Background: an optimization exercise with open tools, aiming at small area and a short achievable clock period. Do not read the settings as production practice. RTL that was checked went through simulation tests only; none was proved equivalent to the original. Some runs may be left out. An edit can pass the tests and still lose a function that they never use. Only the layout flow was run in runs 4 to 7; the RTL was not checked for function there. Power figures rest on the tool's default switching activity, not on a simulated workload.

[flow/config.mk]
export PLATFORM = sky130hd
export DESIGN_NAME = CPU
export DESIGN_NICKNAME = CPU
export VERILOG_FILES = /design/flow/design.v
export SDC_FILE = /design/flow/constraint.sdc
export NUM_CORES = 8
export LEC_CHECK = 0
export CAP_MARGIN = 20
export CORE_MARGIN = 2
export CORE_UTILIZATION = 40
export SLEW_MARGIN = 20
[flow/constraint.sdc]
create_clock -name core_clock -period 10.0 [get_ports {clk}]
set_input_delay 2.0000 -clock core_clock [delete_from_list [all_inputs] [get_ports {clk}]]
set_output_delay 2.0000 -clock core_clock [all_outputs]
set_load 0.01 [all_outputs]
[flow/design.v]
module ALU (clk, inA, inB, Sign, ALUFun,outZ);
input [31:0] inA,inB;
input Sign, clk; 
input [5:0]ALUFun;
output [31:0] outZ;
wire [31:0] outZ;
wire tempZ,tempV,tempN;
wire [31:0] result1,result2,result3,result4;
ALU1 addsub(.clk(clk),.inA(inA),.inB(inB),.Sign(Sign),.ALUFun(ALUFun[0]),
	.outZ(tempZ),.outN(tempN),.outV(tempV),.result(result1));
ALU2 compare(.clk(clk),.ALUFun(ALUFun[3:1]),.Z(tempZ),.V(tempV),.N(tempN),
	.result(result2));
ALU3 logic_unit(.clk(clk),.ALUFun(ALUFun[3:0]),.inA(inA),.inB(inB),
	.result(result3));
ALU4 shift(.clk(clk),.ALUFun(ALUFun[1:0]),.inA(inA),.inB(inB),
	.result(result4));
FourMux mux(.clk(clk),.control(ALUFun[5:4]),
	.input1(result1),.input2(result2),.input3(result3),.input4(result4),
	.outZ(outZ));
endmodule
module FourMux(clk,control,input1,input2,input3,input4,outZ);
input [31:0] input1,input2,input3,input4;
input [1:0] control;
input clk;
output [31:0] outZ;
assign outZ = (control == 2'b00) ? input1:
			 (control == 2'b11) ? input2:
			 (control == 2'b01) ? input3:
			 (control == 2'b10) ? input4:
			 32'b0;
endmodule  
module ALU1 (clk, inA, inB, Sign, ALUFun, outZ, outV, outN, result);
input [31:0] inA,inB;
input Sign,ALUFun,clk;
output reg outZ,outV,outN;
output reg [31:0] result;
reg upper;
wire [32:0] in1,in2,in3;
reg [32:0] temp;
assign in1 = {inA[31],inA};
assign in2 = ALUFun ? ~{inB[31],inB} + 1 : {inB[31],inB};
always @(*)
begin
	temp = {in1 + in2};
	result = temp[31:0];
	outZ = Sign ? (temp[31:0] == 32'b0) : (temp[32:0] == 33'b0);
	outV = Sign ? (inA[31] && inB[31] && ~temp[31])||(~inA[31] && ~inB[31] && temp[31]) : (in1[32] + in2[32] != temp[32]);
	outN = Sign ? (result[31]) : 0;
end		
endmodule
module ALU2 (clk,ALUFun,Z,V,N,result);
input clk,Z,V,N;
input [2:0] ALUFun;
output wire [31:0] result;
reg flag;
assign result = {31'b0,flag};
always @(*)
begin
		case(ALUFun)
			3'b000: flag <= ~Z;
			3'b001: flag <= Z;
			3'b010: flag <= N;
			3'b110: flag <= N|Z;
			3'b101: flag <= N;
			3'b111: flag <= ~N;
			default: flag <= 1'b0;
		endcase  
end
endmodule
module ALU3(clk,ALUFun,inA,inB,result);
input clk;
input [3:0] ALUFun;
input [31:0] inA,inB;
output reg [31:0] result;
always @(*)
begin
	case (ALUFun)
		4'b1000: result <= inA & inB;
		4'b1110: result <= inA | inB;
		4'b0110: result <= inA ^ inB;
		4'b0001: result <= ~(inA | inB);
		4'b1010: result <= inA;
		default : result <= 0;
	endcase
end
endmodule  
module ALU4(clk,ALUFun,inA,inB,result);
input clk;
input [1:0] ALUFun;
input [31:0] inA,inB;
output reg [31:0] result;
always @(*)
begin
	result = inB;
	case (ALUFun)
		2'b00:
		begin
			result = inA[4] ? {result[15:0],16'b0} : result;
			result = inA[3] ? {result[23:0],8'b0} : result;
			result = inA[2] ? {result[27:0],4'b0} : result;
			result = inA[1] ? {result[29:0],2'b0} : result;
			result = inA[0] ? {result[30:0],1'b0} : result;
		end 
		2'b01:
		begin
			result = inA[4] ? {16'b0,result[31:16]} : result;
			result = inA[3] ? {8'b0,result[31:8]} : result;
			result = inA[2] ? {4'b0,result[31:4]} : result;
			result = inA[1] ? {2'b0,result[31:2]} : result;
			result = inA[0] ? {1'b0,result[31:1]} : result;
		end
		2'b11: 
		begin
			result = inA[4] ? {{16{inB[31]}},result[31:16]} : result;
			result = inA[3] ? {{8{inB[31]}},result[31:8]} : result;
			result = inA[2] ? {{4{inB[31]}},result[31:4]} : result;
			result = inA[1] ? {{2{inB[31]}},result[31:2]} : result;
			result = inA[0] ? {{inB[31]},result[31:1]} : result;
		end
		default : result = 0;
	endcase
end
endmodule  
module Control(OpCode, Funct, IRQ, 
	PCSrc, RegWrite, RegDst, 
	MemRead, MemWrite, MemtoReg, 
	ALUSrc1, ALUSrc2, ExtOp, LuOp, ALUFun, Sign);
	input [5:0] OpCode;
	input [5:0] Funct;
	input IRQ;
	output [2:0] PCSrc;
	output RegWrite;
	output [1:0] RegDst;
	output MemRead;
	output MemWrite;
	output [1:0] MemtoReg;
	output ALUSrc1;
	output ALUSrc2;
	output ExtOp;
	output LuOp;
	output Sign;
	output [5:0] ALUFun;
	assign PCSrc = 
		IRQ ? 3'b100:
		((OpCode >= 6'h04 && OpCode <= 6'h07) || OpCode == 6'h01) ? 3'b001:
		(OpCode == 6'h02 || OpCode == 6'h03) ? 3'b010:
		(OpCode == 0 && (Funct == 6'h08 || Funct == 6'h09)) ? 3'b011:
		(OpCode >= 6'h08 && OpCode <= 6'h10) ? 3'b000:
		(OpCode == 6'h23 || OpCode == 6'h2b) ? 3'b000:
		(OpCode == 0 && (Funct >= 6'h20 && Funct <= 6'h27)) ? 3'b000:
		(OpCode == 0 && (Funct == 6'h00 || Funct == 6'h02 || Funct == 6'h03 || Funct == 6'h2a)) ? 3'b000:
		3'b101;
	assign RegWrite = 
		(OpCode == 6'h10 || OpCode == 6'h2b) ? 1'b0:
		(OpCode >= 6'h01 && OpCode <= 6'h07 && OpCode != 6'h03) ? 1'b0:
		(OpCode == 6'h00 && Funct == 6'h08) ? 1'b0:
		1'b1;
	assign RegDst = 
		(OpCode == 6'h00 )? 2'b00:
		(OpCode == 6'h03 )? 2'b10:
		(OpCode >= 6'h04 && OpCode <= 6'h10)? 2'b01:
		(OpCode == 6'h01 || OpCode == 6'h02 || OpCode == 6'h23 || OpCode == 6'h2b)? 2'b01:
		2'b11;
	assign MemRead = 
		(OpCode == 6'h23)? 1'b1:
		1'b0;
	assign MemWrite = 
		(OpCode == 6'h2b)? 1'b1:
		1'b0;
	assign MemtoReg = 
		(OpCode == 6'h23)? 2'b01:
		(OpCode >= 6'h08 && OpCode <= 6'h0f) ? 2'b00:
		(OpCode == 0 && (Funct >= 6'h20 && Funct <= 6'h27)) ? 2'b00:
		(OpCode == 0 && (Funct == 6'h00 || Funct == 6'h02 || Funct == 6'h03 || Funct == 6'h2a)) ? 2'b00:
		2'b10;
	assign ALUSrc1 = 
		(OpCode == 6'h00 && Funct <= 6'h03)? 1'b1:
		1'b0;
	assign ALUSrc2 = 
		(OpCode >= 6'h08 && OpCode != 6'h10)? 1'b1:
		1'b0;
	assign ExtOp = 
		(OpCode >= 6'h0c && OpCode <= 6'h0e)? 1'b0:
		1'b1;
	assign LuOp =
		(OpCode == 6'h0f)? 1'b1:
		1'b0;
	assign Sign = 
		(OpCode == 6'h10 || OpCode == 6'h09 || OpCode == 6'h0b) ? 1'b0:
		(OpCode == 6'h00 && Funct <= 6'h01) ? 1'b0:
		1'b1;
	assign ALUFun[5:0] = 
		(OpCode == 6'h00 && (Funct == 6'h22 || Funct == 6'h23))? 6'b000001:
		(OpCode == 6'h00 && Funct == 6'h24)? 6'b011000:
		(OpCode == 6'h0d || (OpCode == 6'h00 && Funct == 6'h25))? 6'b011110: 
		(OpCode == 6'h0e || (OpCode == 6'h00 && Funct == 6'h26))? 6'b010110:
		(OpCode == 6'h00 && Funct == 6'h27)? 6'b010001:
		(OpCode == 6'h0c)? 6'b011000:
		(OpCode == 6'h00 && Funct == 6'h00)? 6'b100000:
		(OpCode == 6'h00 && Funct == 6'h02)? 6'b100001:
		(OpCode == 6'h00 && Funct == 6'h03)? 6'b100011:
		(OpCode == 6'h00 && Funct == 6'h2a)? 6'b110101:
		(OpCode == 6'h0a || OpCode == 6'h0b)? 6'b110101:
		(OpCode == 6'h04)? 6'b110011:
		(OpCode == 6'h05)? 6'b110001:
		(OpCode == 6'h06)? 6'b111101:
		(OpCode == 6'h07)? 6'b111111:
		(OpCode == 6'h01)? 6'b111011:
		6'b000000;
endmodule
module Forward(IDEX_rs,IDEX_rt,IDEX_alusrc2,IDEX_alusrc1,IDEX_memrd,IDEX_memwr,EXMEM_regwr,MEMWB_regwr,EXMEM_rd,EXMEM_rt,MEMWB_rd,EXMEM_memwr,EXMEM_aluctrl2,
	IFID_rs,IFID_rt,IFID_pcsrc,
	ALUctrl1,ALUctrl2,MemWritectrl,CMPctrl1,CMPctrl2);
input [4:0] IDEX_rs,IDEX_rt,EXMEM_rd,MEMWB_rd,EXMEM_rt,IFID_rs,IFID_rt;
input EXMEM_regwr,MEMWB_regwr,IDEX_alusrc2,IDEX_alusrc1,EXMEM_memwr,IDEX_memwr,IDEX_memrd;
input [1:0] EXMEM_aluctrl2;
input [2:0] IFID_pcsrc;
output [1:0] ALUctrl1,ALUctrl2;
output MemWritectrl;
output CMPctrl1,CMPctrl2;
assign ALUctrl1 = 
		(IDEX_rs == EXMEM_rd && EXMEM_regwr && ~IDEX_alusrc1 && EXMEM_rd != 5'b0)? 2'b10:
		(IDEX_rs == MEMWB_rd && MEMWB_regwr && ~IDEX_alusrc1 && MEMWB_rd != 5'b0 && (~EXMEM_regwr || EXMEM_rd != IDEX_rs))? 2'b01:
		2'b00;
assign ALUctrl2 = 
		(IDEX_rt == EXMEM_rd && EXMEM_regwr && (~IDEX_alusrc2 || (IDEX_alusrc2 && IDEX_memwr)) && EXMEM_rd != 5'b0)? 2'b10:
      (IDEX_rt == MEMWB_rd && MEMWB_regwr && (~IDEX_alusrc2 || (IDEX_alusrc2 && IDEX_memwr)) && MEMWB_rd != 5'b0 && (~EXMEM_regwr || EXMEM_rd != IDEX_rs))? 2'b01:
        2'b00;
assign MemWritectrl = 
		(EXMEM_memwr && MEMWB_regwr && EXMEM_rt == MEMWB_rd && EXMEM_aluctrl2 == 2'b00)? 1'b1:
		1'b0;
assign CMPctrl1 = 
		((IFID_pcsrc == 3'b001 || IFID_pcsrc == 3'b011) && EXMEM_rd != 5'b0 && EXMEM_rd == IFID_rs && EXMEM_regwr)? 1'b1:
		1'b0;
assign CMPctrl2 = 
		((IFID_pcsrc == 3'b001 || IFID_pcsrc == 3'b011) && EXMEM_rd != 5'b0 && EXMEM_rd == IFID_rt && EXMEM_regwr)? 1'b1:
		1'b0;
endmodule
module Hazard(IDEX_memread,IFID_memwr,IDEX_jump,IRQ,IDEX_regwr,IDEX_rt,IFID_rs,IFID_rt,EXMEM_rd,IFID_pcsrc,stall,PCWrite,IFFlush,EXFlush,special);
input IDEX_memread,IFID_memwr,IDEX_jump,IDEX_regwr,IRQ;
input [4:0] IDEX_rt,IFID_rs,IFID_rt,EXMEM_rd;
input [2:0] IFID_pcsrc;
output stall,PCWrite,IFFlush,EXFlush,special;
wire special;
assign special = (IDEX_regwr && (IFID_pcsrc == 3'b001 || IFID_pcsrc == 3'b011) && (IFID_rt == EXMEM_rd || IFID_rs == EXMEM_rd) && (EXMEM_rd != 0));
assign PCWrite = ~stall;
assign IFFlush = IRQ? 1'b1:
		IDEX_jump? 1'b1:
		(IFID_pcsrc == 3'b001)? 1'b1:
		(~IFID_memwr && IDEX_memread && (IDEX_rt == IFID_rs || IDEX_rt == IFID_rt))? 1'b1:
		(IDEX_regwr && (IFID_pcsrc == 3'b001 || IFID_pcsrc == 3'b011) && (IFID_rt == EXMEM_rd || IFID_rs == EXMEM_rd) && (EXMEM_rd != 0))? 1'b1:
		1'b0;
assign EXFlush = 
		(~IFID_memwr && IDEX_memread && (IDEX_rt == IFID_rs || IDEX_rt == IFID_rt))? 1'b1:
		(IDEX_regwr && (IFID_pcsrc == 3'b001 || IFID_pcsrc == 3'b011) && (IFID_rt == EXMEM_rd || IFID_rs == EXMEM_rd) && (EXMEM_rd != 0))? 1'b1:
		1'b0;
endmodule  
module RegisterFile(reset, clk, RegWrite, Read_register1, Read_register2, Write_register, Write_data, Read_data1, Read_data2);
	input reset, clk;
	input RegWrite;
	input [4:0] Read_register1, Read_register2, Write_register;
	input [31:0] Write_data;
	output [31:0] Read_data1, Read_data2;
	reg [31:0] RF_data[31:1];
	wire wr_en = RegWrite && (Write_register != 5'b00000);
	assign Read_data1 = (Read_register1 == 5'b00000)? 32'h00000000:
		(wr_en && Write_register == Read_register1)? Write_data: RF_data[Read_register1];
	assign Read_data2 = (Read_register2 == 5'b00000)? 32'h00000000:
		(wr_en && Write_register == Read_register2)? Write_data: RF_data[Read_register2];
	integer i;
	always @(negedge reset or posedge clk)
		if (!reset)
			for (i = 1; i < 32; i = i + 1)
				RF_data[i] <= 32'h00000000;
		else if (wr_en)
			RF_data[Write_register] <= Write_data;
endmodule
module regIFID(clk, reset, IFFlush, PC_plus_4, Instruction, PC_plus_4_ID, Instruction_ID);
	input clk,reset,IFFlush;
 	input [31:0] PC_plus_4;
 	input [31:0] Instruction;
 	output reg [31:0] PC_plus_4_ID;
 	output reg [31:0] Instruction_ID;
 	always @(negedge reset  or posedge clk)
	begin
		if (~reset)
		  begin
			PC_plus_4_ID <= 32'h0;
			Instruction_ID <= 0;
			end
		else if(IFFlush)
		begin
			PC_plus_4_ID <= 32'h0;
			Instruction_ID <= 0;
		end
		else begin
			PC_plus_4_ID <= PC_plus_4;
			Instruction_ID <= Instruction;
		end
	end
 endmodule  
module regIDEX(reset,clk,PC_plus_4_ID, PCSrc, RegWrite, MemRead, MemWrite, MemtoReg, 
	ALUFun, Sign, ALUSrc1, ALUSrc2, Instruction, EXFlush, 
	Databus1, Databus2, Lu_out, Branch_target, RegDst,
	PCSrc_EX, RegWrite_EX, MemRead_EX, MemWrite_EX, MemtoReg_EX, 
	ALUFun_EX, Sign_EX, PC_plus_4_EX, inA_EX, inB_EX, 
	ALUSrc1_EX, ALUSrc2_EX, Instruction_EX,
	Databus1_EX, Databus2_EX, Lu_out_EX, Branch_target_EX, RegDst_EX);
	input reset,clk;
	input [31:0] PC_plus_4_ID, Instruction, Databus1, Databus2, Lu_out, Branch_target;
	input [2:0] PCSrc;
	input [1:0] RegDst;
	input EXFlush;
	input RegWrite;
	input MemRead;
	input MemWrite;
	input [1:0] MemtoReg;
	input ALUSrc1,ALUSrc2;
	input [5:0] ALUFun;
	input Sign;
	output reg [2:0] PCSrc_EX;
	output reg RegWrite_EX;
	output reg MemRead_EX;
	output reg MemWrite_EX;
	output reg [1:0] MemtoReg_EX;
	output reg [5:0] ALUFun_EX;
	output reg Sign_EX;
	output reg [31:0] PC_plus_4_EX,Instruction_EX, Databus1_EX,Databus2_EX, Lu_out_EX, Branch_target_EX,inA_EX,inB_EX;
	output reg [1:0] RegDst_EX;
	output reg ALUSrc1_EX,ALUSrc2_EX;
	always @(negedge reset or posedge clk)
	begin
		if (~reset)
		begin
			PC_plus_4_EX <= 32'h0;
			PCSrc_EX <= 3'b0;
			RegWrite_EX <= 0;
			MemRead_EX <= 0;
			MemWrite_EX <= 0;
			MemtoReg_EX <= 0;
			ALUFun_EX <= 0;
			Sign_EX <= 0;
			Lu_out_EX <= 0;
			Branch_target_EX <= 0;
			Instruction_EX <= 0;
			Databus1_EX <= 0;
			Databus2_EX <= 0;
			RegDst_EX <= 0;
			ALUSrc1_EX<=0;
			ALUSrc2_EX<=0;
		end
		else if(EXFlush)
		begin
			PC_plus_4_EX <= 32'h0;
			PCSrc_EX <= 3'b0;
			RegWrite_EX <= 0;
			MemRead_EX <= 0;
			MemWrite_EX <= 0;
			MemtoReg_EX <= 0;
			ALUFun_EX <= 0;
			Sign_EX <= 0;
			Lu_out_EX <= 0;
			Branch_target_EX <= 0;
			Instruction_EX <= 0;
			Databus1_EX <= 0;
			Databus2_EX <= 0;
			RegDst_EX <= 0;
			ALUSrc1_EX<=0;
			ALUSrc2_EX<=0;
		end
		else 
		begin
			PC_plus_4_EX <= PC_plus_4_ID;
			PCSrc_EX <= PCSrc;
			Instruction_EX <= Instruction;
			RegWrite_EX <= RegWrite;
			MemRead_EX <= MemRead;
			MemWrite_EX <= MemWrite;
			MemtoReg_EX <= MemtoReg;
			ALUFun_EX <= ALUFun;
			Sign_EX <= Sign;
			Lu_out_EX <= Lu_out;
			Branch_target_EX <= Branch_target;
			Databus1_EX <= Databus1;
			Databus2_EX <= Databus2;
			RegDst_EX <= RegDst;
			ALUSrc1_EX<=ALUSrc1;
			ALUSrc2_EX<=ALUSrc2;
		end
	end
endmodule  
module regEXMEM(reset,clk,Instruction, outZ, Databus1, Databus2, PC_plus_4_EX, PCSrc_EX, RegWrite_EX, 
	MemRead_EX, MemWrite_EX, MemtoReg_EX, Write_register_EX,Branch_target,
	Instruction_MEM, outZ_MEM, Databus1_MEM, Databus2_MEM, PCSrc_MEM, RegWrite_MEM, MemRead_MEM,
	MemWrite_MEM, MemtoReg_MEM, PC_plus_4_MEM, Write_register_MEM,
	Branch_target_MEM);
	input reset,clk;
	input [31:0] Instruction, outZ, Databus1, Databus2,Branch_target;
	input [31:0] PC_plus_4_EX;
	input [2:0] PCSrc_EX;
	input RegWrite_EX;
	input MemRead_EX;
	input MemWrite_EX;
	input [1:0] MemtoReg_EX;
	input [1:0] Write_register_EX;
	output reg [31:0] Instruction_MEM, outZ_MEM, Databus1_MEM,Databus2_MEM,Branch_target_MEM;
	output reg [2:0] PCSrc_MEM;
	output reg RegWrite_MEM;
	output reg MemRead_MEM;
	output reg MemWrite_MEM;
	output reg [1:0] MemtoReg_MEM;
	output reg [31:0] PC_plus_4_MEM;
	output reg [1:0] Write_register_MEM;
	always @(negedge reset or posedge clk)
	begin
		if (~reset)
		begin
			Branch_target_MEM <= 0;
			Instruction_MEM <= 0;
			outZ_MEM <= 0;
			Databus1_MEM <= 0;
			Databus2_MEM <= 0;
			PCSrc_MEM <= 0;
			RegWrite_MEM <= 0;
			MemRead_MEM <= 0;
			MemWrite_MEM <= 0;
			MemtoReg_MEM <= 0;
			PC_plus_4_MEM <= 0;
			Write_register_MEM <= 0;
		end
		else 
		begin
			Branch_target_MEM <= Branch_target;
			Instruction_MEM <= Instruction;
			outZ_MEM <= outZ;
			Databus1_MEM <= Databus1;
			Databus2_MEM <= Databus2;
			PCSrc_MEM <= PCSrc_EX;
			RegWrite_MEM <= RegWrite_EX;
			MemRead_MEM <= MemRead_EX;
			MemWrite_MEM <= MemWrite_EX;
			MemtoReg_MEM <= MemtoReg_EX;
			PC_plus_4_MEM <= PC_plus_4_EX;
			Write_register_MEM <= Write_register_EX;
		end
	end
endmodule  
module regMEMWB(reset,clk,PC_plus_4_MEM, RegWrite_MEM, MemtoReg_MEM, Write_register_MEM, Instruction_MEM,
	Read_Data, outZ, IRQ,
	RegWrite_WB, MemtoReg_WB, PC_plus_4_WB, Write_register_WB,Instruction_WB,
	Read_Data_WB, outZ_WB);
	input reset,clk;
	input IRQ;
	input [31:0] PC_plus_4_MEM, Read_Data,outZ,Instruction_MEM;
	input RegWrite_MEM;
	input [1:0] MemtoReg_MEM;
	input [1:0] Write_register_MEM;
	output reg RegWrite_WB;
	output reg [1:0] MemtoReg_WB;
	output reg [31:0] PC_plus_4_WB, Read_Data_WB,outZ_WB,Instruction_WB;
	output reg [1:0] Write_register_WB;
	always @(negedge reset or posedge clk)
	begin
		if (~reset)
		begin
			Read_Data_WB <= 0;
			RegWrite_WB <= 0;
			MemtoReg_WB <= 0;
			PC_plus_4_WB <= 0;
			Write_register_WB <= 0;
			outZ_WB <=0;
			Instruction_WB<=0;
		end
		else 
		begin
			Read_Data_WB <= Read_Data;
			RegWrite_WB <= RegWrite_MEM;
			MemtoReg_WB <= MemtoReg_MEM;
			PC_plus_4_WB <= PC_plus_4_MEM;
			Write_register_WB <= Write_register_MEM;
			outZ_WB <=outZ;
			Instruction_WB<=Instruction_MEM;
		end
	end
endmodule  
module CPU(reset, clk, imem_addr, imem_data, mem_addr, mem_wdata, mem_rdata, mem_read, mem_write);
input reset, clk;
output [31:0] imem_addr;
input [31:0] imem_data;
output [31:0] mem_addr;
output [31:0] mem_wdata;
input [31:0] mem_rdata;
output mem_read;
output mem_write;
reg [31:0] PC_ID,PC_WB;
wire [31:0] PC_plus_ID;
wire [31:0] PC_plus_4_ID, PC_plus_4_EX, PC_plus_4_MEM, PC_plus_4_WB;
wire [31:0] Instruction,Instruction_ID, Instruction_EX, Instruction_MEM,Instruction_WB;
wire [2:0] PCSrc_ID, PCSrc_EX, PCSrc_MEM;
wire RegWrite_ID, RegWrite_EX, RegWrite_MEM, RegWrite_WB;
wire [1:0] RegDst_ID, RegDst_EX, RegDst_MEM, RegDst_WB;
wire MemRead_ID, MemRead_EX, MemRead_MEM;
wire MemWrite_ID, MemWrite_EX,MemWrite_MEM;
wire [1:0] MemtoReg_ID, MemtoReg_EX, MemtoReg_MEM, MemtoReg_WB;
wire ALUSrc1_ID,ALUSrc1_EX;
wire ALUSrc2_ID,ALUSrc2_EX;
wire ExtOp_ID;
wire LuOp_ID;
wire Sign_ID,Sign_EX;
wire IRQ;
assign IRQ = 1'b0;
wire [5:0]ALUFun_ID, ALUFun_EX;
wire [31:0] Databus1_ID, Databus1_EX, Databus1_MEM;
wire [31:0] Databus2_ID, Databus2_EX, Databus2_MEM;
wire [31:0] Databus3_WB;
wire [4:0] Write_register_EX;
wire [4:0] Write_register_MEM;
wire [4:0] Write_register_WB;
assign Write_register_EX = 
						(RegDst_EX == 2'b01)? Instruction_EX[20:16]: 
						(RegDst_EX == 2'b00)? Instruction_EX[15:11]: 
						(RegDst_EX == 2'b10)? 5'b11111:
						5'd26;
assign Write_register_MEM = 
						(RegDst_MEM == 2'b01)? Instruction_MEM[20:16]: 
						(RegDst_MEM == 2'b00)? Instruction_MEM[15:11]: 
						(RegDst_MEM == 2'b10)? 5'b11111:
						5'd26;
assign Write_register_WB = IRQ? 5'd26:
						(RegDst_WB == 2'b01)? Instruction_WB[20:16]: 
						(RegDst_WB == 2'b00)? Instruction_WB[15:11]: 
						(RegDst_WB == 2'b10)? 5'b11111:
						0;
wire [31:0] Ext_out_ID;
assign Ext_out_ID = {ExtOp_ID? {16{Instruction_ID[15]}}: 16'h0000, Instruction_ID[15:0]};
wire [31:0] LU_out_ID, LU_out_EX;
assign LU_out_ID = LuOp_ID? {Instruction_ID[15:0], 16'h0000}: Ext_out_ID;
wire [31:0] ALU_inA;
wire [31:0] ALU_inB;
wire [31:0] outZ_EX,outZ_MEM,outZ_WB;
wire [1:0] alusrc1,alusrc2;
wire [31:0] Databus22_EX;
assign Databus22_EX = 
			     (alusrc2==2'b00)? Databus2_EX:
				 (alusrc2==2'b10)? outZ_MEM: 
				 outZ_WB;
assign ALU_inA = ALUSrc1_EX? {17'h00000, Instruction_EX[10:6]}:
				 (alusrc1==2'b00)? Databus1_EX:
				 (alusrc1==2'b10)? outZ_MEM: outZ_WB;
assign ALU_inB = ALUSrc2_EX? LU_out_EX: 
				 Databus22_EX;
wire [31:0] Read_data_MEM,Read_data_WB;
wire [31:0] Read_data1_MEM;
wire [31:0] Read_data2_MEM;						
reg [31:0] PC;
assign Read_data_MEM = mem_rdata;
wire [31:0] Jump_target_MEM;
assign Jump_target_MEM = {PC_plus_4_MEM[31:28], Instruction_MEM[25:0], 2'b00};
wire [31:0] Branch_target_ID,Branch_target_EX,Branch_target_MEM;
assign Branch_target_ID = PC_plus_4_ID + {Ext_out_ID[29:0], 2'b00};
wire pcsrc1,pcsrc2;
wire [31:0] PC_next;
wire [31:0] PC_plus;
wire [31:0] PC_plus_4;
wire [3:0] pcsrc;
assign PC_plus_4 = PC + 32'd4;
wire [31:0] compare1,compare2;
assign compare1 = (pcsrc1 == 1)? outZ_MEM:Databus1_ID;
assign compare2 = (pcsrc2 == 1)? outZ_MEM:Databus2_ID;
wire compare;
assign compare = (compare1 == compare2)? 1:0;
wire special;
assign Databus3_WB = 
				  (IRQ && special)? PC:
				  (IRQ && compare && PCSrc_EX == 3'b001)? PC:
				  (IRQ && PCSrc_EX == 3'b010)? PC:
				  IRQ? PC-4:			  
				  (MemtoReg_WB == 2'b00)? outZ_WB: 
				  (MemtoReg_WB == 2'b01)? Read_data_WB: 
				  (MemtoReg_WB == 2'b10)? PC_plus_4_WB:
				  0;
wire [31:0] Jump_target;
assign Jump_target = {PC_plus_4[31:28], Instruction_ID[25:0], 2'b00};
wire [31:0] Branch_target;
assign Branch_target =(compare==1)? PC + {LU_out_ID[29:0], 2'b00}: PC;
wire PCWrite;
wire IFFlush,EXFlush;
assign PC_next =(PCSrc_ID == 3'b100)? 32'h00000004: 
				(PCSrc_ID == 3'b101)? 32'h00000008:
				(EXFlush)? PC - 4:
				(PCSrc_ID == 3'b001)? Branch_target:
				(PCSrc_ID == 3'b010)? Jump_target:
				(PCSrc_ID == 3'b011)? Databus1_ID:
				(IFFlush)? PC:				
				(PCSrc_ID == 3'b000)? PC_plus_4: 			
				32'h0;	
assign mem_addr = outZ_MEM;
assign mem_wdata = Databus2_MEM;
assign mem_read = MemRead_MEM;
assign mem_write = MemWrite_MEM;
always @(negedge reset  or posedge clk)
	if (~reset)
		PC <= 32'h0;
	else
		PC <= PC_next;
assign imem_addr = PC;
assign Instruction = imem_data;
regIFID IFID1(.clk(clk), .reset(reset), .IFFlush(IFFlush), .PC_plus_4(PC_plus_4), .Instruction(Instruction),
	.PC_plus_4_ID(PC_plus_4_ID), .Instruction_ID(Instruction_ID));
Control Control1(.OpCode(Instruction_ID[31:26]), .Funct(Instruction_ID[5:0]), .IRQ(IRQ), 
	.PCSrc(PCSrc_ID), .RegWrite(RegWrite_ID), .RegDst(RegDst_ID), 
	.MemRead(MemRead_ID), .MemWrite(MemWrite_ID), .MemtoReg(MemtoReg_ID), 
	.ALUSrc1(ALUSrc1_ID), .ALUSrc2(ALUSrc2_ID), .ExtOp(ExtOp_ID), .LuOp(LuOp_ID), .ALUFun(ALUFun_ID), .Sign(Sign_ID));
wire regwrite22;
assign regwrite22 = RegWrite_WB || IRQ;
RegisterFile register(.reset(reset), .clk(clk), .RegWrite(regwrite22), .Read_register1(Instruction_ID[25:21]), 
	.Read_register2(Instruction_ID[20:16]), .Write_register(Write_register_WB), .Write_data(Databus3_WB), 
	.Read_data1(Databus1_ID), .Read_data2(Databus2_ID));
regIDEX IDEX1(.reset(reset),.clk(clk),.Databus1(Databus1_ID), .Databus2(Databus2_ID),.PC_plus_4_ID(PC_plus_4_ID), .Instruction(Instruction_ID),
	.PCSrc(PCSrc_ID), .RegWrite(RegWrite_ID), .MemRead(MemRead_ID), .MemWrite(MemWrite_ID), .MemtoReg(MemtoReg_ID), 
	.ALUSrc1(ALUSrc1_ID), .ALUSrc2(ALUSrc2_ID),.ALUFun(ALUFun_ID), .Sign(Sign_ID), .EXFlush(EXFlush),
	.Lu_out(LU_out_ID), .Branch_target(Branch_target_ID), .RegDst(RegDst_ID),
	.PCSrc_EX(PCSrc_EX), .RegWrite_EX(RegWrite_EX), .MemRead_EX(MemRead_EX), .MemWrite_EX(MemWrite_EX), 
	.MemtoReg_EX(MemtoReg_EX), .ALUFun_EX(ALUFun_EX), .Sign_EX(Sign_EX), .PC_plus_4_EX(PC_plus_4_EX), 
	.ALUSrc1_EX(ALUSrc1_EX), .ALUSrc2_EX(ALUSrc2_EX), .Instruction_EX(Instruction_EX),
	.Databus1_EX(Databus1_EX), .Databus2_EX(Databus2_EX), .Lu_out_EX(LU_out_EX), .Branch_target_EX(Branch_target_EX),
	.RegDst_EX(RegDst_EX));
ALU alu1(.clk(clk), .inA(ALU_inA), .inB(ALU_inB), .Sign(Sign_EX), .ALUFun(ALUFun_EX), .outZ(outZ_EX));
regEXMEM EXMEM1(.reset(reset),.clk(clk),.Instruction(Instruction_EX),.outZ(outZ_EX), .Databus1(Databus1_EX), .Databus2(Databus22_EX), .PC_plus_4_EX(PC_plus_4_EX), .PCSrc_EX(PCSrc_EX), .RegWrite_EX(RegWrite_EX), 
	.MemRead_EX(MemRead_EX), .MemWrite_EX(MemWrite_EX), .MemtoReg_EX(MemtoReg_EX), .Write_register_EX(RegDst_EX),
	.Branch_target(Branch_target_EX),
	.Instruction_MEM(Instruction_MEM), .outZ_MEM(outZ_MEM), .Databus1_MEM(Databus1_MEM), .Databus2_MEM(Databus2_MEM), .PCSrc_MEM(PCSrc_MEM),.RegWrite_MEM(RegWrite_MEM), .MemRead_MEM(MemRead_MEM), 
	.MemWrite_MEM(MemWrite_MEM), .MemtoReg_MEM(MemtoReg_MEM), .PC_plus_4_MEM(PC_plus_4_MEM), .Write_register_MEM(RegDst_MEM),
	.Branch_target_MEM(Branch_target_MEM));
regMEMWB MEMWB1(.reset(reset),.clk(clk),.PC_plus_4_MEM(PC_plus_4_MEM), .RegWrite_MEM(RegWrite_MEM), .MemtoReg_MEM(MemtoReg_MEM), .Write_register_MEM(RegDst_MEM), 
	.Read_Data(Read_data_MEM), .outZ(outZ_MEM),.Instruction_MEM(Instruction_MEM), .IRQ(IRQ),
	.RegWrite_WB(RegWrite_WB), .MemtoReg_WB(MemtoReg_WB), .PC_plus_4_WB(PC_plus_4_WB), .Write_register_WB(RegDst_WB),
	.Read_Data_WB(Read_data_WB), .outZ_WB(outZ_WB),.Instruction_WB(Instruction_WB));
Forward Forward1(.IDEX_rs(Instruction_EX[25:21]),.IDEX_rt(Instruction_EX[20:16]),.IDEX_alusrc2(ALUSrc2_EX),.IDEX_alusrc1(ALUSrc1_EX),
	.EXMEM_regwr(RegWrite_MEM),.MEMWB_regwr(RegWrite_WB),.EXMEM_rd(Write_register_MEM),.EXMEM_rt(),.MEMWB_rd(Write_register_WB),
	.EXMEM_memwr(MemWrite_MEM),.IDEX_memwr(MemWrite_EX),.EXMEM_aluctrl2(),.IFID_rs(Instruction_ID[25:21]),.IFID_rt(Instruction_ID[20:16]),
	.IDEX_memrd(MemRead_EX),
	.ALUctrl1(alusrc1),.ALUctrl2(alusrc2),.MemWritectrl(),.IFID_pcsrc(PCSrc_ID),
	.CMPctrl1(pcsrc1),.CMPctrl2(pcsrc2));
wire Ifjump;
assign Ifjump = (Instruction_ID[31:26]==6'b000010) || (Instruction_ID[31:26] == 6'b000011) || 
				(Instruction_ID[31:26] == 6'b0 && (Instruction_ID[5:0] == 6'b001000 || Instruction_ID[5:0] == 6'b001001));
Hazard Hd1(.IDEX_memread(MemRead_EX),.IFID_memwr(MemWrite_ID),.IDEX_jump(Ifjump), .IRQ(IRQ), .IDEX_regwr(RegWrite_EX),
		   .IDEX_rt(Instruction_EX[20:16]),.IFID_rs(Instruction_ID[25:21]),.IFID_rt(Instruction_ID[20:16]),
		   .EXMEM_rd(Write_register_EX),.IFID_pcsrc(PCSrc_ID),.stall(),.PCWrite(PCWrite),.IFFlush(IFFlush),.EXFlush(EXFlush),
		   .special(special));
endmodule
[flow/run.sh]
#!/bin/bash
# synth_recipe.tcl (not shown) runs the flow's synth.tcl, then flattens the netlist and writes it again
# the make line also repeats each setting of config.mk as NAME=value (left out here)
make -C /OpenROAD-flow-scripts/flow DESIGN_CONFIG=/design/flow/config.mk WORK_HOME=/design/flow/orfs CLKGATE_MAP_FILE= SYNTH_SCRIPT=/design/flow/synth_recipe.tcl finish
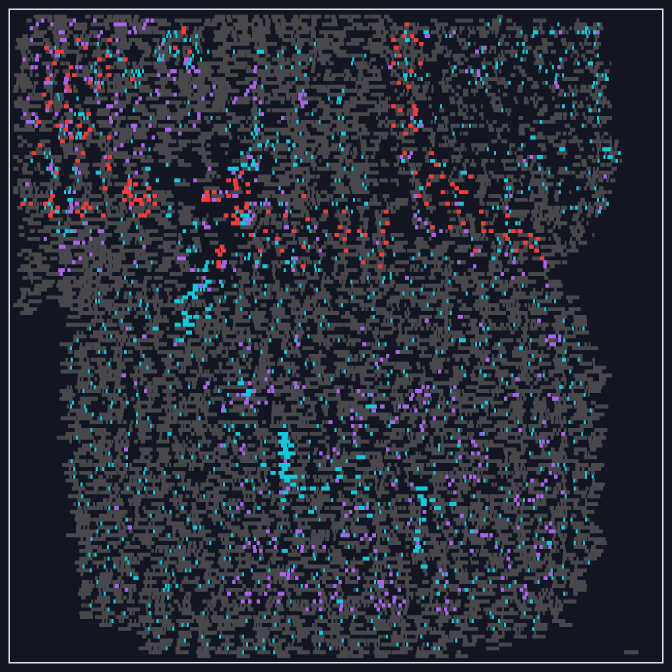
run_1/logic_types.png
legend:
  xor and xnor cells:
    colour: red
    cells: 201
    most_used: xnor2_1
  and/or cells:
    colour: purple
    cells: 539
    most_used: and3_1
    where: widely spread
  nor cells:
    colour: cyan
    cells: 1,198
    most_used: nor2_1
    where: widely spread

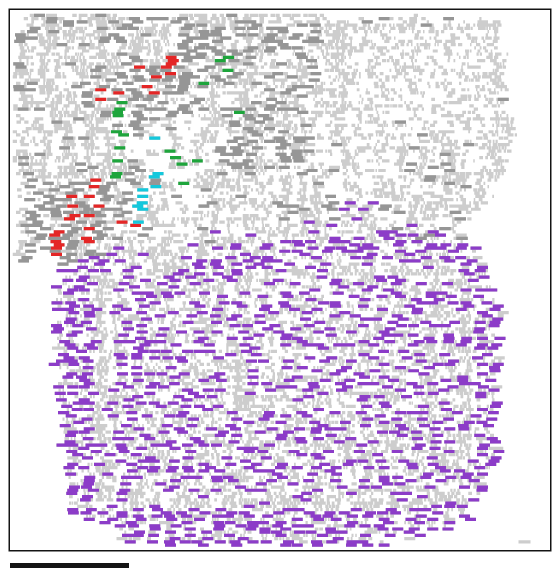
run_1/flops_by_reg.png
Scale bar: 100 um. Other sequential cells in the stronger grey, the rest of the logic in the fainter grey.
legend:
  `register.RF_data`:
    colour: purple
    flops: 992
  `IDEX1.PC_plus_4_EX`:
    colour: red
    flops: 32
  `MEMWB1.Instruction_WB`:
    colour: cyan
    flops: 10
  `IDEX1.Instruction_EX`:
    colour: green
    flops: 20
    where: north-west
not coloured: 420

==> results_dict.tcl, run 1 <==
set metrics [dict create \
    tritoncts "yes" \
    swShare_pct 46.0 \
    critPathArrivalTime_ns 9.74 \
    firstDrtPassIters 14 \
    period_minus_slack_ns 8.95 \
    finalSetupViolations 0 \
    tightest_slew_ns 1.35 \
    grt_first_pass_wirelength_um 632000 \
    grt_overflow_total 0 \
    timing.rr.end "EXMEM1.outZ_MEM[0]$_DFF_PN0_" \
    yosysWarnings 11 \
    io_pins 164 \
    largest_reg_flops 992 \
    core_um2 202000 \
    routed-via-count 85857 \
    status "finished clean" \
    peakVddDrop_uv 176 \
    first_iter_violations 17291 \
    synth_top_family_by_area "compound AO/OA/AOI/OAI gates" \
    fp.dieArea_um2 207000 \
    syn_inst 9204 \
    path_class "flip-flop to flip-flop" \
    synth_top_area_share_pct 45.4 \
    p_comb_share_pct 42.2 \
    yosys.area_share.adder_pct 2.04 \
    cts.sinks 1474 \
    switching_power_mw 13.0 \
    synth_edf_count 0 \
    hold_start "EXMEM1.PC_plus_4_MEM[26]$_DFF_PN0_" \
    crit_path_start_kind "flip-flop" \
    dp_hpwl_um 298000 \
    timing.final.crit_share_pct 89.5 \
    reg2reg_depth 29 \
    hold_viol 0 \
    areaGrowthSynthToFinish_pct 13.8 \
    pwr-share-seq_pct 34.5 \
    holdPathStages 0 \
    rsz0062_at_grt "false" \
    synth_area_um2 81300 \
    internal-power_mw 15.2 \
    regToRegSetupSlack_ns 1.05 \
    p_leak_nw 39.6 \
]
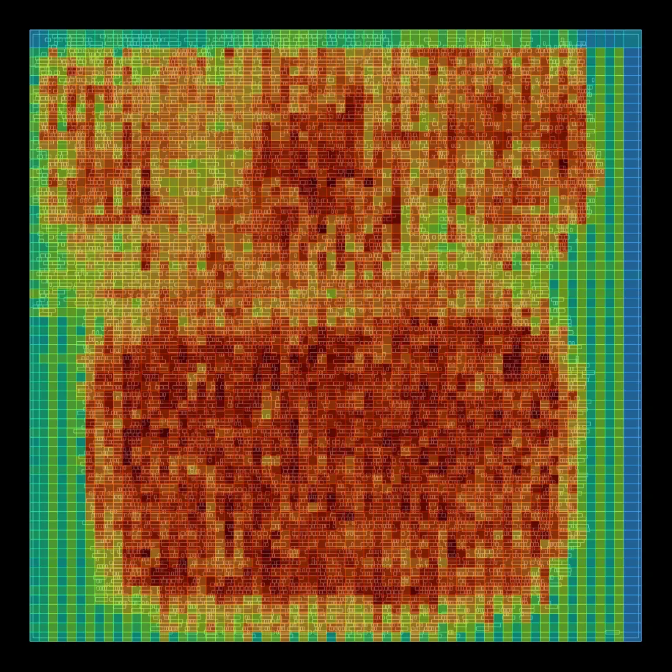
run_1/congestion.png
met2 GRT Util: 57.0%
total track usage: 43.4%

-- run 1: critical path: cells and delay by family (launching register included) --
kind / cells / cell delay, ns
buf+inv: 1 / 0.06
simple gates: 11 / 3.50
compound gates: 9 / 2.19
xor+xnor: 2 / 0.34
mux: 4 / 1.54
flops: 1 / 0.58
fa+ha+maj: 2 / 0.68
-- run 1: per-layer routing --
metal  part of all wire (%)  routed length (um)  global-route usage [%]
met3                     16               74500                    19.7
met2                     38              177000                    57.0
met1                     37              172000                    57.0
met4                    8.4               38700                    27.9
met5                  0.099                 456                   0.483
-- run 1: cell usage after synthesis, types with 59 or more instances --
| library cell | n |
|---|---|
| a221oi_1 | 59 |
| ha_1 | 129 |
| and3_1 | 312 |
| nand3_1 | 296 |
| nand2_1 | 835 |
| o21ai_0 | 692 |
| clkbuf_1 | 702 |
| buf_2 | 66 |
| xor2_1 | 59 |
| o22ai_1 | 68 |
| nand4_1 | 163 |
| inv_1 | 131 |
| a22oi_1 | 694 |
| dfrtp_1 | 1474 |
| a21oi_1 | 833 |
| mux2i_1 | 128 |
| nor3_1 | 132 |
| and2_1 | 83 |
| a2111oi_0 | 75 |
| xnor2_1 | 142 |
| nor2_1 | 975 |
-- run 1: kinds of logic (layout without fill, tap and decap cells) --
kind of cell	count (synthesis)	after routing
mux	219	219
xor+xnor	201	201
compound gates	3089	3089
fa+ha+maj	131	131
flops	1474	1474
other cells	0	51
simple gates	3114	3114
buf+inv	976	952
-- run 1: power by group through the flow --
| stage | registers (mW) | logic (mW) | clock network (mW) |
|---|---|---|---|
| 6_report | 9.73 | 11.9 | 6.56 |
| 5_1_grt | 9.78 | 12.3 | 6.79 |
| 4_1_cts | 9.55 | 11.2 | 6.56 |
| 3_5_place_dp | 9.63 | 11.2 | 0 |
| 3_3_place_gp | 9.63 | 11.1 | 0 |
| 2_1_floorplan | 8.68 | 6.77 | 0 |
-- run 1: per-stage QoR --
step                hold WS [ns]  setup WS (ns)  cell area [um2]
finish                     0.335           1.05            92500
CTS                        0.348           1.11            92300
detailed placement         0.335           1.14            86500
floorplan                  0.331           2.49            81300
global placement           0.332           1.03            86500
global route               0.353          0.472            92400
-- run 1: cell type report --
cell class                 count  area, um2  area share, %
antenna                       51        128          0.138
clock buffer                 229       4750           5.14
clock inverter                75        956           1.03
inverter                     149        559          0.605
multi-input combinational   6754      41500           44.9
sequential                  1474      36900           39.9
tap                         2672       3340           3.61
timing repair buffer         499       4350           4.70
-- run 1: worst max path at each step --
stage                                                 from                           end  slack [ns]  cells after the start
detailed placement  EXMEM1.Write_register_MEM[0]$_DFF_PN0_  EXMEM1.outZ_MEM[0]$_DFF_PN0_        1.14                     29
global route        EXMEM1.Write_register_MEM[0]$_DFF_PN0_  EXMEM1.outZ_MEM[0]$_DFF_PN0_        0.47                     29
finish              EXMEM1.Write_register_MEM[0]$_DFF_PN0_  EXMEM1.outZ_MEM[0]$_DFF_PN0_        1.05                     29
CTS                 EXMEM1.Write_register_MEM[0]$_DFF_PN0_  EXMEM1.outZ_MEM[0]$_DFF_PN0_        1.11                     29
global placement    EXMEM1.Write_register_MEM[0]$_DFF_PN0_  EXMEM1.outZ_MEM[0]$_DFF_PN0_        1.03                     29
floorplan           EXMEM1.Write_register_MEM[0]$_DFF_PN0_  EXMEM1.outZ_MEM[0]$_DFF_PN0_        2.49                     31
run_1/detail.png
Region (329, 329) to (354, 354) um. Cells in grey, sequential cells in the stronger grey; small squares are vias.
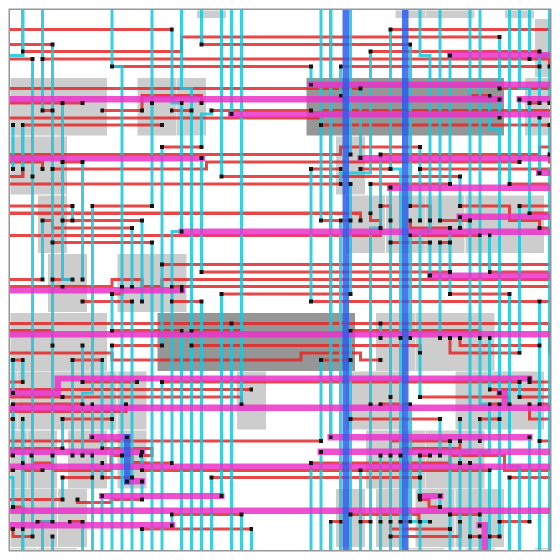

--- run 2 (changed files replaced; the others as in run 1) ---
==> flow/design.v <==
module CPU(reset, clk, imem_addr, imem_data, mem_addr, mem_wdata, mem_rdata, mem_read, mem_write);
input reset, clk;
output [31:0] imem_addr;
input [31:0] imem_data;
output [31:0] mem_addr;
output [31:0] mem_wdata;
input [31:0] mem_rdata;
output mem_read;
output mem_write;
reg [31:0] PC;
reg [31:0] ir;           
reg [31:0] pc4_id;       
reg [31:0] d1_ex, d2_ex, imm_ex;
reg        fwdA_ex, fwdB_ex;
reg        alusrc2_ex, link_ex;
reg        mrd_ex, mwr_ex, rw_ex, mv_ex, wv_ex;
reg [4:0]  wreg_ex;
reg        sub_ex;
reg [2:0]  rsel_ex;      
reg [1:0]  lop_ex;       
reg [1:0]  sop_ex;       
reg [31:0] outZ_mem, d2_mem;
reg        mrd_mem, mwr_mem, mv_mem, wv_mem, link_mem;
reg [4:0]  wreg_mem;
reg [31:0] rf [1:31];
reg [31:1] rvalid;
wire [5:0] op = ir[31:26];
wire [5:0] fn = ir[5:0];
wire [4:0] rs = ir[25:21];
wire [4:0] rt = ir[20:16];
wire [4:0] rd = ir[15:11];
wire [4:0] sh = ir[10:6];
wire [15:0] imm16 = ir[15:0];
wire opR = (op == 6'h00);
wire fn_alu = (fn[5:3] == 3'b100);                        
wire fn_sh  = (fn == 6'h00) || (fn == 6'h02) || (fn == 6'h03);
wire fn_slt = (fn == 6'h2a);
wire fn_jr  = (fn == 6'h08) || (fn == 6'h09);
wire is_branch = (op == 6'h01) || (op[5:2] == 4'b0001);
wire is_jump   = (op == 6'h02) || (op == 6'h03);
wire is_jr     = opR && fn_jr;
wire is_itype  = (op[5:3] == 3'b001) || (op == 6'h10);      
wire is_lw = (op == 6'h23);
wire is_sw = (op == 6'h2b);
wire defined = is_branch || is_jump || is_itype || is_lw || is_sw ||
               (opR && (fn_jr || fn_alu || fn_sh || fn_slt));
wire undef = !defined;
wire regwrite = !((op == 6'h10) || is_sw || ((op[5:3] == 3'b000) && op != 6'h00 && op != 6'h03) ||
                  (opR && fn == 6'h08));
wire [1:0] regdst = opR ? 2'b00 : (op == 6'h03) ? 2'b10 :
                    ((op >= 6'h04 && op <= 6'h10) || op == 6'h01 || op == 6'h02 || is_lw || is_sw) ? 2'b01 : 2'b11;
wire [4:0] wreg = (regdst == 2'b00) ? rd : (regdst == 2'b01) ? rt : (regdst == 2'b10) ? 5'd31 : 5'd26;
wire mv = regwrite && (wreg != 5'd0);
wire wv = mv && (regdst != 2'b11);
wire alusrc1 = opR && (fn[5:2] == 4'b0000);
wire alusrc2 = (op[5:3] != 3'b000) && (op != 6'h10);
wire memtoreg_alu = is_itype && op != 6'h10 || (opR && (fn_alu || fn_sh || fn_slt));
wire link = regwrite && !is_lw && !memtoreg_alu && (regdst != 2'b11);    
wire extop = !(op == 6'h0c || op == 6'h0d || op == 6'h0e);
wire luop = (op == 6'h0f);
wire [31:0] lu_out = luop ? {imm16, 16'h0000} : {extop ? {16{imm16[15]}} : 16'h0000, imm16};
reg sub_d; reg [2:0] rsel_d; reg [1:0] lop_d; reg [1:0] sop_d;
always @(*) begin
    sub_d = 1'b0; rsel_d = 3'd0; lop_d = 2'd0; sop_d = 2'd0;
    if (opR) begin
        case (fn)
        6'h22, 6'h23: sub_d = 1'b1;
        6'h24: begin rsel_d = 3'd3; lop_d = 2'd0; end
        6'h25: begin rsel_d = 3'd3; lop_d = 2'd1; end
        6'h26: begin rsel_d = 3'd3; lop_d = 2'd2; end
        6'h27: begin rsel_d = 3'd3; lop_d = 2'd3; end
        6'h00: begin rsel_d = 3'd4; sop_d = 2'b00; end
        6'h02: begin rsel_d = 3'd4; sop_d = 2'b01; end
        6'h03: begin rsel_d = 3'd4; sop_d = 2'b11; end
        6'h2a: begin rsel_d = 3'd1; sub_d = 1'b1; end
        default: ;
        endcase
    end else begin
        case (op)
        6'h0c: begin rsel_d = 3'd3; lop_d = 2'd0; end
        6'h0d: begin rsel_d = 3'd3; lop_d = 2'd1; end
        6'h0e: begin rsel_d = 3'd3; lop_d = 2'd2; end
        6'h0a: begin rsel_d = 3'd1; sub_d = 1'b1; end
        6'h0b: rsel_d = 3'd2;
        default: ;
        endcase
    end
end
wire [31:0] rf1 = (rs != 5'd0 && rvalid[rs]) ? rf[rs] : 32'h0;
wire [31:0] rf2 = (rt != 5'd0 && rvalid[rt]) ? rf[rt] : 32'h0;
wire ex_hit_rs = (wreg_ex == rs);
wire ex_hit_rt = (wreg_ex == rt);
wire loaduse = !is_sw && mrd_ex && (ex_hit_rs || ex_hit_rt);
wire special = rw_ex && (is_branch || is_jr) && (wreg_ex != 5'd0) && (ex_hit_rs || ex_hit_rt);
wire exflush = loaduse || special;
wire ifflush = is_branch || is_jump || is_jr || exflush;
wire fwdA_d = !alusrc1 && mv_ex && ex_hit_rs;
wire fwdB_d = (!alusrc2 || is_sw) && mv_ex && ex_hit_rt;
wire mem_hit_rs = (wreg_mem == rs);
wire mem_hit_rt = (wreg_mem == rt);
wire wbA = !alusrc1 && wv_mem && mem_hit_rs;
wire wbB = (!alusrc2 || is_sw) && wv_mem && mem_hit_rt && !(rw_ex && ex_hit_rs);
wire cmp1 = mv_mem && mem_hit_rs;
wire cmp2 = mv_mem && mem_hit_rt;
wire [31:0] c1 = cmp1 ? outZ_mem : rf1;
wire [31:0] c2 = cmp2 ? outZ_mem : rf2;
wire taken = (c1 == c2);
wire [31:0] off = {lu_out[29:0], 2'b00};
wire [31:0] addend = exflush ? 32'hfffffffc : is_branch ? off : 32'd4;
wire [31:0] sum = PC + addend;
wire [31:0] PC_next = undef ? 32'h8 :
                      exflush ? sum :
                      is_branch ? (taken ? sum : PC) :
                      is_jump ? {sum[31:28], ir[25:0], 2'b00} :
                      is_jr ? rf1 :
                      sum;
assign imem_addr = PC;
always @(negedge reset or posedge clk)
    if (!reset) PC <= 32'h0;
    else PC <= PC_next;
always @(negedge reset or posedge clk)
    if (!reset) ir <= 32'h0;
    else ir <= ifflush ? 32'h0 : imem_data;
always @(posedge clk) pc4_id <= sum;
always @(posedge clk) begin
    d1_ex  <= alusrc1 ? {27'h0, sh} : (wbA ? outZ_mem : rf1);
    d2_ex  <= wbB ? outZ_mem : rf2;
    imm_ex <= link ? pc4_id : lu_out;
    wreg_ex <= wreg;
    sub_ex <= sub_d; rsel_ex <= rsel_d; lop_ex <= lop_d; sop_ex <= sop_d;
    alusrc2_ex <= alusrc2;
    link_ex <= link;
end
always @(negedge reset or posedge clk)
    if (!reset) begin
        fwdA_ex <= 1'b0; fwdB_ex <= 1'b0; mrd_ex <= 1'b0; mwr_ex <= 1'b0;
        rw_ex <= 1'b0; mv_ex <= 1'b0; wv_ex <= 1'b0;
    end else if (exflush) begin
        fwdA_ex <= 1'b0; fwdB_ex <= 1'b0; mrd_ex <= 1'b0; mwr_ex <= 1'b0;
        rw_ex <= 1'b0; mv_ex <= 1'b0; wv_ex <= 1'b0;
    end else begin
        fwdA_ex <= fwdA_d; fwdB_ex <= fwdB_d; mrd_ex <= is_lw; mwr_ex <= is_sw;
        rw_ex <= regwrite; mv_ex <= mv; wv_ex <= wv;
    end
wire [31:0] inA = fwdA_ex ? outZ_mem : d1_ex;
wire [31:0] d2f = fwdB_ex ? outZ_mem : d2_ex;
wire [31:0] inB = alusrc2_ex ? imm_ex : d2f;
wire [31:0] s = inA + (sub_ex ? ~inB : inB) + {31'h0, sub_ex};
reg [31:0] lres;
always @(*)
    case (lop_ex)
    2'd0: lres = inA & inB;
    2'd1: lres = inA | inB;
    2'd2: lres = inA ^ inB;
    default: lres = ~(inA | inB);
    endcase
wire [63:0] sraw = {{32{inB[31]}}, inB} >> inA[4:0];
reg [31:0] shres;
always @(*)
    case (sop_ex)
    2'b00: shres = inB << inA[4:0];
    2'b01: shres = inB >> inA[4:0];
    2'b11: shres = sraw[31:0];
    default: shres = 32'h0;
    endcase
reg [31:0] alu;
always @(*)
    case (rsel_ex)
    3'd0: alu = s;
    3'd1: alu = {31'h0, s[31]};
    3'd3: alu = lres;
    3'd4: alu = shres;
    default: alu = 32'h0;
    endcase
always @(posedge clk) begin
    outZ_mem <= alu;
    d2_mem <= link_ex ? imm_ex : d2f;
    wreg_mem <= wreg_ex;
    link_mem <= link_ex;
end
always @(negedge reset or posedge clk)
    if (!reset) begin
        mrd_mem <= 1'b0; mwr_mem <= 1'b0; mv_mem <= 1'b0; wv_mem <= 1'b0;
    end else begin
        mrd_mem <= mrd_ex; mwr_mem <= mwr_ex; mv_mem <= mv_ex; wv_mem <= wv_ex;
    end
assign mem_addr = outZ_mem;
assign mem_wdata = d2_mem;
assign mem_read = mrd_mem;
assign mem_write = mwr_mem;
wire [31:0] wdata = mrd_mem ? mem_rdata : link_mem ? d2_mem : outZ_mem;
integer i;
always @(posedge clk)
    for (i = 1; i < 32; i = i + 1)
        if (wv_mem && wreg_mem == i) rf[i] <= wdata;
always @(negedge reset or posedge clk)
    if (!reset) rvalid <= 31'h0;
    else for (i = 1; i < 32; i = i + 1)
        if (wv_mem && wreg_mem == i) rvalid[i] <= 1'b1;
endmodule
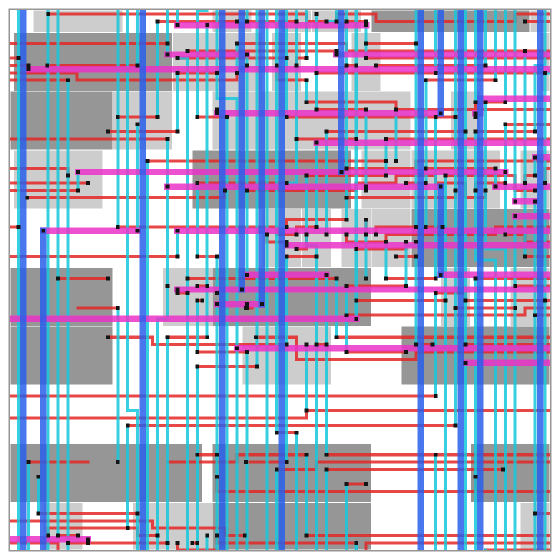
run_2/detail.png
Region (297, 297) to (322, 322) um. Cells in grey, sequential cells in the stronger grey; small squares are vias.
legend:
  metal 4:
    colour: blue
  metal 2:
    colour: cyan
  metal 3:
    colour: magenta
  metal 1:
    colour: red
sequential cells in the window: 11
cells with their middle in the window: 31
most frequent: dfxtp_1 (9), nand2_1 (5), mux2_2 (4)
netlist names of flops here include: `d2_ex` (4), `imm_ex` (3), `PC` (2)

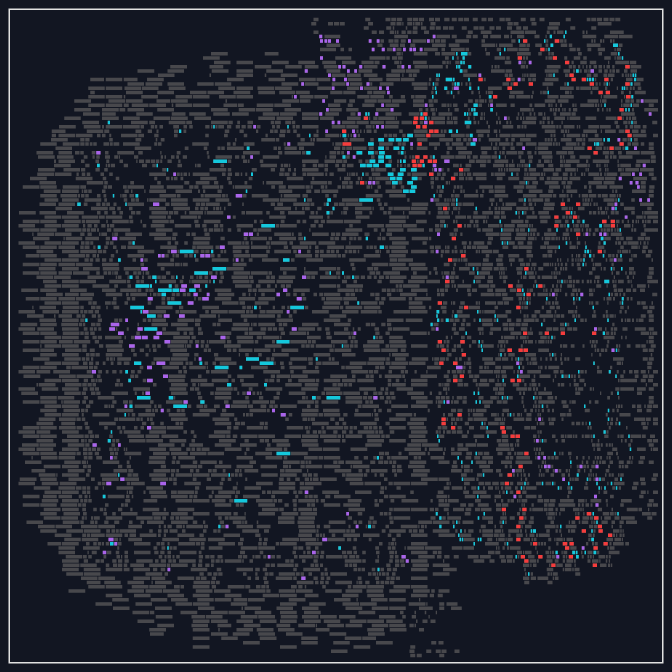
run_2/logic_types.png
legend:
  xor and xnor cells:
    colour: red
    cells: 135
    most_used: xnor2_1
  nor cells:
    colour: cyan
    cells: 393
    most_used: nor2_1
    where: widely spread
  and/or cells:
    colour: purple
    cells: 213
    most_used: and3_1
    where: widely spread

==> results_dict.tcl, run 2 <==
set metrics [dict create \
    synth_edf_count 992 \
    period_minus_slack_ns 7.16 \
    yosysWarnings 34 \
    status "finished clean" \
    dp_hpwl_um 238000 \
    internal-power_mw 12.8 \
    peakVddDrop_uv 152 \
    p_leak_nw 27.8 \
    cts.sinks 1311 \
    fp.dieArea_um2 170000 \
    p_comb_share_pct 36.9 \
    rsz0062_at_grt "false" \
    path_class "flip-flop to flip-flop" \
    syn_inst 5841 \
    firstDrtPassIters 13 \
    hold_start "wv_ex$_DFF_PN0_" \
    synth_most_common_cell "edfxtp_1" \
    timing.final.crit_share_pct 71.6 \
    first_iter_violations 14246 \
    grt_overflow_total 0 \
    synthTopCellsByCount "edfxtp_1 (992), a22oi_1 (517), nand2_1 (466)" \
    areaGrowthSynthToFinish_pct 16.3 \
    timing.rr.end "PC[3]$_DFFE_PN0P_" \
    synth_area_um2 66800 \
    switching_power_mw 8.55 \
    tritoncts "yes" \
    critPathCapture "PC[3]$_DFFE_PN0P_" \
    regToRegSetupSlack_ns 2.84 \
    globalRouteTotalUtil_pct 42.6 \
    hold_viol 0 \
    routed-via-count 62131 \
    synth_top_area_share_pct 44.6 \
    grt_first_pass_wirelength_um 495000 \
    finalSetupViolations 0 \
]
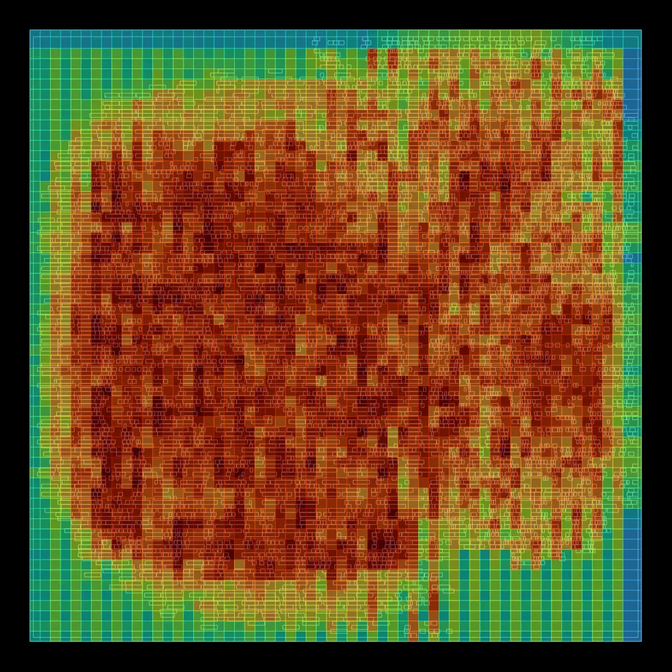
run_2/congestion.png
Final Util: 47.0%
gr busiest metal: met2

run 2: worst max-delay path: stages, from the launching register on:
cell and delay, ns:
dfrtp_1 0.85, ha_1 0.79, buf_4 0.45, and4b_2 0.53, buf_4 0.69, a22o_1 0.26, a221oi_1 0.09, nand3_1 0.17
a211o_1 0.11, o221ai_1 0.45, o221a_2 0.49, o221ai_1 0.32, nand4_1 0.16, nor4_1 0.53, a31oi_4 0.14, buf_4 0.33
a2111oi_0 0.48, a21oi_1 0.09
run 2: cells by family after synthesis:
group | count (synthesis) | share of synthesized area [%]
compound gates | 1937 | 20.8
simple gates | 1344 | 10.1
flops | 1311 | 55.0
buf+inv | 613 | 3.73
mux | 362 | 5.99
fa+ha+maj | 139 | 2.63
xor+xnor | 135 | 1.78
run 2: layout make-up:
| type | count | area (um2) |
|---|---|---|
| fillers | 14896 | 87700 |
| flip-flops and latches | 1311 | 36700 |
| multi-input cells | 3917 | 28500 |
| clock buffers | 194 | 4090 |
| repair buffers | 454 | 3940 |
| well taps | 2189 | 2740 |
| clock inverters | 82 | 1080 |
| inverters | 138 | 518 |
| diodes | 23 | 57.6 |
run 2: stage by stage:
step | worst slack [ns] | std cells | hold slack [ns] | power, mW | instance area (um2)
after detailed placement | 2.97 | 8006 | 0.342 | 15.2 | 72400
after floorplan | 3.90 | 5841 | 0.329 | 11.5 | 66800
final | 2.84 | 8308 | 0.340 | 21.4 | 77700
after CTS | 2.92 | 8282 | 0.345 | 20.9 | 77600
after global placement | 2.65 | 7996 | 0.338 | 15.1 | 72200
after global routing | 2.22 | 8287 | 0.354 | 21.9 | 77600
run 2: routing by layer:
layer  vias up  share of wire (%)  track usage (%)
met4        31                9.9             33.4
met1     30135                 34             51.0
met3      2089                 15             18.6
li1      23349                  -                -
met5         -               0.17             1.24
met2      6527                 40             59.4
run 2: how the worst min path moves through the flow:
| stage | depth (start not counted) | to |
|---|---|---|
| 2_1_floorplan | 0 | link_mem$_DFF_P_ |
| 3_3_place_gp | 0 | mwr_mem$_DFF_PN0_ |
| 3_5_place_dp | 0 | wv_mem$_DFF_PN0_ |
| 4_1_cts | 0 | wv_mem$_DFF_PN0_ |
| 5_1_grt | 0 | wv_mem$_DFF_PN0_ |
| 6_report | 0 | wv_mem$_DFF_PN0_ |
run 2: power by group through the flow:
stage | Clock (mW) | Combinational (mW) | Sequential, mW
finish | 5.89 | 7.91 | 7.61
CTS | 5.87 | 7.50 | 7.58
global route | 6.09 | 8.15 | 7.61
floorplan | 0 | 4.12 | 7.43
detailed placement | 0 | 7.47 | 7.68
global placement | 0 | 7.41 | 7.68
run_2/flops_by_reg.png
Scale bar: 100 um. Other sequential cells in the stronger grey, the rest of the logic in the fainter grey.
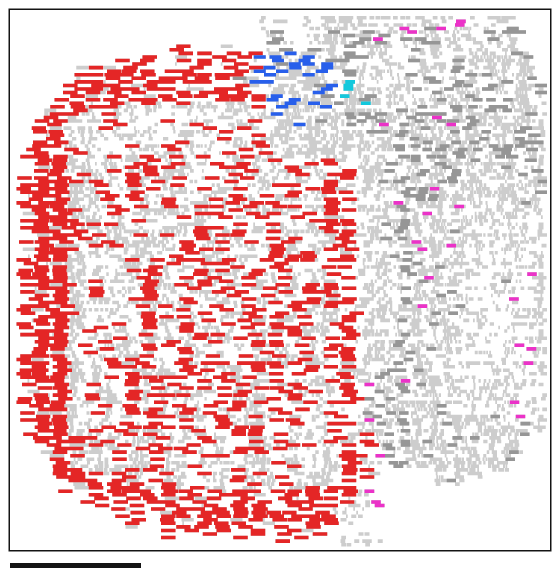

==> run 2 -> run 3 <==
--- a/flow/design.v
+++ b/flow/design.v
@@ -88,4 +88,19 @@
 end
-wire [31:0] rf1 = (rs != 5'd0 && rvalid[rs]) ? rf[rs] : 32'h0;
-wire [31:0] rf2 = (rt != 5'd0 && rvalid[rt]) ? rf[rt] : 32'h0;
+wire [30:0] sel1, sel2;
+wire [31:0] rf1, rf2;
+genvar gj, gb;
+generate
+    for (gj = 1; gj < 32; gj = gj + 1) begin : dec
+        assign sel1[gj-1] = rvalid[gj] && (rs == gj);
+        assign sel2[gj-1] = rvalid[gj] && (rt == gj);
+    end
+    for (gb = 0; gb < 32; gb = gb + 1) begin : rdcol
+        wire [30:0] col;
+        for (gj = 1; gj < 32; gj = gj + 1) begin : c
+            assign col[gj-1] = rf[gj][gb];
+        end
+        rf_rdbit u1 (.s(sel1), .d(col), .y(rf1[gb]));
+        rf_rdbit u2 (.s(sel2), .d(col), .y(rf2[gb]));
+    end
+endgenerate
 wire ex_hit_rs = (wreg_ex == rs);
@@ -107,7 +122,7 @@
 wire taken = (c1 == c2);
-wire [31:0] off = {lu_out[29:0], 2'b00};
-wire [31:0] addend = exflush ? 32'hfffffffc : is_branch ? off : 32'd4;
-wire [31:0] sum = PC + addend;
+wire [31:0] off = {{14{imm16[15]}}, imm16, 2'b00};
+wire [31:0] sum = PC + (is_branch ? off : 32'd4);
+wire [31:0] pcm4 = {PC[31:2] - 30'd1, PC[1:0]};
 wire [31:0] PC_next = undef ? 32'h8 :
-                      exflush ? sum :
+                      exflush ? pcm4 :
                       is_branch ? (taken ? sum : PC) :
@@ -200 +215,19 @@
 endmodule
+module rf_rdbit(s, d, y);
+input [30:0] s, d;
+output y;
+wire [10:0] g;
+genvar k;
+generate
+    for (k = 0; k < 10; k = k + 1) begin : grp
+        rf_aoi222 u (.a(s[3*k]), .b(d[3*k]), .c(s[3*k+1]), .d(d[3*k+1]), .e(s[3*k+2]), .f(d[3*k+2]), .y(g[k]));
+    end
+endgenerate
+assign g[10] = ~(s[30] & d[30]);
+assign y = ~(&g);
+endmodule
+module rf_aoi222(a, b, c, d, e, f, y);
+input a, b, c, d, e, f;
+output y;
+assign y = ~((a & b) | (c & d) | (e & f));
+endmodule
--- a/flow/config.mk
+++ b/flow/config.mk
@@ -11 +11,2 @@
 export SLEW_MARGIN = 20
+export SYNTH_HIERARCHICAL = 1
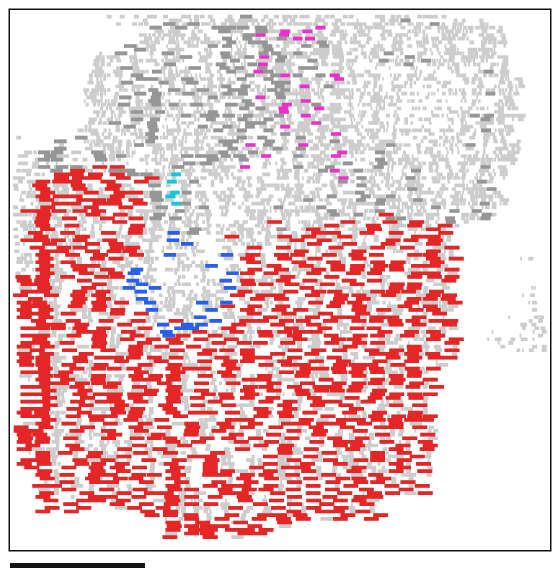
run_3/flops_by_reg.png
Scale bar: 100 um. Other sequential cells in the stronger grey, the rest of the logic in the fainter grey.
legend:
  `rf`:
    colour: red
    flops: 992
  `wreg_ex`:
    colour: cyan
    flops: 5
  `d2_mem`:
    colour: magenta
    flops: 32
    where: north
  `rvalid`:
    colour: blue
    flops: 31
not coloured: 251
FF+latch area: 36,700 um2
Seq area share: 50.6%
sequential power: 7.54 mW

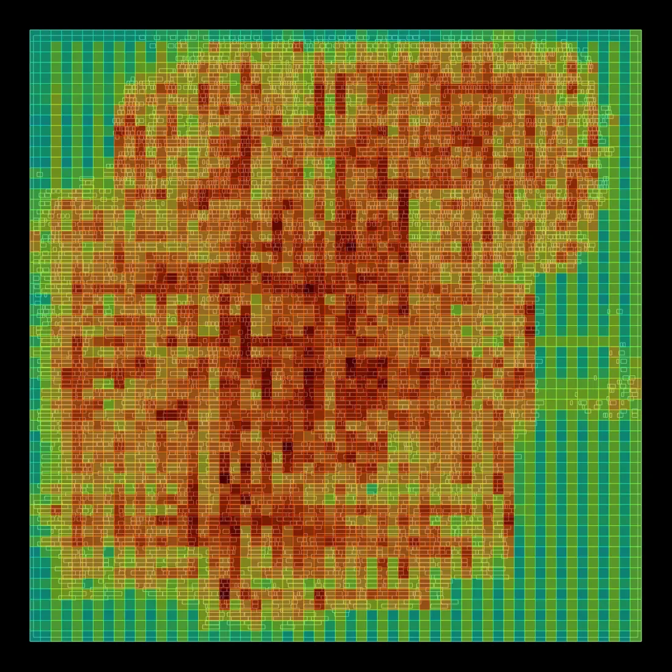
run_3/congestion.png
met3 usage: 10.6%
WL/cell: 36.8 um
met1 Resource Use GR: 44.9%
Final Util: 46.5%
total track usage: 32.6%

==> results_dict.tcl, run 3 <==
set metrics [dict create \
    holdPathStages 0 \
    crit_slowest_cell "and2_0" \
    muxShareOfSynthArea_pct 6.09 \
    finalSetupViolations 0 \
    cp_cell_sequence "nor2b_1, nor2b_1, and3_1, buf_4, a222oi_1, nand4_1, a2111o_1, xor2_1, nor3_1, a211oi_1, a2111oi_0, nand4_1, o31ai_4, buf_4, and2_0, a32o_1" \
    tritoncts "yes" \
    switching_power_mw 7.04 \
    pwr-share-seq_pct 40.2 \
    path_buf_inv 2 \
    synth_most_common_cell "edfxtp_1" \
    synth_top_family_by_area "compound AO/OA/AOI/OAI gates" \
    syn_inst 4999 \
    period_minus_slack_ns 6.50 \
    final_cell_count_no_fill 7417 \
    tightest_slew_ns 1.19 \
    path_class "flip-flop to flip-flop" \
    synthTopCellsByCount "edfxtp_1 (992), a222oi_1 (640), nand2_1 (442)" \
    fp.dieArea_um2 161000 \
    yosysWarnings 8 \
    grt_overflow_total 0 \
    p_comb_share_pct 32.5 \
    yosys.area_share.adder_pct 2.27 \
    hold_viol 0 \
    synth_compound_area_share_pct 20.0 \
    total_power_mw 18.7 \
    regToRegSetupSlack_ns 3.50 \
    areaGrowthSynthToFinish_pct 15.3 \
    firstDrtPassIters 14 \
    dp_hpwl_um 179000 \
    peakVddDrop_uv 186 \
    dp_cells 7157 \
    routed-via-count 52846 \
    p_leak_nw 25.9 \
    internal-power_mw 11.7 \
    max_stage_delay_ns 0.82 \
    status "finished clean" \
    synth_area_um2 63000 \
    grt_first_pass_wirelength_um 375000 \
    rsz0062_at_grt "false" \
    crit_family "simple AND/OR/NAND/NOR gates" \
    first_iter_violations 13047 \
]
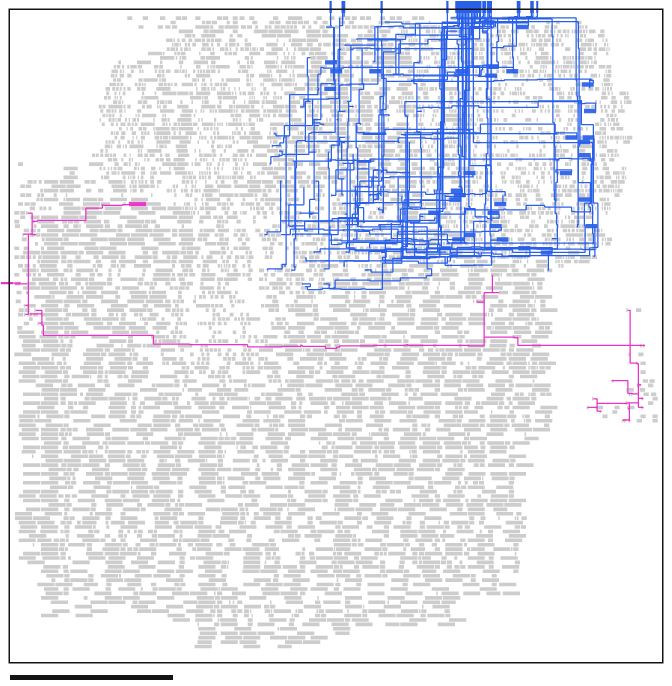
run_3/io_fan.png
Scale bar: 100 um.
legend:
  `mem_read`:
    colour: magenta
    bits: 1
    direction: output
    edge: west
    end_cells: 1
    wire: 808 um
  `mem_addr`:
    colour: blue
    bits: 32
    direction: output
    edge: north
    end_cells: 32
    wire: 10,600 um
IO buf count: 163
Top Ports: 164

[run 3: cell types whose count changed after synthesis, sizes merged, moves of 68 or more]
cell | before | now
clkbuf | 313 | 161
a222oi | 28 | 640
a22oi | 518 | 24
nand3 | 117 | 49
buf | 162 | 65
a221oi | 167 | 2
a22o | 151 | 33
[run 3: power groups by stage]
stage	clock, mW	combinational (mW)	sequential, mW
global route	5.36	6.33	7.56
detailed placement	0	5.78	7.62
global placement	0	5.74	7.62
floorplan	0	3.24	7.38
finish	5.12	6.09	7.54
CTS	5.15	5.82	7.51
[run 3: final timing paths]
path / end / from
min in group asynchronous: ir[7]$_DFF_PN0_ / reset
max in group asynchronous: rvalid[8]$_DFFE_PN0P_ / reset
hold / removal: wv_mem$_DFF_PN0_ / wv_ex$_DFF_PN0_
setup reg to reg: PC[19]$_DFFE_PN0P_ / ir[22]$_DFF_PN0_
setup / recovery: PC[19]$_DFFE_PN0P_ / ir[22]$_DFF_PN0_
hold reg to reg: wv_mem$_DFF_PN0_ / wv_ex$_DFF_PN0_
[run 3: modules after synthesis (local to each module, per instance)]
module / times used / cells / cell area, um2 / flops+latches
rf_rdbit: 64 / 4 / 27.5 / 0
CPU: 1 / 4103 / 54800 / 1311
rf_aoi222: 640 / 1 / 10.0 / 0
[run 3: routing by layer]
layer,global-route usage [%],up-vias,wire (um)
li1,-,21485,-
met1,44.9,26215,104000
met2,46.6,4453,113000
met3,10.6,681,40800
met4,14.2,12,14200
met5,2.29,-,555
[run 3: final cells by class]
class	count	area, um2	area share (%)
well taps	2058	2570	3.55
multi-input cells	3319	25400	35.0
clock inverters	72	732	1.01
repair buffers	328	2910	4.01
diodes	7	17.5	0.0241
flip-flops and latches	1311	36700	50.6
inverters	143	537	0.739
clock buffers	179	3720	5.13
[run 3: logic make-up (layout without fill, tap and decap cells)]
logic type | Yosys count | count (layout)
AOI/OAI and AO/OA | 1558 | 1558
xor gates and xnor gates | 137 | 137
buffers and inverters | 369 | 722
muxes | 325 | 325
DFF | 1311 | 1311
other | 0 | 7
and+or+nand+nor | 1186 | 1186
adders and majority gates | 113 | 113
[run 3: stage by stage]
step                      setup WS [ns]  hold WS, ns
after floorplan                    5.65        0.329
after global placement             3.83        0.332
after detailed placement           3.83        0.337
after CTS                          3.77        0.359
after global routing               3.27        0.370
final                              3.50        0.359
[run 3: worst reg2reg max path, cell delays in order (launching register included)]
cell and delay (ns):
dfrtp_1 0.52, nor2b_1 0.40, nor2b_1 0.36, and3_1 0.75, buf_4 0.47, a222oi_1 0.14
nand4_1 0.23, a2111o_1 0.45, xor2_1 0.12, nor3_1 0.17, a211oi_1 0.06, a2111oi_0 0.55
nand4_1 0.23, o31ai_4 0.37, buf_4 0.48, and2_0 0.83, a32o_1 0.28
run_3/detail.png
Region (288, 288) to (313, 313) um. Cells in grey, sequential cells in the stronger grey; small squares are vias.
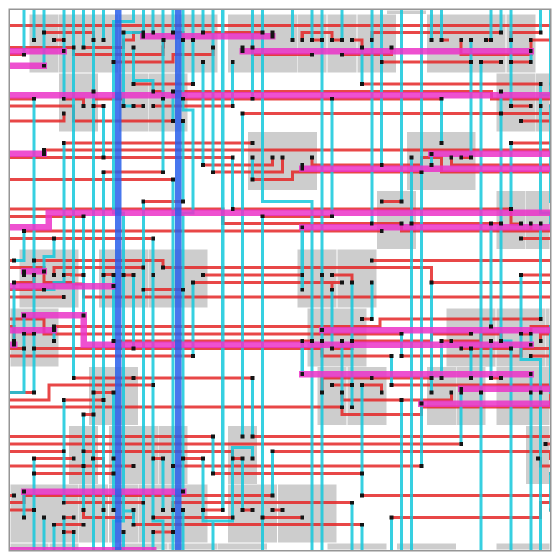

==> run 4: a larger rewrite; changed files in full <==
==> flow/design.v <==
module CPU(reset, clk, imem_addr, imem_data, mem_addr, mem_wdata, mem_rdata, mem_read, mem_write);
input reset, clk;
output [31:0] imem_addr;
input [31:0] imem_data;
output [31:0] mem_addr;
output [31:0] mem_wdata;
input [31:0] mem_rdata;
output mem_read;
output mem_write;
reg [31:0] PC;
reg [31:0] ir;           
reg [31:0] pc4_id;       
reg [31:0] d1_ex;        
reg [31:0] d2_ex;        
reg [31:0] e_ex;         
reg        fwdA_ex, fwdB_ex, fwdS_ex;
reg        mrd_ex, mwr_ex, rw_ex, mv_ex, wv_ex, link_ex;
reg [4:0]  wreg_ex;
reg        sub_ex, add_ex, slt_ex, log_ex, sh_ex;
reg [1:0]  lop_ex, sop_ex;
reg [31:0] outZ_mem, d2_mem;
reg        mrd_mem, mwr_mem, mv_mem, wv_mem, link_mem;
reg [4:0]  wreg_mem;
reg [31:0] rf [1:31];
reg [31:1] rvalid;
wire [4:0] rs = ir[25:21];
wire [4:0] rt = ir[20:16];
wire is_branch, is_jump, is_jr, undef, is_lw, is_sw, regwrite, mv, wv;
wire alusrc1, alusrc2, link;
wire [4:0] wreg;
wire sub_d, add_d, slt_d, log_d, sh_d;
wire [1:0] lop_d, sop_d;
wire [31:0] lu_out;
id_decode dec (.ir(ir), .is_branch(is_branch), .is_jump(is_jump), .is_jr(is_jr), .undef(undef),
    .is_lw(is_lw), .is_sw(is_sw), .regwrite(regwrite), .wreg(wreg), .mv(mv), .wv(wv),
    .alusrc1(alusrc1), .alusrc2(alusrc2), .link(link),
    .sub(sub_d), .add(add_d), .slt(slt_d), .log(log_d), .sh(sh_d), .lop(lop_d), .sop(sop_d),
    .lu_out(lu_out));
wire [30:0] sel1, sel2;
wire [31:0] rf1, rf2;
genvar gj, gb;
generate
    for (gj = 1; gj < 32; gj = gj + 1) begin : dec1
        assign sel1[gj-1] = rvalid[gj] && (rs == gj);
        assign sel2[gj-1] = rvalid[gj] && (rt == gj);
    end
    for (gb = 0; gb < 32; gb = gb + 1) begin : rdcol
        wire [30:0] col;
        for (gj = 1; gj < 32; gj = gj + 1) begin : c
            assign col[gj-1] = rf[gj][gb];
        end
        rf_rdbit u1 (.s(sel1), .d(col), .y(rf1[gb]));
        rf_rdbit u2 (.s(sel2), .d(col), .y(rf2[gb]));
    end
endgenerate
wire ex_hit_rs = (wreg_ex == rs);
wire ex_hit_rt = (wreg_ex == rt);
wire loaduse = !is_sw && mrd_ex && (ex_hit_rs || ex_hit_rt);
wire special = rw_ex && (is_branch || is_jr) && (wreg_ex != 5'd0) && (ex_hit_rs || ex_hit_rt);
wire exflush = loaduse || special;
wire ifflush = is_branch || is_jump || is_jr || exflush;
wire fwdA_d = !alusrc1 && mv_ex && ex_hit_rs;
wire fwdB_d = !alusrc2 && mv_ex && ex_hit_rt;
wire fwdS_d = is_sw && mv_ex && ex_hit_rt;
wire mem_hit_rs = (wreg_mem == rs);
wire mem_hit_rt = (wreg_mem == rt);
wire wbA = !alusrc1 && wv_mem && mem_hit_rs;
wire wbB = (!alusrc2 || is_sw) && wv_mem && mem_hit_rt && !(rw_ex && ex_hit_rs);
wire [31:0] rt_val = wbB ? outZ_mem : rf2;
wire taken;
br_compare cmp (.a(rf1), .b(rf2), .z(outZ_mem), .fa(mv_mem && mem_hit_rs), .fb(mv_mem && mem_hit_rt), .eq(taken));
wire [31:0] PC_next;
next_pc npc (.pc(PC), .ir(ir), .rf1(rf1), .undef(undef), .exflush(exflush), .is_branch(is_branch),
    .taken(taken), .is_jump(is_jump), .is_jr(is_jr), .pc_next(PC_next), .pc4(pc4_next));
wire [31:0] pc4_next;
assign imem_addr = PC;
always @(negedge reset or posedge clk)
    if (!reset) PC <= 32'h0;
    else PC <= PC_next;
always @(negedge reset or posedge clk)
    if (!reset) ir <= 32'h0;
    else ir <= ifflush ? 32'h0 : imem_data;
always @(posedge clk) pc4_id <= pc4_next;
always @(posedge clk) begin
    d1_ex <= alusrc1 ? {27'h0, ir[10:6]} : (wbA ? outZ_mem : rf1);
    d2_ex <= alusrc2 ? lu_out : rt_val;
    e_ex  <= link ? pc4_id : rt_val;
    wreg_ex <= wreg;
    sub_ex <= sub_d; add_ex <= add_d; slt_ex <= slt_d; log_ex <= log_d; sh_ex <= sh_d;
    lop_ex <= lop_d; sop_ex <= sop_d;
    link_ex <= link;
end
always @(negedge reset or posedge clk)
    if (!reset) begin
        fwdA_ex <= 1'b0; fwdB_ex <= 1'b0; fwdS_ex <= 1'b0; mrd_ex <= 1'b0; mwr_ex <= 1'b0;
        rw_ex <= 1'b0; mv_ex <= 1'b0; wv_ex <= 1'b0;
    end else if (exflush) begin
        fwdA_ex <= 1'b0; fwdB_ex <= 1'b0; fwdS_ex <= 1'b0; mrd_ex <= 1'b0; mwr_ex <= 1'b0;
        rw_ex <= 1'b0; mv_ex <= 1'b0; wv_ex <= 1'b0;
    end else begin
        fwdA_ex <= fwdA_d; fwdB_ex <= fwdB_d; fwdS_ex <= fwdS_d; mrd_ex <= is_lw; mwr_ex <= is_sw;
        rw_ex <= regwrite; mv_ex <= mv; wv_ex <= wv;
    end
wire [31:0] inA = fwdA_ex ? outZ_mem : d1_ex;
wire [31:0] inB = fwdB_ex ? outZ_mem : d2_ex;
wire [31:0] alu_out;
alu alu0 (.a(inA), .b(inB), .sub(sub_ex), .add(add_ex), .slt(slt_ex), .log(log_ex), .sh(sh_ex),
    .lop(lop_ex), .sop(sop_ex), .y(alu_out));
always @(posedge clk) begin
    outZ_mem <= alu_out;
    d2_mem <= fwdS_ex ? outZ_mem : e_ex;
    wreg_mem <= wreg_ex;
    link_mem <= link_ex;
end
always @(negedge reset or posedge clk)
    if (!reset) begin
        mrd_mem <= 1'b0; mwr_mem <= 1'b0; mv_mem <= 1'b0; wv_mem <= 1'b0;
    end else begin
        mrd_mem <= mrd_ex; mwr_mem <= mwr_ex; mv_mem <= mv_ex; wv_mem <= wv_ex;
    end
assign mem_addr = outZ_mem;
assign mem_wdata = d2_mem;
assign mem_read = mrd_mem;
assign mem_write = mwr_mem;
wire [31:0] wdata = mrd_mem ? mem_rdata : link_mem ? d2_mem : outZ_mem;
integer i;
always @(posedge clk)
    for (i = 1; i < 32; i = i + 1)
        if (wv_mem && wreg_mem == i) rf[i] <= wdata;
always @(negedge reset or posedge clk)
    if (!reset) rvalid <= 31'h0;
    else for (i = 1; i < 32; i = i + 1)
        if (wv_mem && wreg_mem == i) rvalid[i] <= 1'b1;
endmodule
module id_decode(ir, is_branch, is_jump, is_jr, undef, is_lw, is_sw, regwrite, wreg, mv, wv,
    alusrc1, alusrc2, link, sub, add, slt, log, sh, lop, sop, lu_out);
input [31:0] ir;
output is_branch, is_jump, is_jr, undef, is_lw, is_sw, regwrite, mv, wv, alusrc1, alusrc2, link;
output [4:0] wreg;
output reg sub, add, slt, log, sh;
output reg [1:0] lop, sop;
output [31:0] lu_out;
wire [5:0] op = ir[31:26];
wire [5:0] fn = ir[5:0];
wire [4:0] rt = ir[20:16];
wire [4:0] rd = ir[15:11];
wire [15:0] imm16 = ir[15:0];
wire opR = (op == 6'h00);
wire fn_alu = (fn[5:3] == 3'b100);                        
wire fn_sh  = (fn == 6'h00) || (fn == 6'h02) || (fn == 6'h03);
wire fn_slt = (fn == 6'h2a);
wire fn_jr  = (fn == 6'h08) || (fn == 6'h09);
assign is_branch = (op == 6'h01) || (op[5:2] == 4'b0001);
assign is_jump   = (op == 6'h02) || (op == 6'h03);
assign is_jr     = opR && fn_jr;
wire is_itype  = (op[5:3] == 3'b001) || (op == 6'h10);      
assign is_lw = (op == 6'h23);
assign is_sw = (op == 6'h2b);
wire defined = is_branch || is_jump || is_itype || is_lw || is_sw ||
               (opR && (fn_jr || fn_alu || fn_sh || fn_slt));
assign undef = !defined;
assign regwrite = !((op == 6'h10) || is_sw || ((op[5:3] == 3'b000) && op != 6'h00 && op != 6'h03) ||
                    (opR && fn == 6'h08));
wire [1:0] regdst = opR ? 2'b00 : (op == 6'h03) ? 2'b10 :
                    ((op >= 6'h04 && op <= 6'h10) || op == 6'h01 || op == 6'h02 || is_lw || is_sw) ? 2'b01 : 2'b11;
assign wreg = (regdst == 2'b00) ? rd : (regdst == 2'b01) ? rt : (regdst == 2'b10) ? 5'd31 : 5'd26;
assign mv = regwrite && (wreg != 5'd0);
assign wv = mv && (regdst != 2'b11);
assign alusrc1 = opR && (fn[5:2] == 4'b0000);
assign alusrc2 = (op[5:3] != 3'b000) && (op != 6'h10);
wire memtoreg_alu = is_itype && op != 6'h10 || (opR && (fn_alu || fn_sh || fn_slt));
assign link = regwrite && !is_lw && !memtoreg_alu && (regdst != 2'b11);    
wire extop = !(op == 6'h0c || op == 6'h0d || op == 6'h0e);
wire luop = (op == 6'h0f);
assign lu_out = luop ? {imm16, 16'h0000} : {extop ? {16{imm16[15]}} : 16'h0000, imm16};
always @(*) begin
    sub = 1'b0; add = 1'b1; slt = 1'b0; log = 1'b0; sh = 1'b0; lop = 2'd0; sop = 2'd0;
    if (opR) begin
        case (fn)
        6'h22, 6'h23: sub = 1'b1;
        6'h24: begin add = 1'b0; log = 1'b1; lop = 2'd0; end
        6'h25: begin add = 1'b0; log = 1'b1; lop = 2'd1; end
        6'h26: begin add = 1'b0; log = 1'b1; lop = 2'd2; end
        6'h27: begin add = 1'b0; log = 1'b1; lop = 2'd3; end
        6'h00: begin add = 1'b0; sh = 1'b1; sop = 2'b00; end
        6'h02: begin add = 1'b0; sh = 1'b1; sop = 2'b01; end
        6'h03: begin add = 1'b0; sh = 1'b1; sop = 2'b11; end
        6'h2a: begin add = 1'b0; slt = 1'b1; sub = 1'b1; end
        default: ;
        endcase
    end else begin
        case (op)
        6'h0c: begin add = 1'b0; log = 1'b1; lop = 2'd0; end
        6'h0d: begin add = 1'b0; log = 1'b1; lop = 2'd1; end
        6'h0e: begin add = 1'b0; log = 1'b1; lop = 2'd2; end
        6'h0a: begin add = 1'b0; slt = 1'b1; sub = 1'b1; end
        6'h0b: add = 1'b0;
        default: ;
        endcase
    end
end
endmodule
module br_compare(a, b, z, fa, fb, eq);
input [31:0] a, b, z;
input fa, fb;
output eq;
wire [31:0] x = fa ? z : a;
wire [31:0] y = fb ? z : b;
assign eq = (x == y);
endmodule
module next_pc(pc, ir, rf1, undef, exflush, is_branch, taken, is_jump, is_jr, pc_next, pc4);
input [31:0] pc, ir, rf1;
input undef, exflush, is_branch, taken, is_jump, is_jr;
output [31:0] pc_next, pc4;
wire [31:0] off = {{14{ir[15]}}, ir[15:0], 2'b00};
wire [31:0] sum = pc + (is_branch ? off : 32'd4);
wire [31:0] pcm4 = {pc[31:2] - 30'd1, pc[1:0]};
assign pc4 = sum;
assign pc_next = undef ? 32'h8 :
                 exflush ? pcm4 :
                 is_branch ? (taken ? sum : pc) :
                 is_jump ? {sum[31:28], ir[25:0], 2'b00} :
                 is_jr ? rf1 :
                 sum;
endmodule
module alu(a, b, sub, add, slt, log, sh, lop, sop, y);
input [31:0] a, b;
input sub, add, slt, log, sh;
input [1:0] lop, sop;       
output [31:0] y;
wire [31:0] s = a + (sub ? ~b : b) + {31'h0, sub};
reg [31:0] l;
always @(*)
    case (lop)
    2'd0: l = a & b;
    2'd1: l = a | b;
    2'd2: l = a ^ b;
    default: l = ~(a | b);
    endcase
wire [31:0] br, sr, shv;
wire [63:0] sx;
genvar k;
generate for (k = 0; k < 32; k = k + 1) begin : rv
    assign br[k] = sop[0] ? b[k] : b[31-k];
    assign shv[k] = sop[0] ? sr[k] : sr[31-k];
end endgenerate
assign sx = {{32{sop[1] & b[31]}}, br} >> a[4:0];
assign sr = sx[31:0];
assign y = ({32{add}} & s) | {31'h0, slt & s[31]} | ({32{log}} & l) | ({32{sh}} & shv);
endmodule
module rf_rdbit(s, d, y);
input [30:0] s, d;
output y;
wire [10:0] g;
genvar k;
generate
    for (k = 0; k < 10; k = k + 1) begin : grp
        rf_aoi222 u (.a(s[3*k]), .b(d[3*k]), .c(s[3*k+1]), .d(d[3*k+1]), .e(s[3*k+2]), .f(d[3*k+2]), .y(g[k]));
    end
endgenerate
assign g[10] = ~(s[30] & d[30]);
assign y = ~(&g);
endmodule
module rf_aoi222(a, b, c, d, e, f, y);
input a, b, c, d, e, f;
output y;
assign y = ~((a & b) | (c & d) | (e & f));
endmodule
==> flow/config.mk <==
export PLATFORM = sky130hd
export DESIGN_NAME = CPU
export DESIGN_NICKNAME = CPU
export VERILOG_FILES = /design/flow/design.v
export SDC_FILE = /design/flow/constraint.sdc
export NUM_CORES = 8
export LEC_CHECK = 0
export CAP_MARGIN = 20
export CORE_MARGIN = 2
export CORE_UTILIZATION = 40
export SETUP_SLACK_MARGIN = 5
export SLEW_MARGIN = 20
export SYNTH_HIERARCHICAL = 1
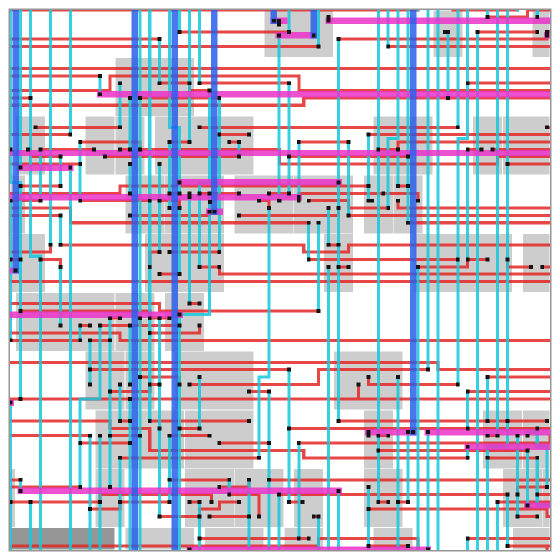
run_4/detail.png
Region (290, 290) to (315, 315) um. Cells in grey, sequential cells in the stronger grey; small squares are vias.
legend:
  metal 4:
    colour: blue
  metal 3:
    colour: magenta
  metal 2:
    colour: cyan
  metal 1:
    colour: red
sequential cells in the window: 0
most frequent: inv_1 (7), nand2_1 (4), a21oi_1 (4)
cells with their middle in the window: 39

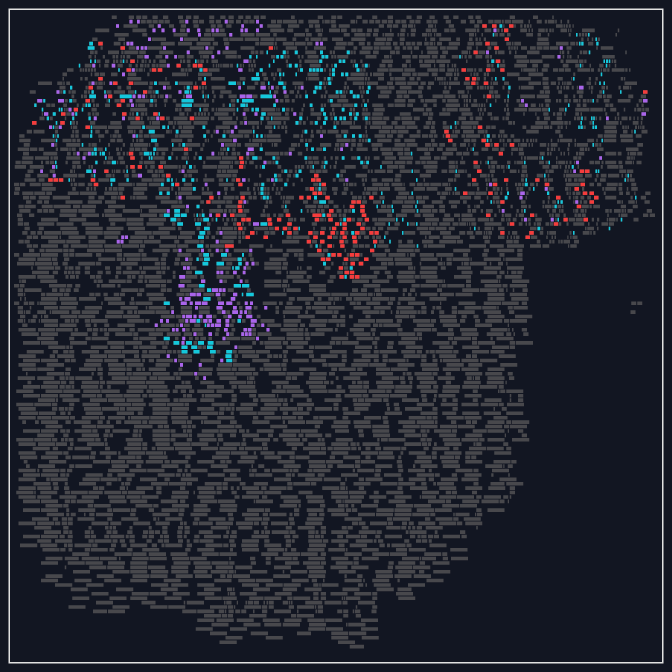
run_4/logic_types.png
legend:
  xor and xnor cells:
    colour: red
    cells: 199
    most_used: xor2_1
  and/or cells:
    colour: purple
    cells: 243
    most_used: and2_1
  nor cells:
    colour: cyan
    cells: 411
    most_used: nor2_1

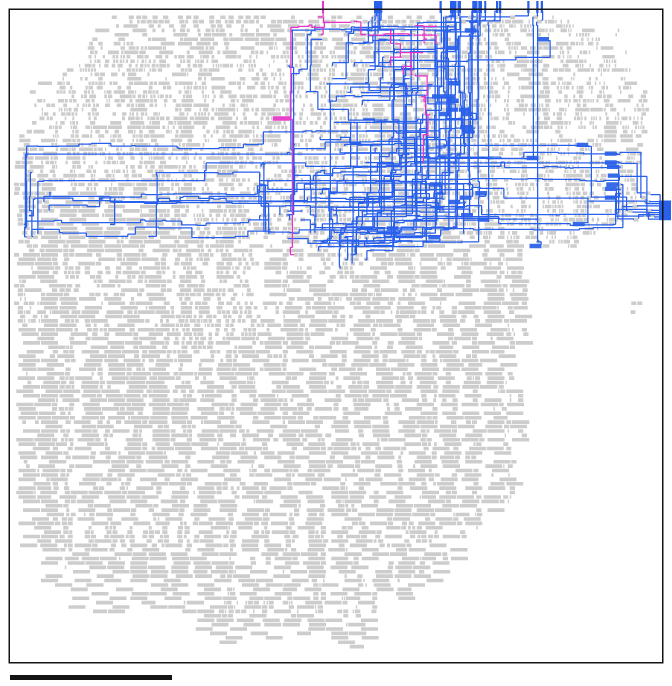
run_4/io_fan.png
Scale bar: 100 um.
legend:
  `mem_read`:
    colour: magenta
    bits: 1
    direction: output
    edge: north
    end_cells: 1
    wire: 442 um
  `mem_addr`:
    colour: blue
    bits: 32
    direction: output
    edge: 23 north, 9 east
    end_cells: 32
    wire: 12,800 um

==> results_dict.tcl, run 4 <==
set metrics [dict create \
    status "finished clean" \
    crit_path_start_kind "flip-flop" \
    crit_slowest_cell "a2111o_1" \
    synthTopCellsByCount "edfxtp_1 (992), a222oi_1 (647), nand2_1 (307)" \
    areaGrowthSynthToFinish_pct 17.7 \
    pwr-share-seq_pct 40.4 \
    crit_family "compound AO/OA/AOI/OAI gates" \
    max_stage_delay_ns 0.62 \
    timing.final.crit_share_pct 57.2 \
    tightest_slew_ns 1.19 \
    clockBufferDepth 3 \
    final_common_cell "edfxtp_1" \
    cp-startpoint "ir[25]$_DFF_PN0_" \
    period_minus_slack_ns 5.72 \
    peakVddDrop_uv 215 \
    finalSetupViolations 0 \
    critPathArrivalTime_ns 6.40 \
    fin_area_um2 75000 \
    internal-power_mw 11.9 \
    routed-via-count 53711 \
    grt_overflow_total 0 \
    swShare_pct 36.7 \
    cts.sinks 1312 \
    wire_per_inst_um 37.0 \
    seq_area_um2 36800 \
    switching_power_mw 6.92 \
    synth_area_um2 63700 \
    path_class "flip-flop to flip-flop" \
    tritoncts "yes" \
    globalRouteTotalUtil_pct 33.0 \
    grt_util_met2_pct 47.9 \
    total_power_mw 18.9 \
    reg2reg_from "ir[25]$_DFF_PN0_" \
    use_met1_pct 45.0 \
    placed_area_um2 68700 \
    synth_most_common_cell "edfxtp_1" \
    core_um2 158000 \
    grt_first_pass_wirelength_um 383000 \
    met3_usage_pct 10.1 \
    synth_top_area_share_pct 46.8 \
    yosysWarnings 10 \
    rsz0062_at_grt "true" \
    firstDrtPassIters 14 \
    cp_cell_sequence "and2_4, and3_4, buf_12, a222oi_1, nand4_1, a2111o_1, mux2i_1, xor2_1, nand4_1, nor4_2, a31oi_1, a211oi_4, buf_12, clkinvlp_4, nor2_4, a21oi_2, buf_6, or3_1, a211o_1, o2111ai_2, nor2_1" \
    fillers 13969 \
    io_pins 164 \
    dp_hpwl_um 174000 \
    hold_start "link_ex$_DFF_P_" \
    hold_viol 0 \
    path_buf_inv 4 \
]
==> run 4: changes by cell type after synthesis, sizes merged, moves of 29 or more <==
cell   before  now
mux2i     182  149
a22o       33    4
nand2     442  308
nor4       11   49
o21ai     258  223
nor2b      27  107
a21oi     196  272
xor2       46  106
==> run 4: kinds of logic after synthesis <==
| kind of cell | synth area share, % |
|---|---|
| XOR/XNOR | 2.75 |
| flip-flops | 57.7 |
| adder cells (fa/ha/maj) | 2.24 |
| buffers and inverters | 2.40 |
| multiplexers | 6.19 |
| AO/OA/AOI/OAI | 18.8 |
| AND/OR/NAND/NOR | 9.88 |
==> run 4: layout make-up <==
cell class | instances | share of cell area, %
repair buffers | 428 | 5.67
clock inverters | 82 | 1.20
clock buffers | 174 | 4.98
multi-input cells | 3323 | 35.0
well taps | 2072 | 3.46
flip-flops and latches | 1312 | 49.0
diodes | 2 | 0.00668
inverters | 130 | 0.656
==> run 4: repair_timing <==
action,CTS,global route
buffers inserted,49,20
setup endpoints to repair,30,31
gates resized for setup,133,45
cloned,14,0
pin swaps,53,13
==> run 4: Yosys stat by module, one instance, submodules excluded <==
| module | flip-flops and latches | copies in the design | cells inside | cell area [um2] |
|---|---|---|---|---|
| CPU | 1312 | 1 | 2198 | 42400 |
| alu | 0 | 1 | 1008 | 7170 |
| br_compare | 0 | 1 | 140 | 1150 |
| id_decode | 0 | 1 | 144 | 932 |
| next_pc | 0 | 1 | 616 | 3860 |
| rf_aoi222 | 0 | 640 | 1 | 10.0 |
| rf_rdbit | 0 | 64 | 4 | 27.5 |
==> run 4: path summary, 6_finish.rpt <==
check                      slack, ns                 to  depth (start not counted)
min in group asynchronous       1.20  mwr_mem$_DFF_PN0_                          1
hold reg to reg                 0.32   link_mem$_DFF_P_                          0
hold / removal                  0.32   link_mem$_DFF_P_                          0
max in group asynchronous       7.34  mrd_mem$_DFF_PN0_                          2
setup / recovery                4.28   PC[27]$_DFF_PN0_                         21
setup reg to reg                4.28   PC[27]$_DFF_PN0_                         21
==> run 4: power groups by stage <==
stage | sequential (mW) | clock (mW) | combinational, mW
floorplan | 7.54 | 0 | 2.94
detailed placement | 7.69 | 0 | 5.55
global route | 7.63 | 5.53 | 6.13
CTS | 7.58 | 5.31 | 5.65
global placement | 7.69 | 0 | 5.50
finish | 7.62 | 5.30 | 5.94
==> run 4: metrics by stage <==
stage / utilization, % / setup slack, ns / instances / hold WS [ns]
5_1_grt: 47.4 / 4.31 / 7522 / 0.322
4_1_cts: 47.2 / 4.71 / 7499 / 0.322
2_1_floorplan: - / 5.26 / 5002 / 0.310
6_report: 47.4 / 4.28 / 7523 / 0.325
3_5_place_dp: 43.4 / 3.57 / 7180 / 0.313
3_3_place_gp: 43.4 / 3.44 / 7179 / 0.311
==> run 4: metal layers <==
metal / part of all wire [%] / vias to the layer above / wire, um
li1: - / 21606 / -
met4: 6.0 / 16 / 16800
met2: 42 / 4713 / 117000
met5: 0.037 / - / 104
met3: 15 / 825 / 40900
met1: 37 / 26551 / 104000
run_4/congestion.png
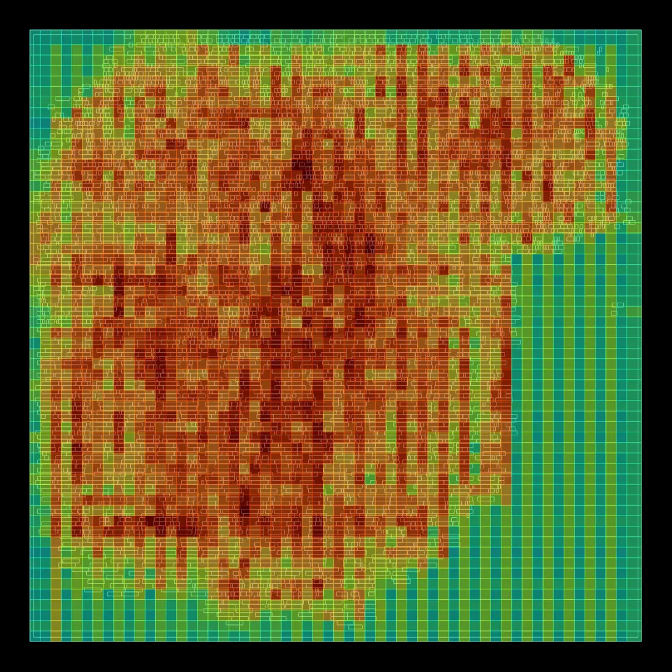

==> run 4 -> run 5 <==
--- a/flow/config.mk
+++ b/flow/config.mk
@@ -10,3 +10,2 @@
 export CORE_UTILIZATION = 40
-export SETUP_SLACK_MARGIN = 5
 export SLEW_MARGIN = 20
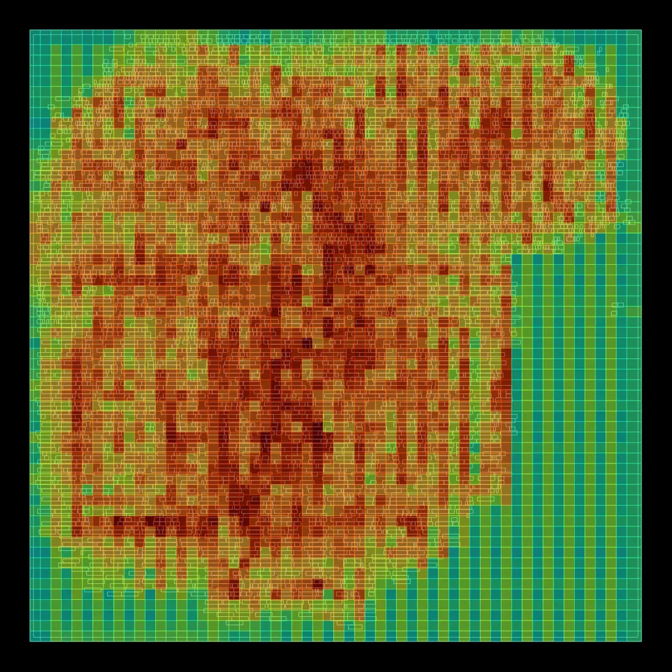
run_5/congestion.png
total track usage: 32.4%
Final Util: 46.4%
met1 Resource Use GR: 44.1%
met3 usage: 10.6%
WL/cell: 36.6 um

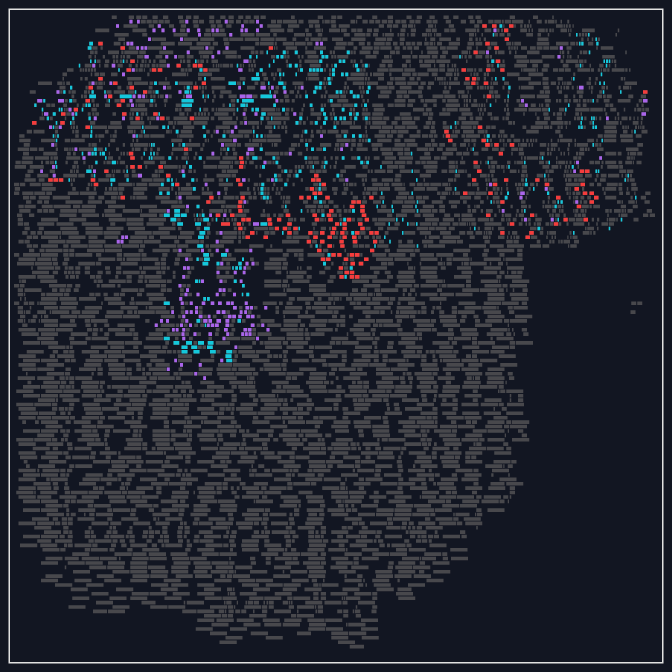
run_5/logic_types.png
legend:
  nor cells:
    colour: cyan
    cells: 411
    most_used: nor2_1
  and/or cells:
    colour: purple
    cells: 243
    most_used: and2_1
  xor and xnor cells:
    colour: red
    cells: 199
    most_used: xor2_1
Finished Layout Cells: 7,442
fraction of area in multi-input gates: 35.3%

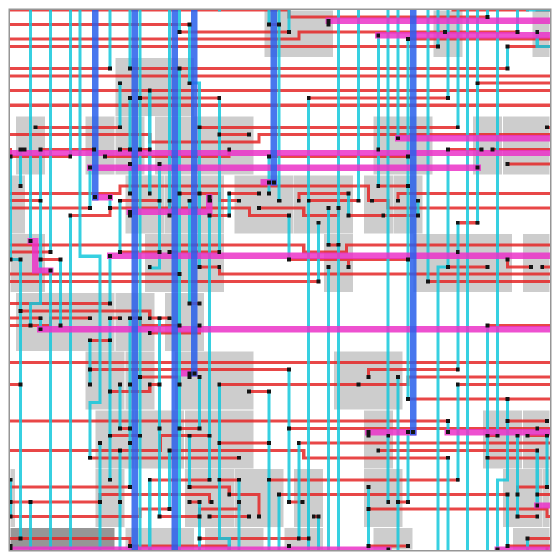
run_5/detail.png
Region (290, 290) to (315, 315) um. Cells in grey, sequential cells in the stronger grey; small squares are vias.
legend:
  metal 4:
    colour: blue
  metal 2:
    colour: cyan
  metal 1:
    colour: red
  metal 3:
    colour: magenta
sequential cells in the window: 0
cells with their middle in the window: 39
most frequent: inv_1 (7), nand2_1 (4), a21oi_1 (4)

==> results_dict.tcl, run 5 <==
set metrics [dict create \
    rsz0062_at_grt "false" \
    fp-row-count 146 \
    synthTopCellsByCount "edfxtp_1 (992), a222oi_1 (647), nand2_1 (307)" \
    synth_most_common_cell "edfxtp_1" \
    holdCritPathClass "flip-flop to flip-flop" \
    cts.sinks 1312 \
    reg2reg_from "ir[22]$_DFF_PN0_" \
    grt_first_pass_wirelength_um 376000 \
    peakVddDrop_uv 216 \
    io_buffers 163 \
    routed-via-count 52916 \
    synthFlopType "edfxtp_1" \
    tritoncts "yes" \
    timing.rr.end "PC[29]$_DFF_PN0_" \
    p_per_area_nw_per_um2 255 \
    multi_input_area_um2 25900 \
    areaGrowthSynthToFinish_pct 15.2 \
    yosysWarnings 10 \
    finalSetupViolations 0 \
    p_leak_nw 26.2 \
    first_iter_violations 13004 \
    synth_top_area_share_pct 46.8 \
    clockBufferDepth 3 \
    timing.final.crit_share_pct 69.7 \
    cts-resized-gates 0 \
    crit_fanout 32 \
    regToRegSetupSlack_ns 3.03 \
    synth_area_um2 63700 \
    cts_setup_buffers 0 \
    hold_path_end "link_mem$_DFF_P_" \
    tightest_slew_ns 1.26 \
    core_um2 158000 \
    period_minus_slack_ns 6.97 \
    drc 0 \
    syn_inst 5002 \
    fp.dieArea_um2 162000 \
    crit_path_start_kind "flip-flop" \
    io_pins 164 \
    final_common_cell "edfxtp_1" \
    clk_latency_ns 0.82 \
    hold_viol 0 \
    dp_hpwl_um 174000 \
    firstDrtPassIters 14 \
    seq_area_um2 36700 \
    layout_common_cells "edfxtp_1 (992), a222oi_1 (647), nand2_1 (306), a21oi_1 (269), dfxtp_1 (208)" \
    worstSetupEndpointType "flip-flop" \
    synth_edf_count 992 \
    fillers 14136 \
    largest_reg_flops 992 \
    reg2reg_depth 20 \
    grt_overflow_total 0 \
    holdPathStages 0 \
    hold_start "link_ex$_DFF_P_" \
    status "finished clean" \
    die_y_um 403 \
    critPathArrivalTime_ns 7.62 \
    path_class "flip-flop to flip-flop" \
]
[run 5: cell counts after synthesis]
Identical to the previous run, type by type.
[run 5: cells by family after synthesis]
family | after synthesis | synth area share (%)
DFF | 1312 | 57.7
AOI/OAI and AO/OA | 1492 | 18.8
adders and majority gates | 113 | 2.24
buffers and inverters | 367 | 2.40
xor gates and xnor gates | 199 | 2.75
muxes | 325 | 6.19
and+or+nand+nor | 1194 | 9.88
[run 5: Yosys stat by module (local to each module, per instance)]
module | area [um2] | cells inside
id_decode | 932 | 144
next_pc | 3860 | 616
alu | 7170 | 1008
br_compare | 1150 | 140
rf_rdbit | 27.5 | 4
CPU | 42400 | 2198
rf_aoi222 | 10.0 | 1
[run 5: metrics by stage]
step	total power [mW]	setup slack [ns]	hold slack (ns)	instance area, um2	instances
after floorplan	10.5	5.26	0.310	63700	5002
after global placement	13.2	3.44	0.311	68700	7179
after detailed placement	13.2	3.57	0.313	68700	7180
after CTS	18.5	3.51	0.322	73300	7436
after global routing	19.2	2.99	0.322	73300	7437
final	18.7	3.03	0.323	73400	7442
[run 5: worst max-delay path by stage]
stage | start | endpoint | slack [ns] | depth (start not counted)
global placement | ir[22]$_DFF_PN0_ | PC[29]$_DFF_PN0_ | 3.44 | 20
global route | ir[22]$_DFF_PN0_ | PC[29]$_DFF_PN0_ | 2.99 | 20
CTS | ir[22]$_DFF_PN0_ | PC[29]$_DFF_PN0_ | 3.51 | 20
floorplan | ir[18]$_DFF_PN0_ | PC[27]$_DFF_PN0_ | 5.26 | 19
detailed placement | ir[22]$_DFF_PN0_ | PC[29]$_DFF_PN0_ | 3.57 | 20
finish | ir[22]$_DFF_PN0_ | PC[29]$_DFF_PN0_ | 3.03 | 20
[run 5: power by group]
group          total, mW  leakage (nW)  switching (mW)  internal, mW
Sequential          7.62          12.1           0.573          7.05
Combinational       5.81          11.8            3.98          1.83
Clock               5.30          2.26            2.30          2.99
[run 5: critical path, stage by stage, from the launching register on]
cell	delay (ns)
dfrtp_1	0.51
nor2b_1	0.42
nor2b_1	0.35
and3_2	1.02
a222oi_1	0.29
nand4_1	0.17
a2111o_1	0.58
mux2i_1	0.18
xor2_1	0.20
nand4_1	0.11
nor4_1	0.28
a31oi_1	0.17
a211oi_4	0.31
buf_4	0.35
inv_1	0.28
nand2_1	0.23
o21ai_0	0.11
nand2_1	0.11
a41oi_1	0.07
a2111oi_0	0.84
a221oi_1	0.18
[run 5: layout make-up]
cell class              count  share of cell area (%)
flip-flops and latches   1312                    50.1
multi-input cells        3323                    35.3
clock buffers             174                    5.09
repair buffers            344                    4.09
well taps                2072                    3.53
clock inverters            82                    1.23
inverters                 130                   0.665
diodes                      5                  0.0171
[run 5: layer usage]
metal	track usage [%]	share of wire, %
met5	0.0297	0.052
met4	14.8	5.5
met3	10.6	15
met2	46.8	42
met1	44.1	38
run_5/io_fan.png
Scale bar: 100 um.
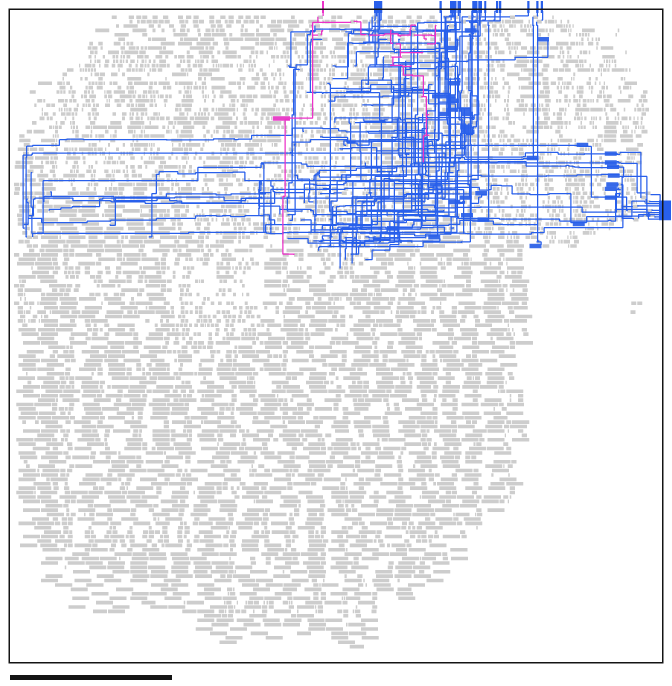

==> run 5 -> run 6 <==
--- a/flow/config.mk
+++ b/flow/config.mk
@@ -9,3 +9,4 @@
 export CORE_MARGIN = 2
-export CORE_UTILIZATION = 40
+export CORE_UTILIZATION = 30
+export SETUP_SLACK_MARGIN = 5
 export SLEW_MARGIN = 20
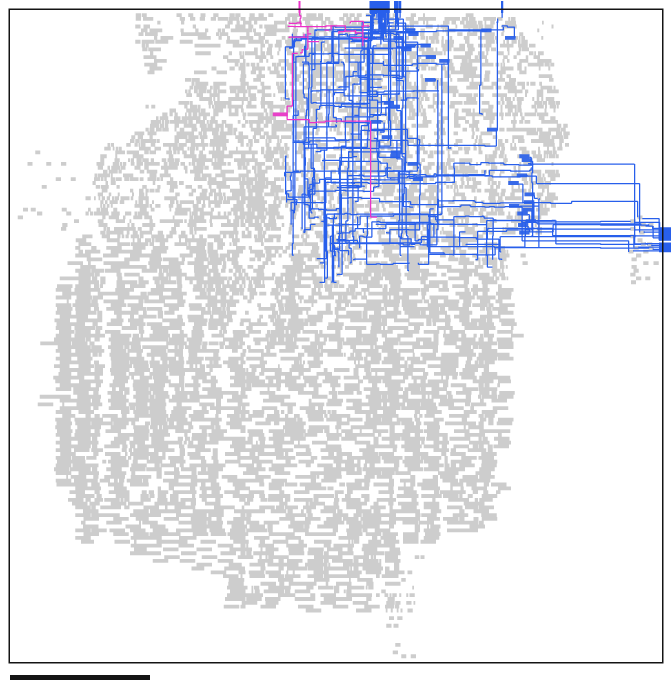
run_6/io_fan.png
Scale bar: 100 um.
legend:
  `mem_addr`:
    colour: blue
    bits: 32
    direction: output
    edge: 20 north, 12 east
    end_cells: 32
    wire: 10,800 um
  `mem_read`:
    colour: magenta
    bits: 1
    direction: output
    edge: north
    end_cells: 1
    wire: 384 um

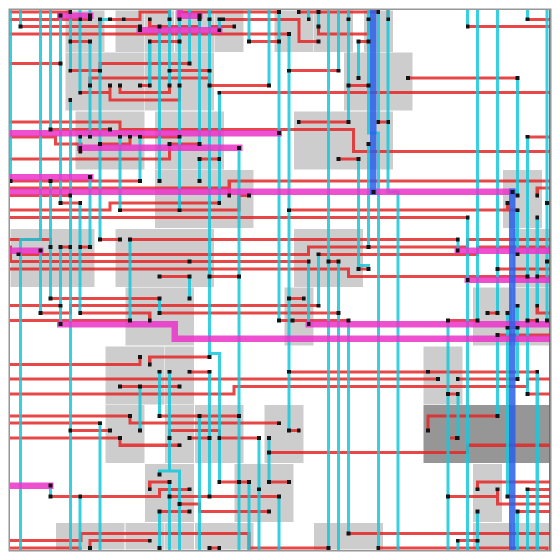
run_6/detail.png
Region (336, 336) to (361, 361) um. Cells in grey, sequential cells in the stronger grey; small squares are vias.
legend:
  metal 4:
    colour: blue
  metal 3:
    colour: magenta
  metal 1:
    colour: red
  metal 2:
    colour: cyan
netlist names of flops here include: `outZ_mem` (1)
sequential cells in the window: 1
most frequent: a21oi_1 (5), xor2_1 (4), o21ai_0 (4)
cells with their middle in the window: 35

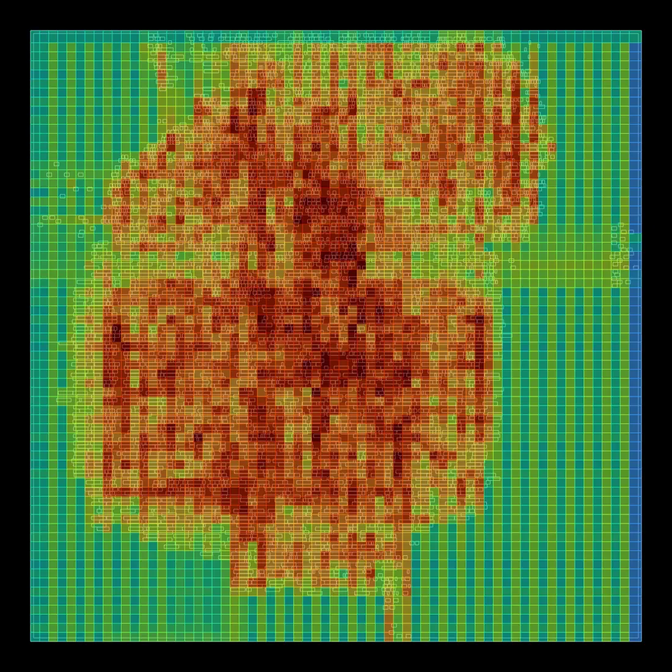
run_6/congestion.png
WL/cell: 34.7 um
met1 Resource Use GR: 33.1%

==> results_dict.tcl, run 6 <==
set metrics [dict create \
    status "finished clean" \
    cts.sinks 1312 \
    globalRouteTotalUtil_pct 25.0 \
    synth_most_common_cell "edfxtp_1" \
    routed-via-count 54055 \
    peakVddDrop_uv 197 \
    p_leak_nw 27.3 \
    synth_top_area_share_pct 46.8 \
    p_per_area_nw_per_um2 248 \
    areaGrowthSynthToFinish_pct 21.3 \
    critPathArrivalTime_ns 6.30 \
    cp_cell_sequence "nor2b_4, and2_4, and3_4, buf_12, buf_16, buf_4, a222oi_1, nand4_1, a2111o_1, xnor2_1, nand4_1, nor4_2, a31oi_1, a21o_1, a211oi_4, buf_12, clkinvlp_4, nor2_4, a21oi_4, or3_1, a211o_1, o2111ai_2, nor2_1" \
    tritoncts "yes" \
    swShare_pct 36.9 \
    firstDrtPassIters 15 \
    layout_common_cells "edfxtp_1 (992), a222oi_1 (647), nand2_1 (303), a21oi_1 (257), buf_4 (209)" \
    grt_first_pass_wirelength_um 389000 \
    crit_path_start_kind "flip-flop" \
    synth_edf_count 992 \
    hold_viol 0 \
    path_class "flip-flop to flip-flop" \
    largest_reg_flops 992 \
    timing.final.crit_share_pct 56.0 \
    crit_slowest_cell "a2111o_1" \
    clkPwrFrac_pct 27.9 \
    internal-power_mw 12.1 \
    io_buffers 163 \
    yosysWarnings 10 \
    core_um2 211000 \
    period_minus_slack_ns 5.60 \
    tightest_slew_ns 1.24 \
    finalSetupViolations 0 \
    rsz0062_at_grt "true" \
]
-- run 6: worst register-to-register path, delay by kind of cell, from the launching register on --
kind | cells | cell delay (ns)
buffers and inverters | 5 | 0.78
and+or+nand+nor | 9 | 1.93
AOI/OAI and AO/OA | 8 | 2.11
xor gates and xnor gates | 1 | 0.24
DFF | 1 | 0.46
-- run 6: per-layer routing --
metal	share of wire (%)	wire length, um	vias to the layer above	global-route usage (%)
met5	0.011	33	-	0.111
met2	41	119000	4834	35.9
met4	7.9	22700	6	15.9
li1	-	-	21688	-
met3	14	40500	971	6.96
met1	37	106000	26556	33.1
-- run 6: worst paths after layout --
| path | start | endpoint | slack [ns] | cells past startpoint |
|---|---|---|---|---|
| worst max register to register | ir[24]$_DFF_PN0_ | PC[27]$_DFF_PN0_ | 4.40 | 23 |
| worst min-delay path | link_ex$_DFF_P_ | link_mem$_DFF_P_ | 0.33 | 0 |
| worst min register to register | link_ex$_DFF_P_ | link_mem$_DFF_P_ | 0.33 | 0 |
| max in group asynchronous | reset | ir[22]$_DFF_PN0_ | 7.33 | 2 |
| min in group asynchronous | reset | mwr_mem$_DFF_PN0_ | 1.18 | 1 |
| worst max-delay path | ir[24]$_DFF_PN0_ | PC[27]$_DFF_PN0_ | 4.40 | 23 |
-- run 6: layout make-up --
class | count | area [um2]
Clock buffer | 175 | 3740
Sequential cell | 1312 | 36800
Timing Repair Buffer | 477 | 5280
Fill cell | 20293 | 134000
Inverter | 130 | 492
Multi-Input combinational cell | 3323 | 26400
Antenna cell | 5 | 12.5
Tap cell | 2821 | 3530
Clock inverter | 77 | 986
-- run 6: per-stage QoR --
| stage | instances | total power [mW] | instance area (um2) | hold WS (ns) | setup WS (ns) |
|---|---|---|---|---|---|
| after floorplan | 5002 | 10.5 | 63700 | 0.310 | 5.26 |
| after global placement | 7923 | 13.3 | 69600 | 0.312 | 3.44 |
| after detailed placement | 7925 | 13.4 | 69600 | 0.312 | 3.43 |
| after CTS | 8247 | 18.7 | 76000 | 0.325 | 4.59 |
| after global routing | 8316 | 19.6 | 77200 | 0.329 | 4.37 |
| final | 8320 | 19.2 | 77200 | 0.326 | 4.40 |
-- run 6: cell families (layout without fill, tap and decap cells) --
| family | Yosys count | in the layout | synth area share, % |
|---|---|---|---|
| buffers and inverters | 367 | 859 | 2.40 |
| AND/OR/NAND/NOR | 1194 | 1194 | 9.88 |
| AO/OA/AOI/OAI | 1492 | 1492 | 18.8 |
| adder cells (fa/ha/maj) | 113 | 113 | 2.24 |
| XOR/XNOR | 199 | 199 | 2.75 |
| multiplexers | 325 | 325 | 6.19 |
| other | 0 | 5 | 0 |
| flip-flops | 1312 | 1312 | 57.7 |
-- run 6: timing repair --
| action | CTS | global route |
|---|---|---|
| buffers inserted | 57 | 52 |
| gates cloned | 13 | 11 |
| resized for setup | 175 | 135 |
| endpoints found under the setup margin | 30 | 33 |
| pin swaps | 64 | 79 |
-- run 6: Yosys stat by module, one instance, submodules excluded --
module,times used,cells,flops+latches,cell area (um2)
rf_rdbit,64,4,0,27.5
rf_aoi222,640,1,0,10.0
next_pc,1,616,0,3860
br_compare,1,140,0,1150
id_decode,1,144,0,932
CPU,1,2198,1312,42400
alu,1,1008,0,7170
-- run 6: power groups by stage --
stage | Combinational [mW] | Clock (mW) | Sequential [mW]
after global placement | 5.52 | 0 | 7.74
after CTS | 5.74 | 5.37 | 7.64
final | 6.14 | 5.35 | 7.66
after global routing | 6.34 | 5.59 | 7.68
after floorplan | 2.94 | 0 | 7.54
after detailed placement | 5.62 | 0 | 7.75
run_6/logic_types.png
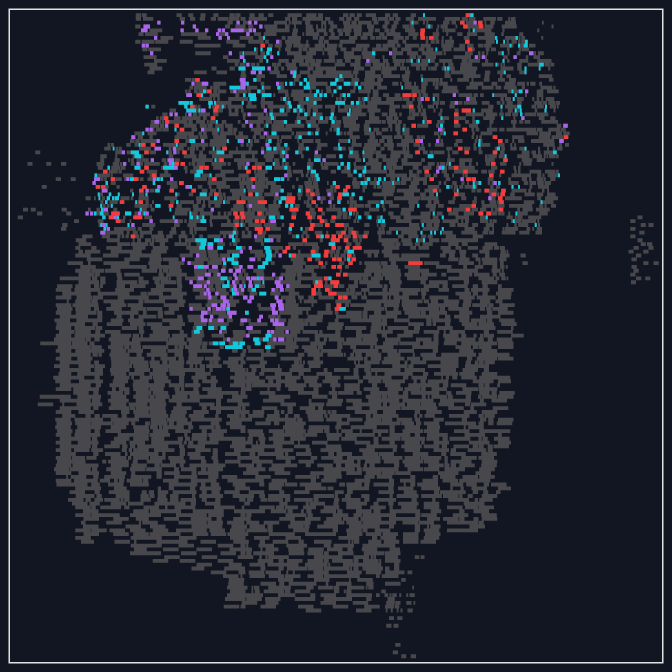

==> run 6 -> run 7 <==
--- a/flow/config.mk
+++ b/flow/config.mk
@@ -9,3 +9,4 @@
 export CORE_MARGIN = 2
-export CORE_UTILIZATION = 30
+export CORE_UTILIZATION = 40
+export CTS_BUF_LIST = sky130_fd_sc_hd__clkbuf_8
 export SETUP_SLACK_MARGIN = 5
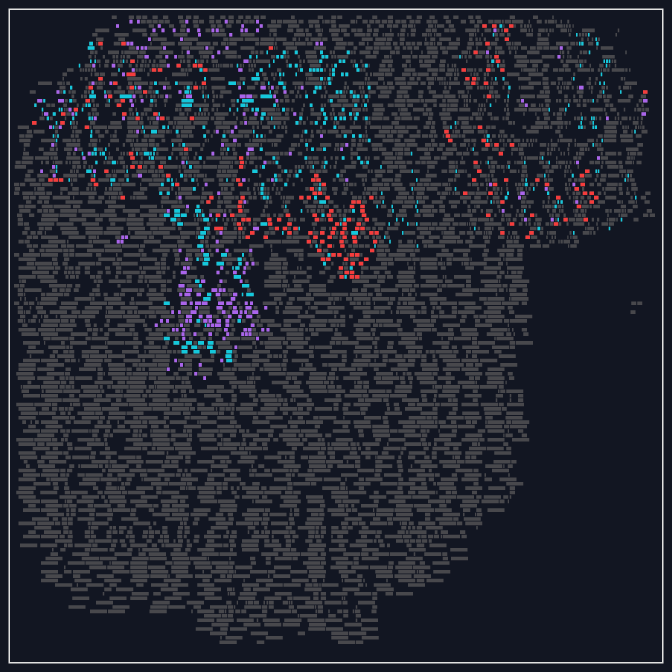
run_7/logic_types.png
legend:
  and/or cells:
    colour: purple
    cells: 243
    most_used: and2_1
  nor cells:
    colour: cyan
    cells: 411
    most_used: nor2_1
  xor and xnor cells:
    colour: red
    cells: 199
    most_used: xor2_1
most common cell after layout, fill and taps aside: edfxtp_1
fraction of area in multi-input gates: 35.3%
Finished Layout Cells: 7,657

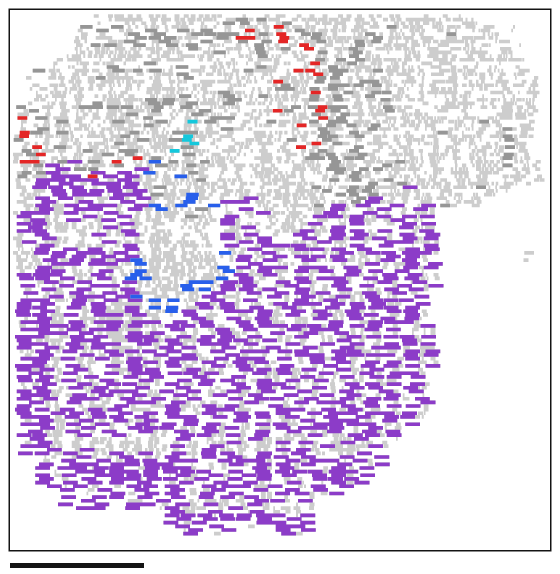
run_7/flops_by_reg.png
Scale bar: 100 um. Other sequential cells in the stronger grey, the rest of the logic in the fainter grey.
legend:
  `wreg_ex`:
    colour: cyan
    flops: 5
  `rf`:
    colour: purple
    flops: 992
  `e_ex`:
    colour: red
    flops: 32
  `rvalid`:
    colour: blue
    flops: 31
not coloured: 252
sequential power: 7.62 mW
Seq area share: 49.5%
FF+latch area: 36,800 um2
Final Util: 47.0%

==> results_dict.tcl, run 7 <==
set metrics [dict create \
    core_um2 158000 \
    worstSetupEndpointType "flip-flop" \
    tritoncts "yes" \
    p_per_area_nw_per_um2 243 \
    largest_reg_flops 992 \
    routed-via-count 53977 \
    path_class "flip-flop to flip-flop" \
    peakVddDrop_uv 274 \
    synthFlopType "edfxtp_1" \
    fp.dieArea_um2 162000 \
    status "finished clean" \
    synthTopCellsByCount "edfxtp_1 (992), a222oi_1 (647), nand2_1 (307)" \
    clockBufferDepth 3 \
    top_usage_layer "met2" \
    layout_common_cells "edfxtp_1 (992), a222oi_1 (647), nand2_1 (304), a21oi_1 (261), clkbuf_8 (217)" \
    synth_area_um2 63700 \
    dp_hpwl_um 174000 \
    synth_most_common_cell "edfxtp_1" \
    crit_fanout 32 \
    critPathArrivalTime_ns 6.62 \
    hold_start "link_ex$_DFF_P_" \
    firstDrtPassIters 12 \
    grt_first_pass_wirelength_um 384000 \
    grt_overflow_total 0 \
    syn_inst 5002 \
    reg2reg_from "ir[18]$_DFF_PN0_" \
    crit_path_start_kind "flip-flop" \
    hold_path_end "link_mem$_DFF_P_" \
    reg2reg_depth 23 \
    cp-startpoint "ir[18]$_DFF_PN0_" \
    drc 0 \
    hold_viol 0 \
    yosysWarnings 10 \
    timing.final.crit_share_pct 57.5 \
    first_iter_violations 13357 \
    io_pins 164 \
    areaGrowthSynthToFinish_pct 16.7 \
]
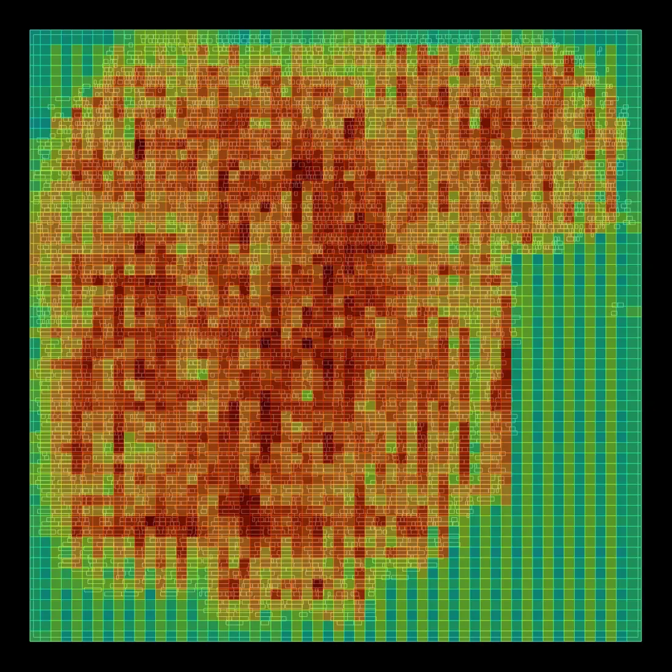
run_7/congestion.png
met3 usage: 11.7%
total track usage: 33.1%
met1 Resource Use GR: 44.1%
met2 GRT Util: 47.9%
WL/cell: 36.5 um

## run 7: critical path: stages, from the launching register on
cell and delay (ns):
dfrtp_2 0.51, and3b_1 0.27, and3_1 0.20, buf_6 0.23, a222oi_1 0.46, nand4_1 0.49
a2111o_1 0.60, xor2_1 0.21, nor4_1 0.31, mux2i_1 0.14, nor3_1 0.27, a31oi_1 0.17
a211oi_4 0.33, buf_12 0.16, clkinvlp_4 0.13, buf_6 0.14, buf_6 0.10, buf_6 0.11
nand2_4 0.09, o21ai_2 0.06, nand2_1 0.10, a41oi_2 0.07, a2111oi_4 0.36, a221oi_2 0.09
## run 7: area by class of cell
type	instances	area share [%]
Sequential cell	1312	49.5
Multi-Input combinational cell	3323	35.3
Timing Repair Buffer	422	5.64
Clock buffer	217	4.02
Tap cell	2072	3.49
Clock inverter	170	1.34
Inverter	130	0.662
Antenna cell	11	0.0370
## run 7: per-module statistics from Yosys, one instance, submodules excluded
module	copies in the design	flops+latches	area [um2]
CPU	1	1312	42400
alu	1	0	7170
br_compare	1	0	1150
id_decode	1	0	932
next_pc	1	0	3860
rf_aoi222	640	0	10.0
rf_rdbit	64	0	27.5
## run 7: kinds of logic after synthesis
| kind of cell | after synthesis | synth area share, % |
|---|---|---|
| AO/OA/AOI/OAI | 1492 | 18.8 |
| flip-flops | 1312 | 57.7 |
| AND/OR/NAND/NOR | 1194 | 9.88 |
| buffers and inverters | 367 | 2.40 |
| multiplexers | 325 | 6.19 |
| XOR/XNOR | 199 | 2.75 |
| adder cells (fa/ha/maj) | 113 | 2.24 |
## run 7: where the power goes
part	leakage (nW)	total, mW	switching (mW)	internal (mW)
sequential	12.1	7.62	0.569	7.05
combinational	12.4	5.95	4.05	1.89
clock	2.29	4.48	2.27	2.21
total	26.8	18.1	6.89	11.2
## run 7: metal layers
layer | share of wire [%] | vias to the layer above | wire length (um)
li1 | - | 21757 | -
met1 | 37 | 26589 | 103000
met2 | 42 | 4767 | 118000
met3 | 15 | 844 | 42500
met4 | 5.6 | 20 | 15700
met5 | 0.051 | - | 141
## run 7: how the worst max path moves through the flow
stage                            end  cells after the start
floorplan           PC[27]$_DFF_PN0_                     19
global placement    PC[29]$_DFF_PN0_                     20
detailed placement  PC[29]$_DFF_PN0_                     20
CTS                 PC[27]$_DFF_PN0_                     23
global route        PC[27]$_DFF_PN0_                     21
finish              PC[29]$_DFF_PN0_                     23
## run 7: metrics by stage
stage	std cells	total power, mW	instance area [um2]	setup slack (ns)
floorplan	5002	10.5	63700	5.26
global placement	7179	13.2	68700	3.44
detailed placement	7180	13.2	68700	3.57
CTS	7618	17.7	73800	4.68
global route	7647	18.5	74300	4.27
finish	7657	18.1	74300	4.25
## run 7: what timing repair did
action                                  CTS  global route
pin swaps                                59            18
resized for setup                       137            62
endpoints found under the setup margin   30            31
setup buffers                            38            27
hold buffers                              0             0
cloned                                   13             0

separate check: timing with driven ports:
The flow's constraints put no driver on any port. The routed layouts listed below were extracted and timed again, unchanged, in two steps.
Step 1 (the two cells are an assumption about what drives the block):
set clk [get_ports {clk}]
set_driving_cell -lib_cell sky130_fd_sc_hd__clkbuf_16 $clk
set_driving_cell -lib_cell sky130_fd_sc_hd__buf_2 [delete_from_list [all_inputs] $clk]
Step 2, shift: input delay + t, output delay - t, t = (earliest + latest rising clock arrival at the registers) / 2. This alone moves slack from input paths to output paths.
Three values: ideal, step 1, step 2; two values: the first two.
run | t (ns) | setup slack, ns | worst slew at a driven data input, ns
run 1 | 0.940 | 1.053 / 1.053 / 1.053 | 0.20
run 2 | 0.915 | 2.840 / 2.840 / 2.840 | 0.06
run 3 | 0.891 | 3.503 / 3.503 / 3.503 | 0.06
run 4 | 0.901 | 4.284 / 4.284 / 4.284 | 0.06
run 5 | 0.889 | 3.031 / 3.031 / 3.031 | 0.06
run 6 | 0.902 | 4.400 / 4.400 / 4.400 | 0.06
run 7 | 1.072 | 4.248 / 4.248 / 4.248 | 0.06
After both steps setup and hold are still met in every run listed.
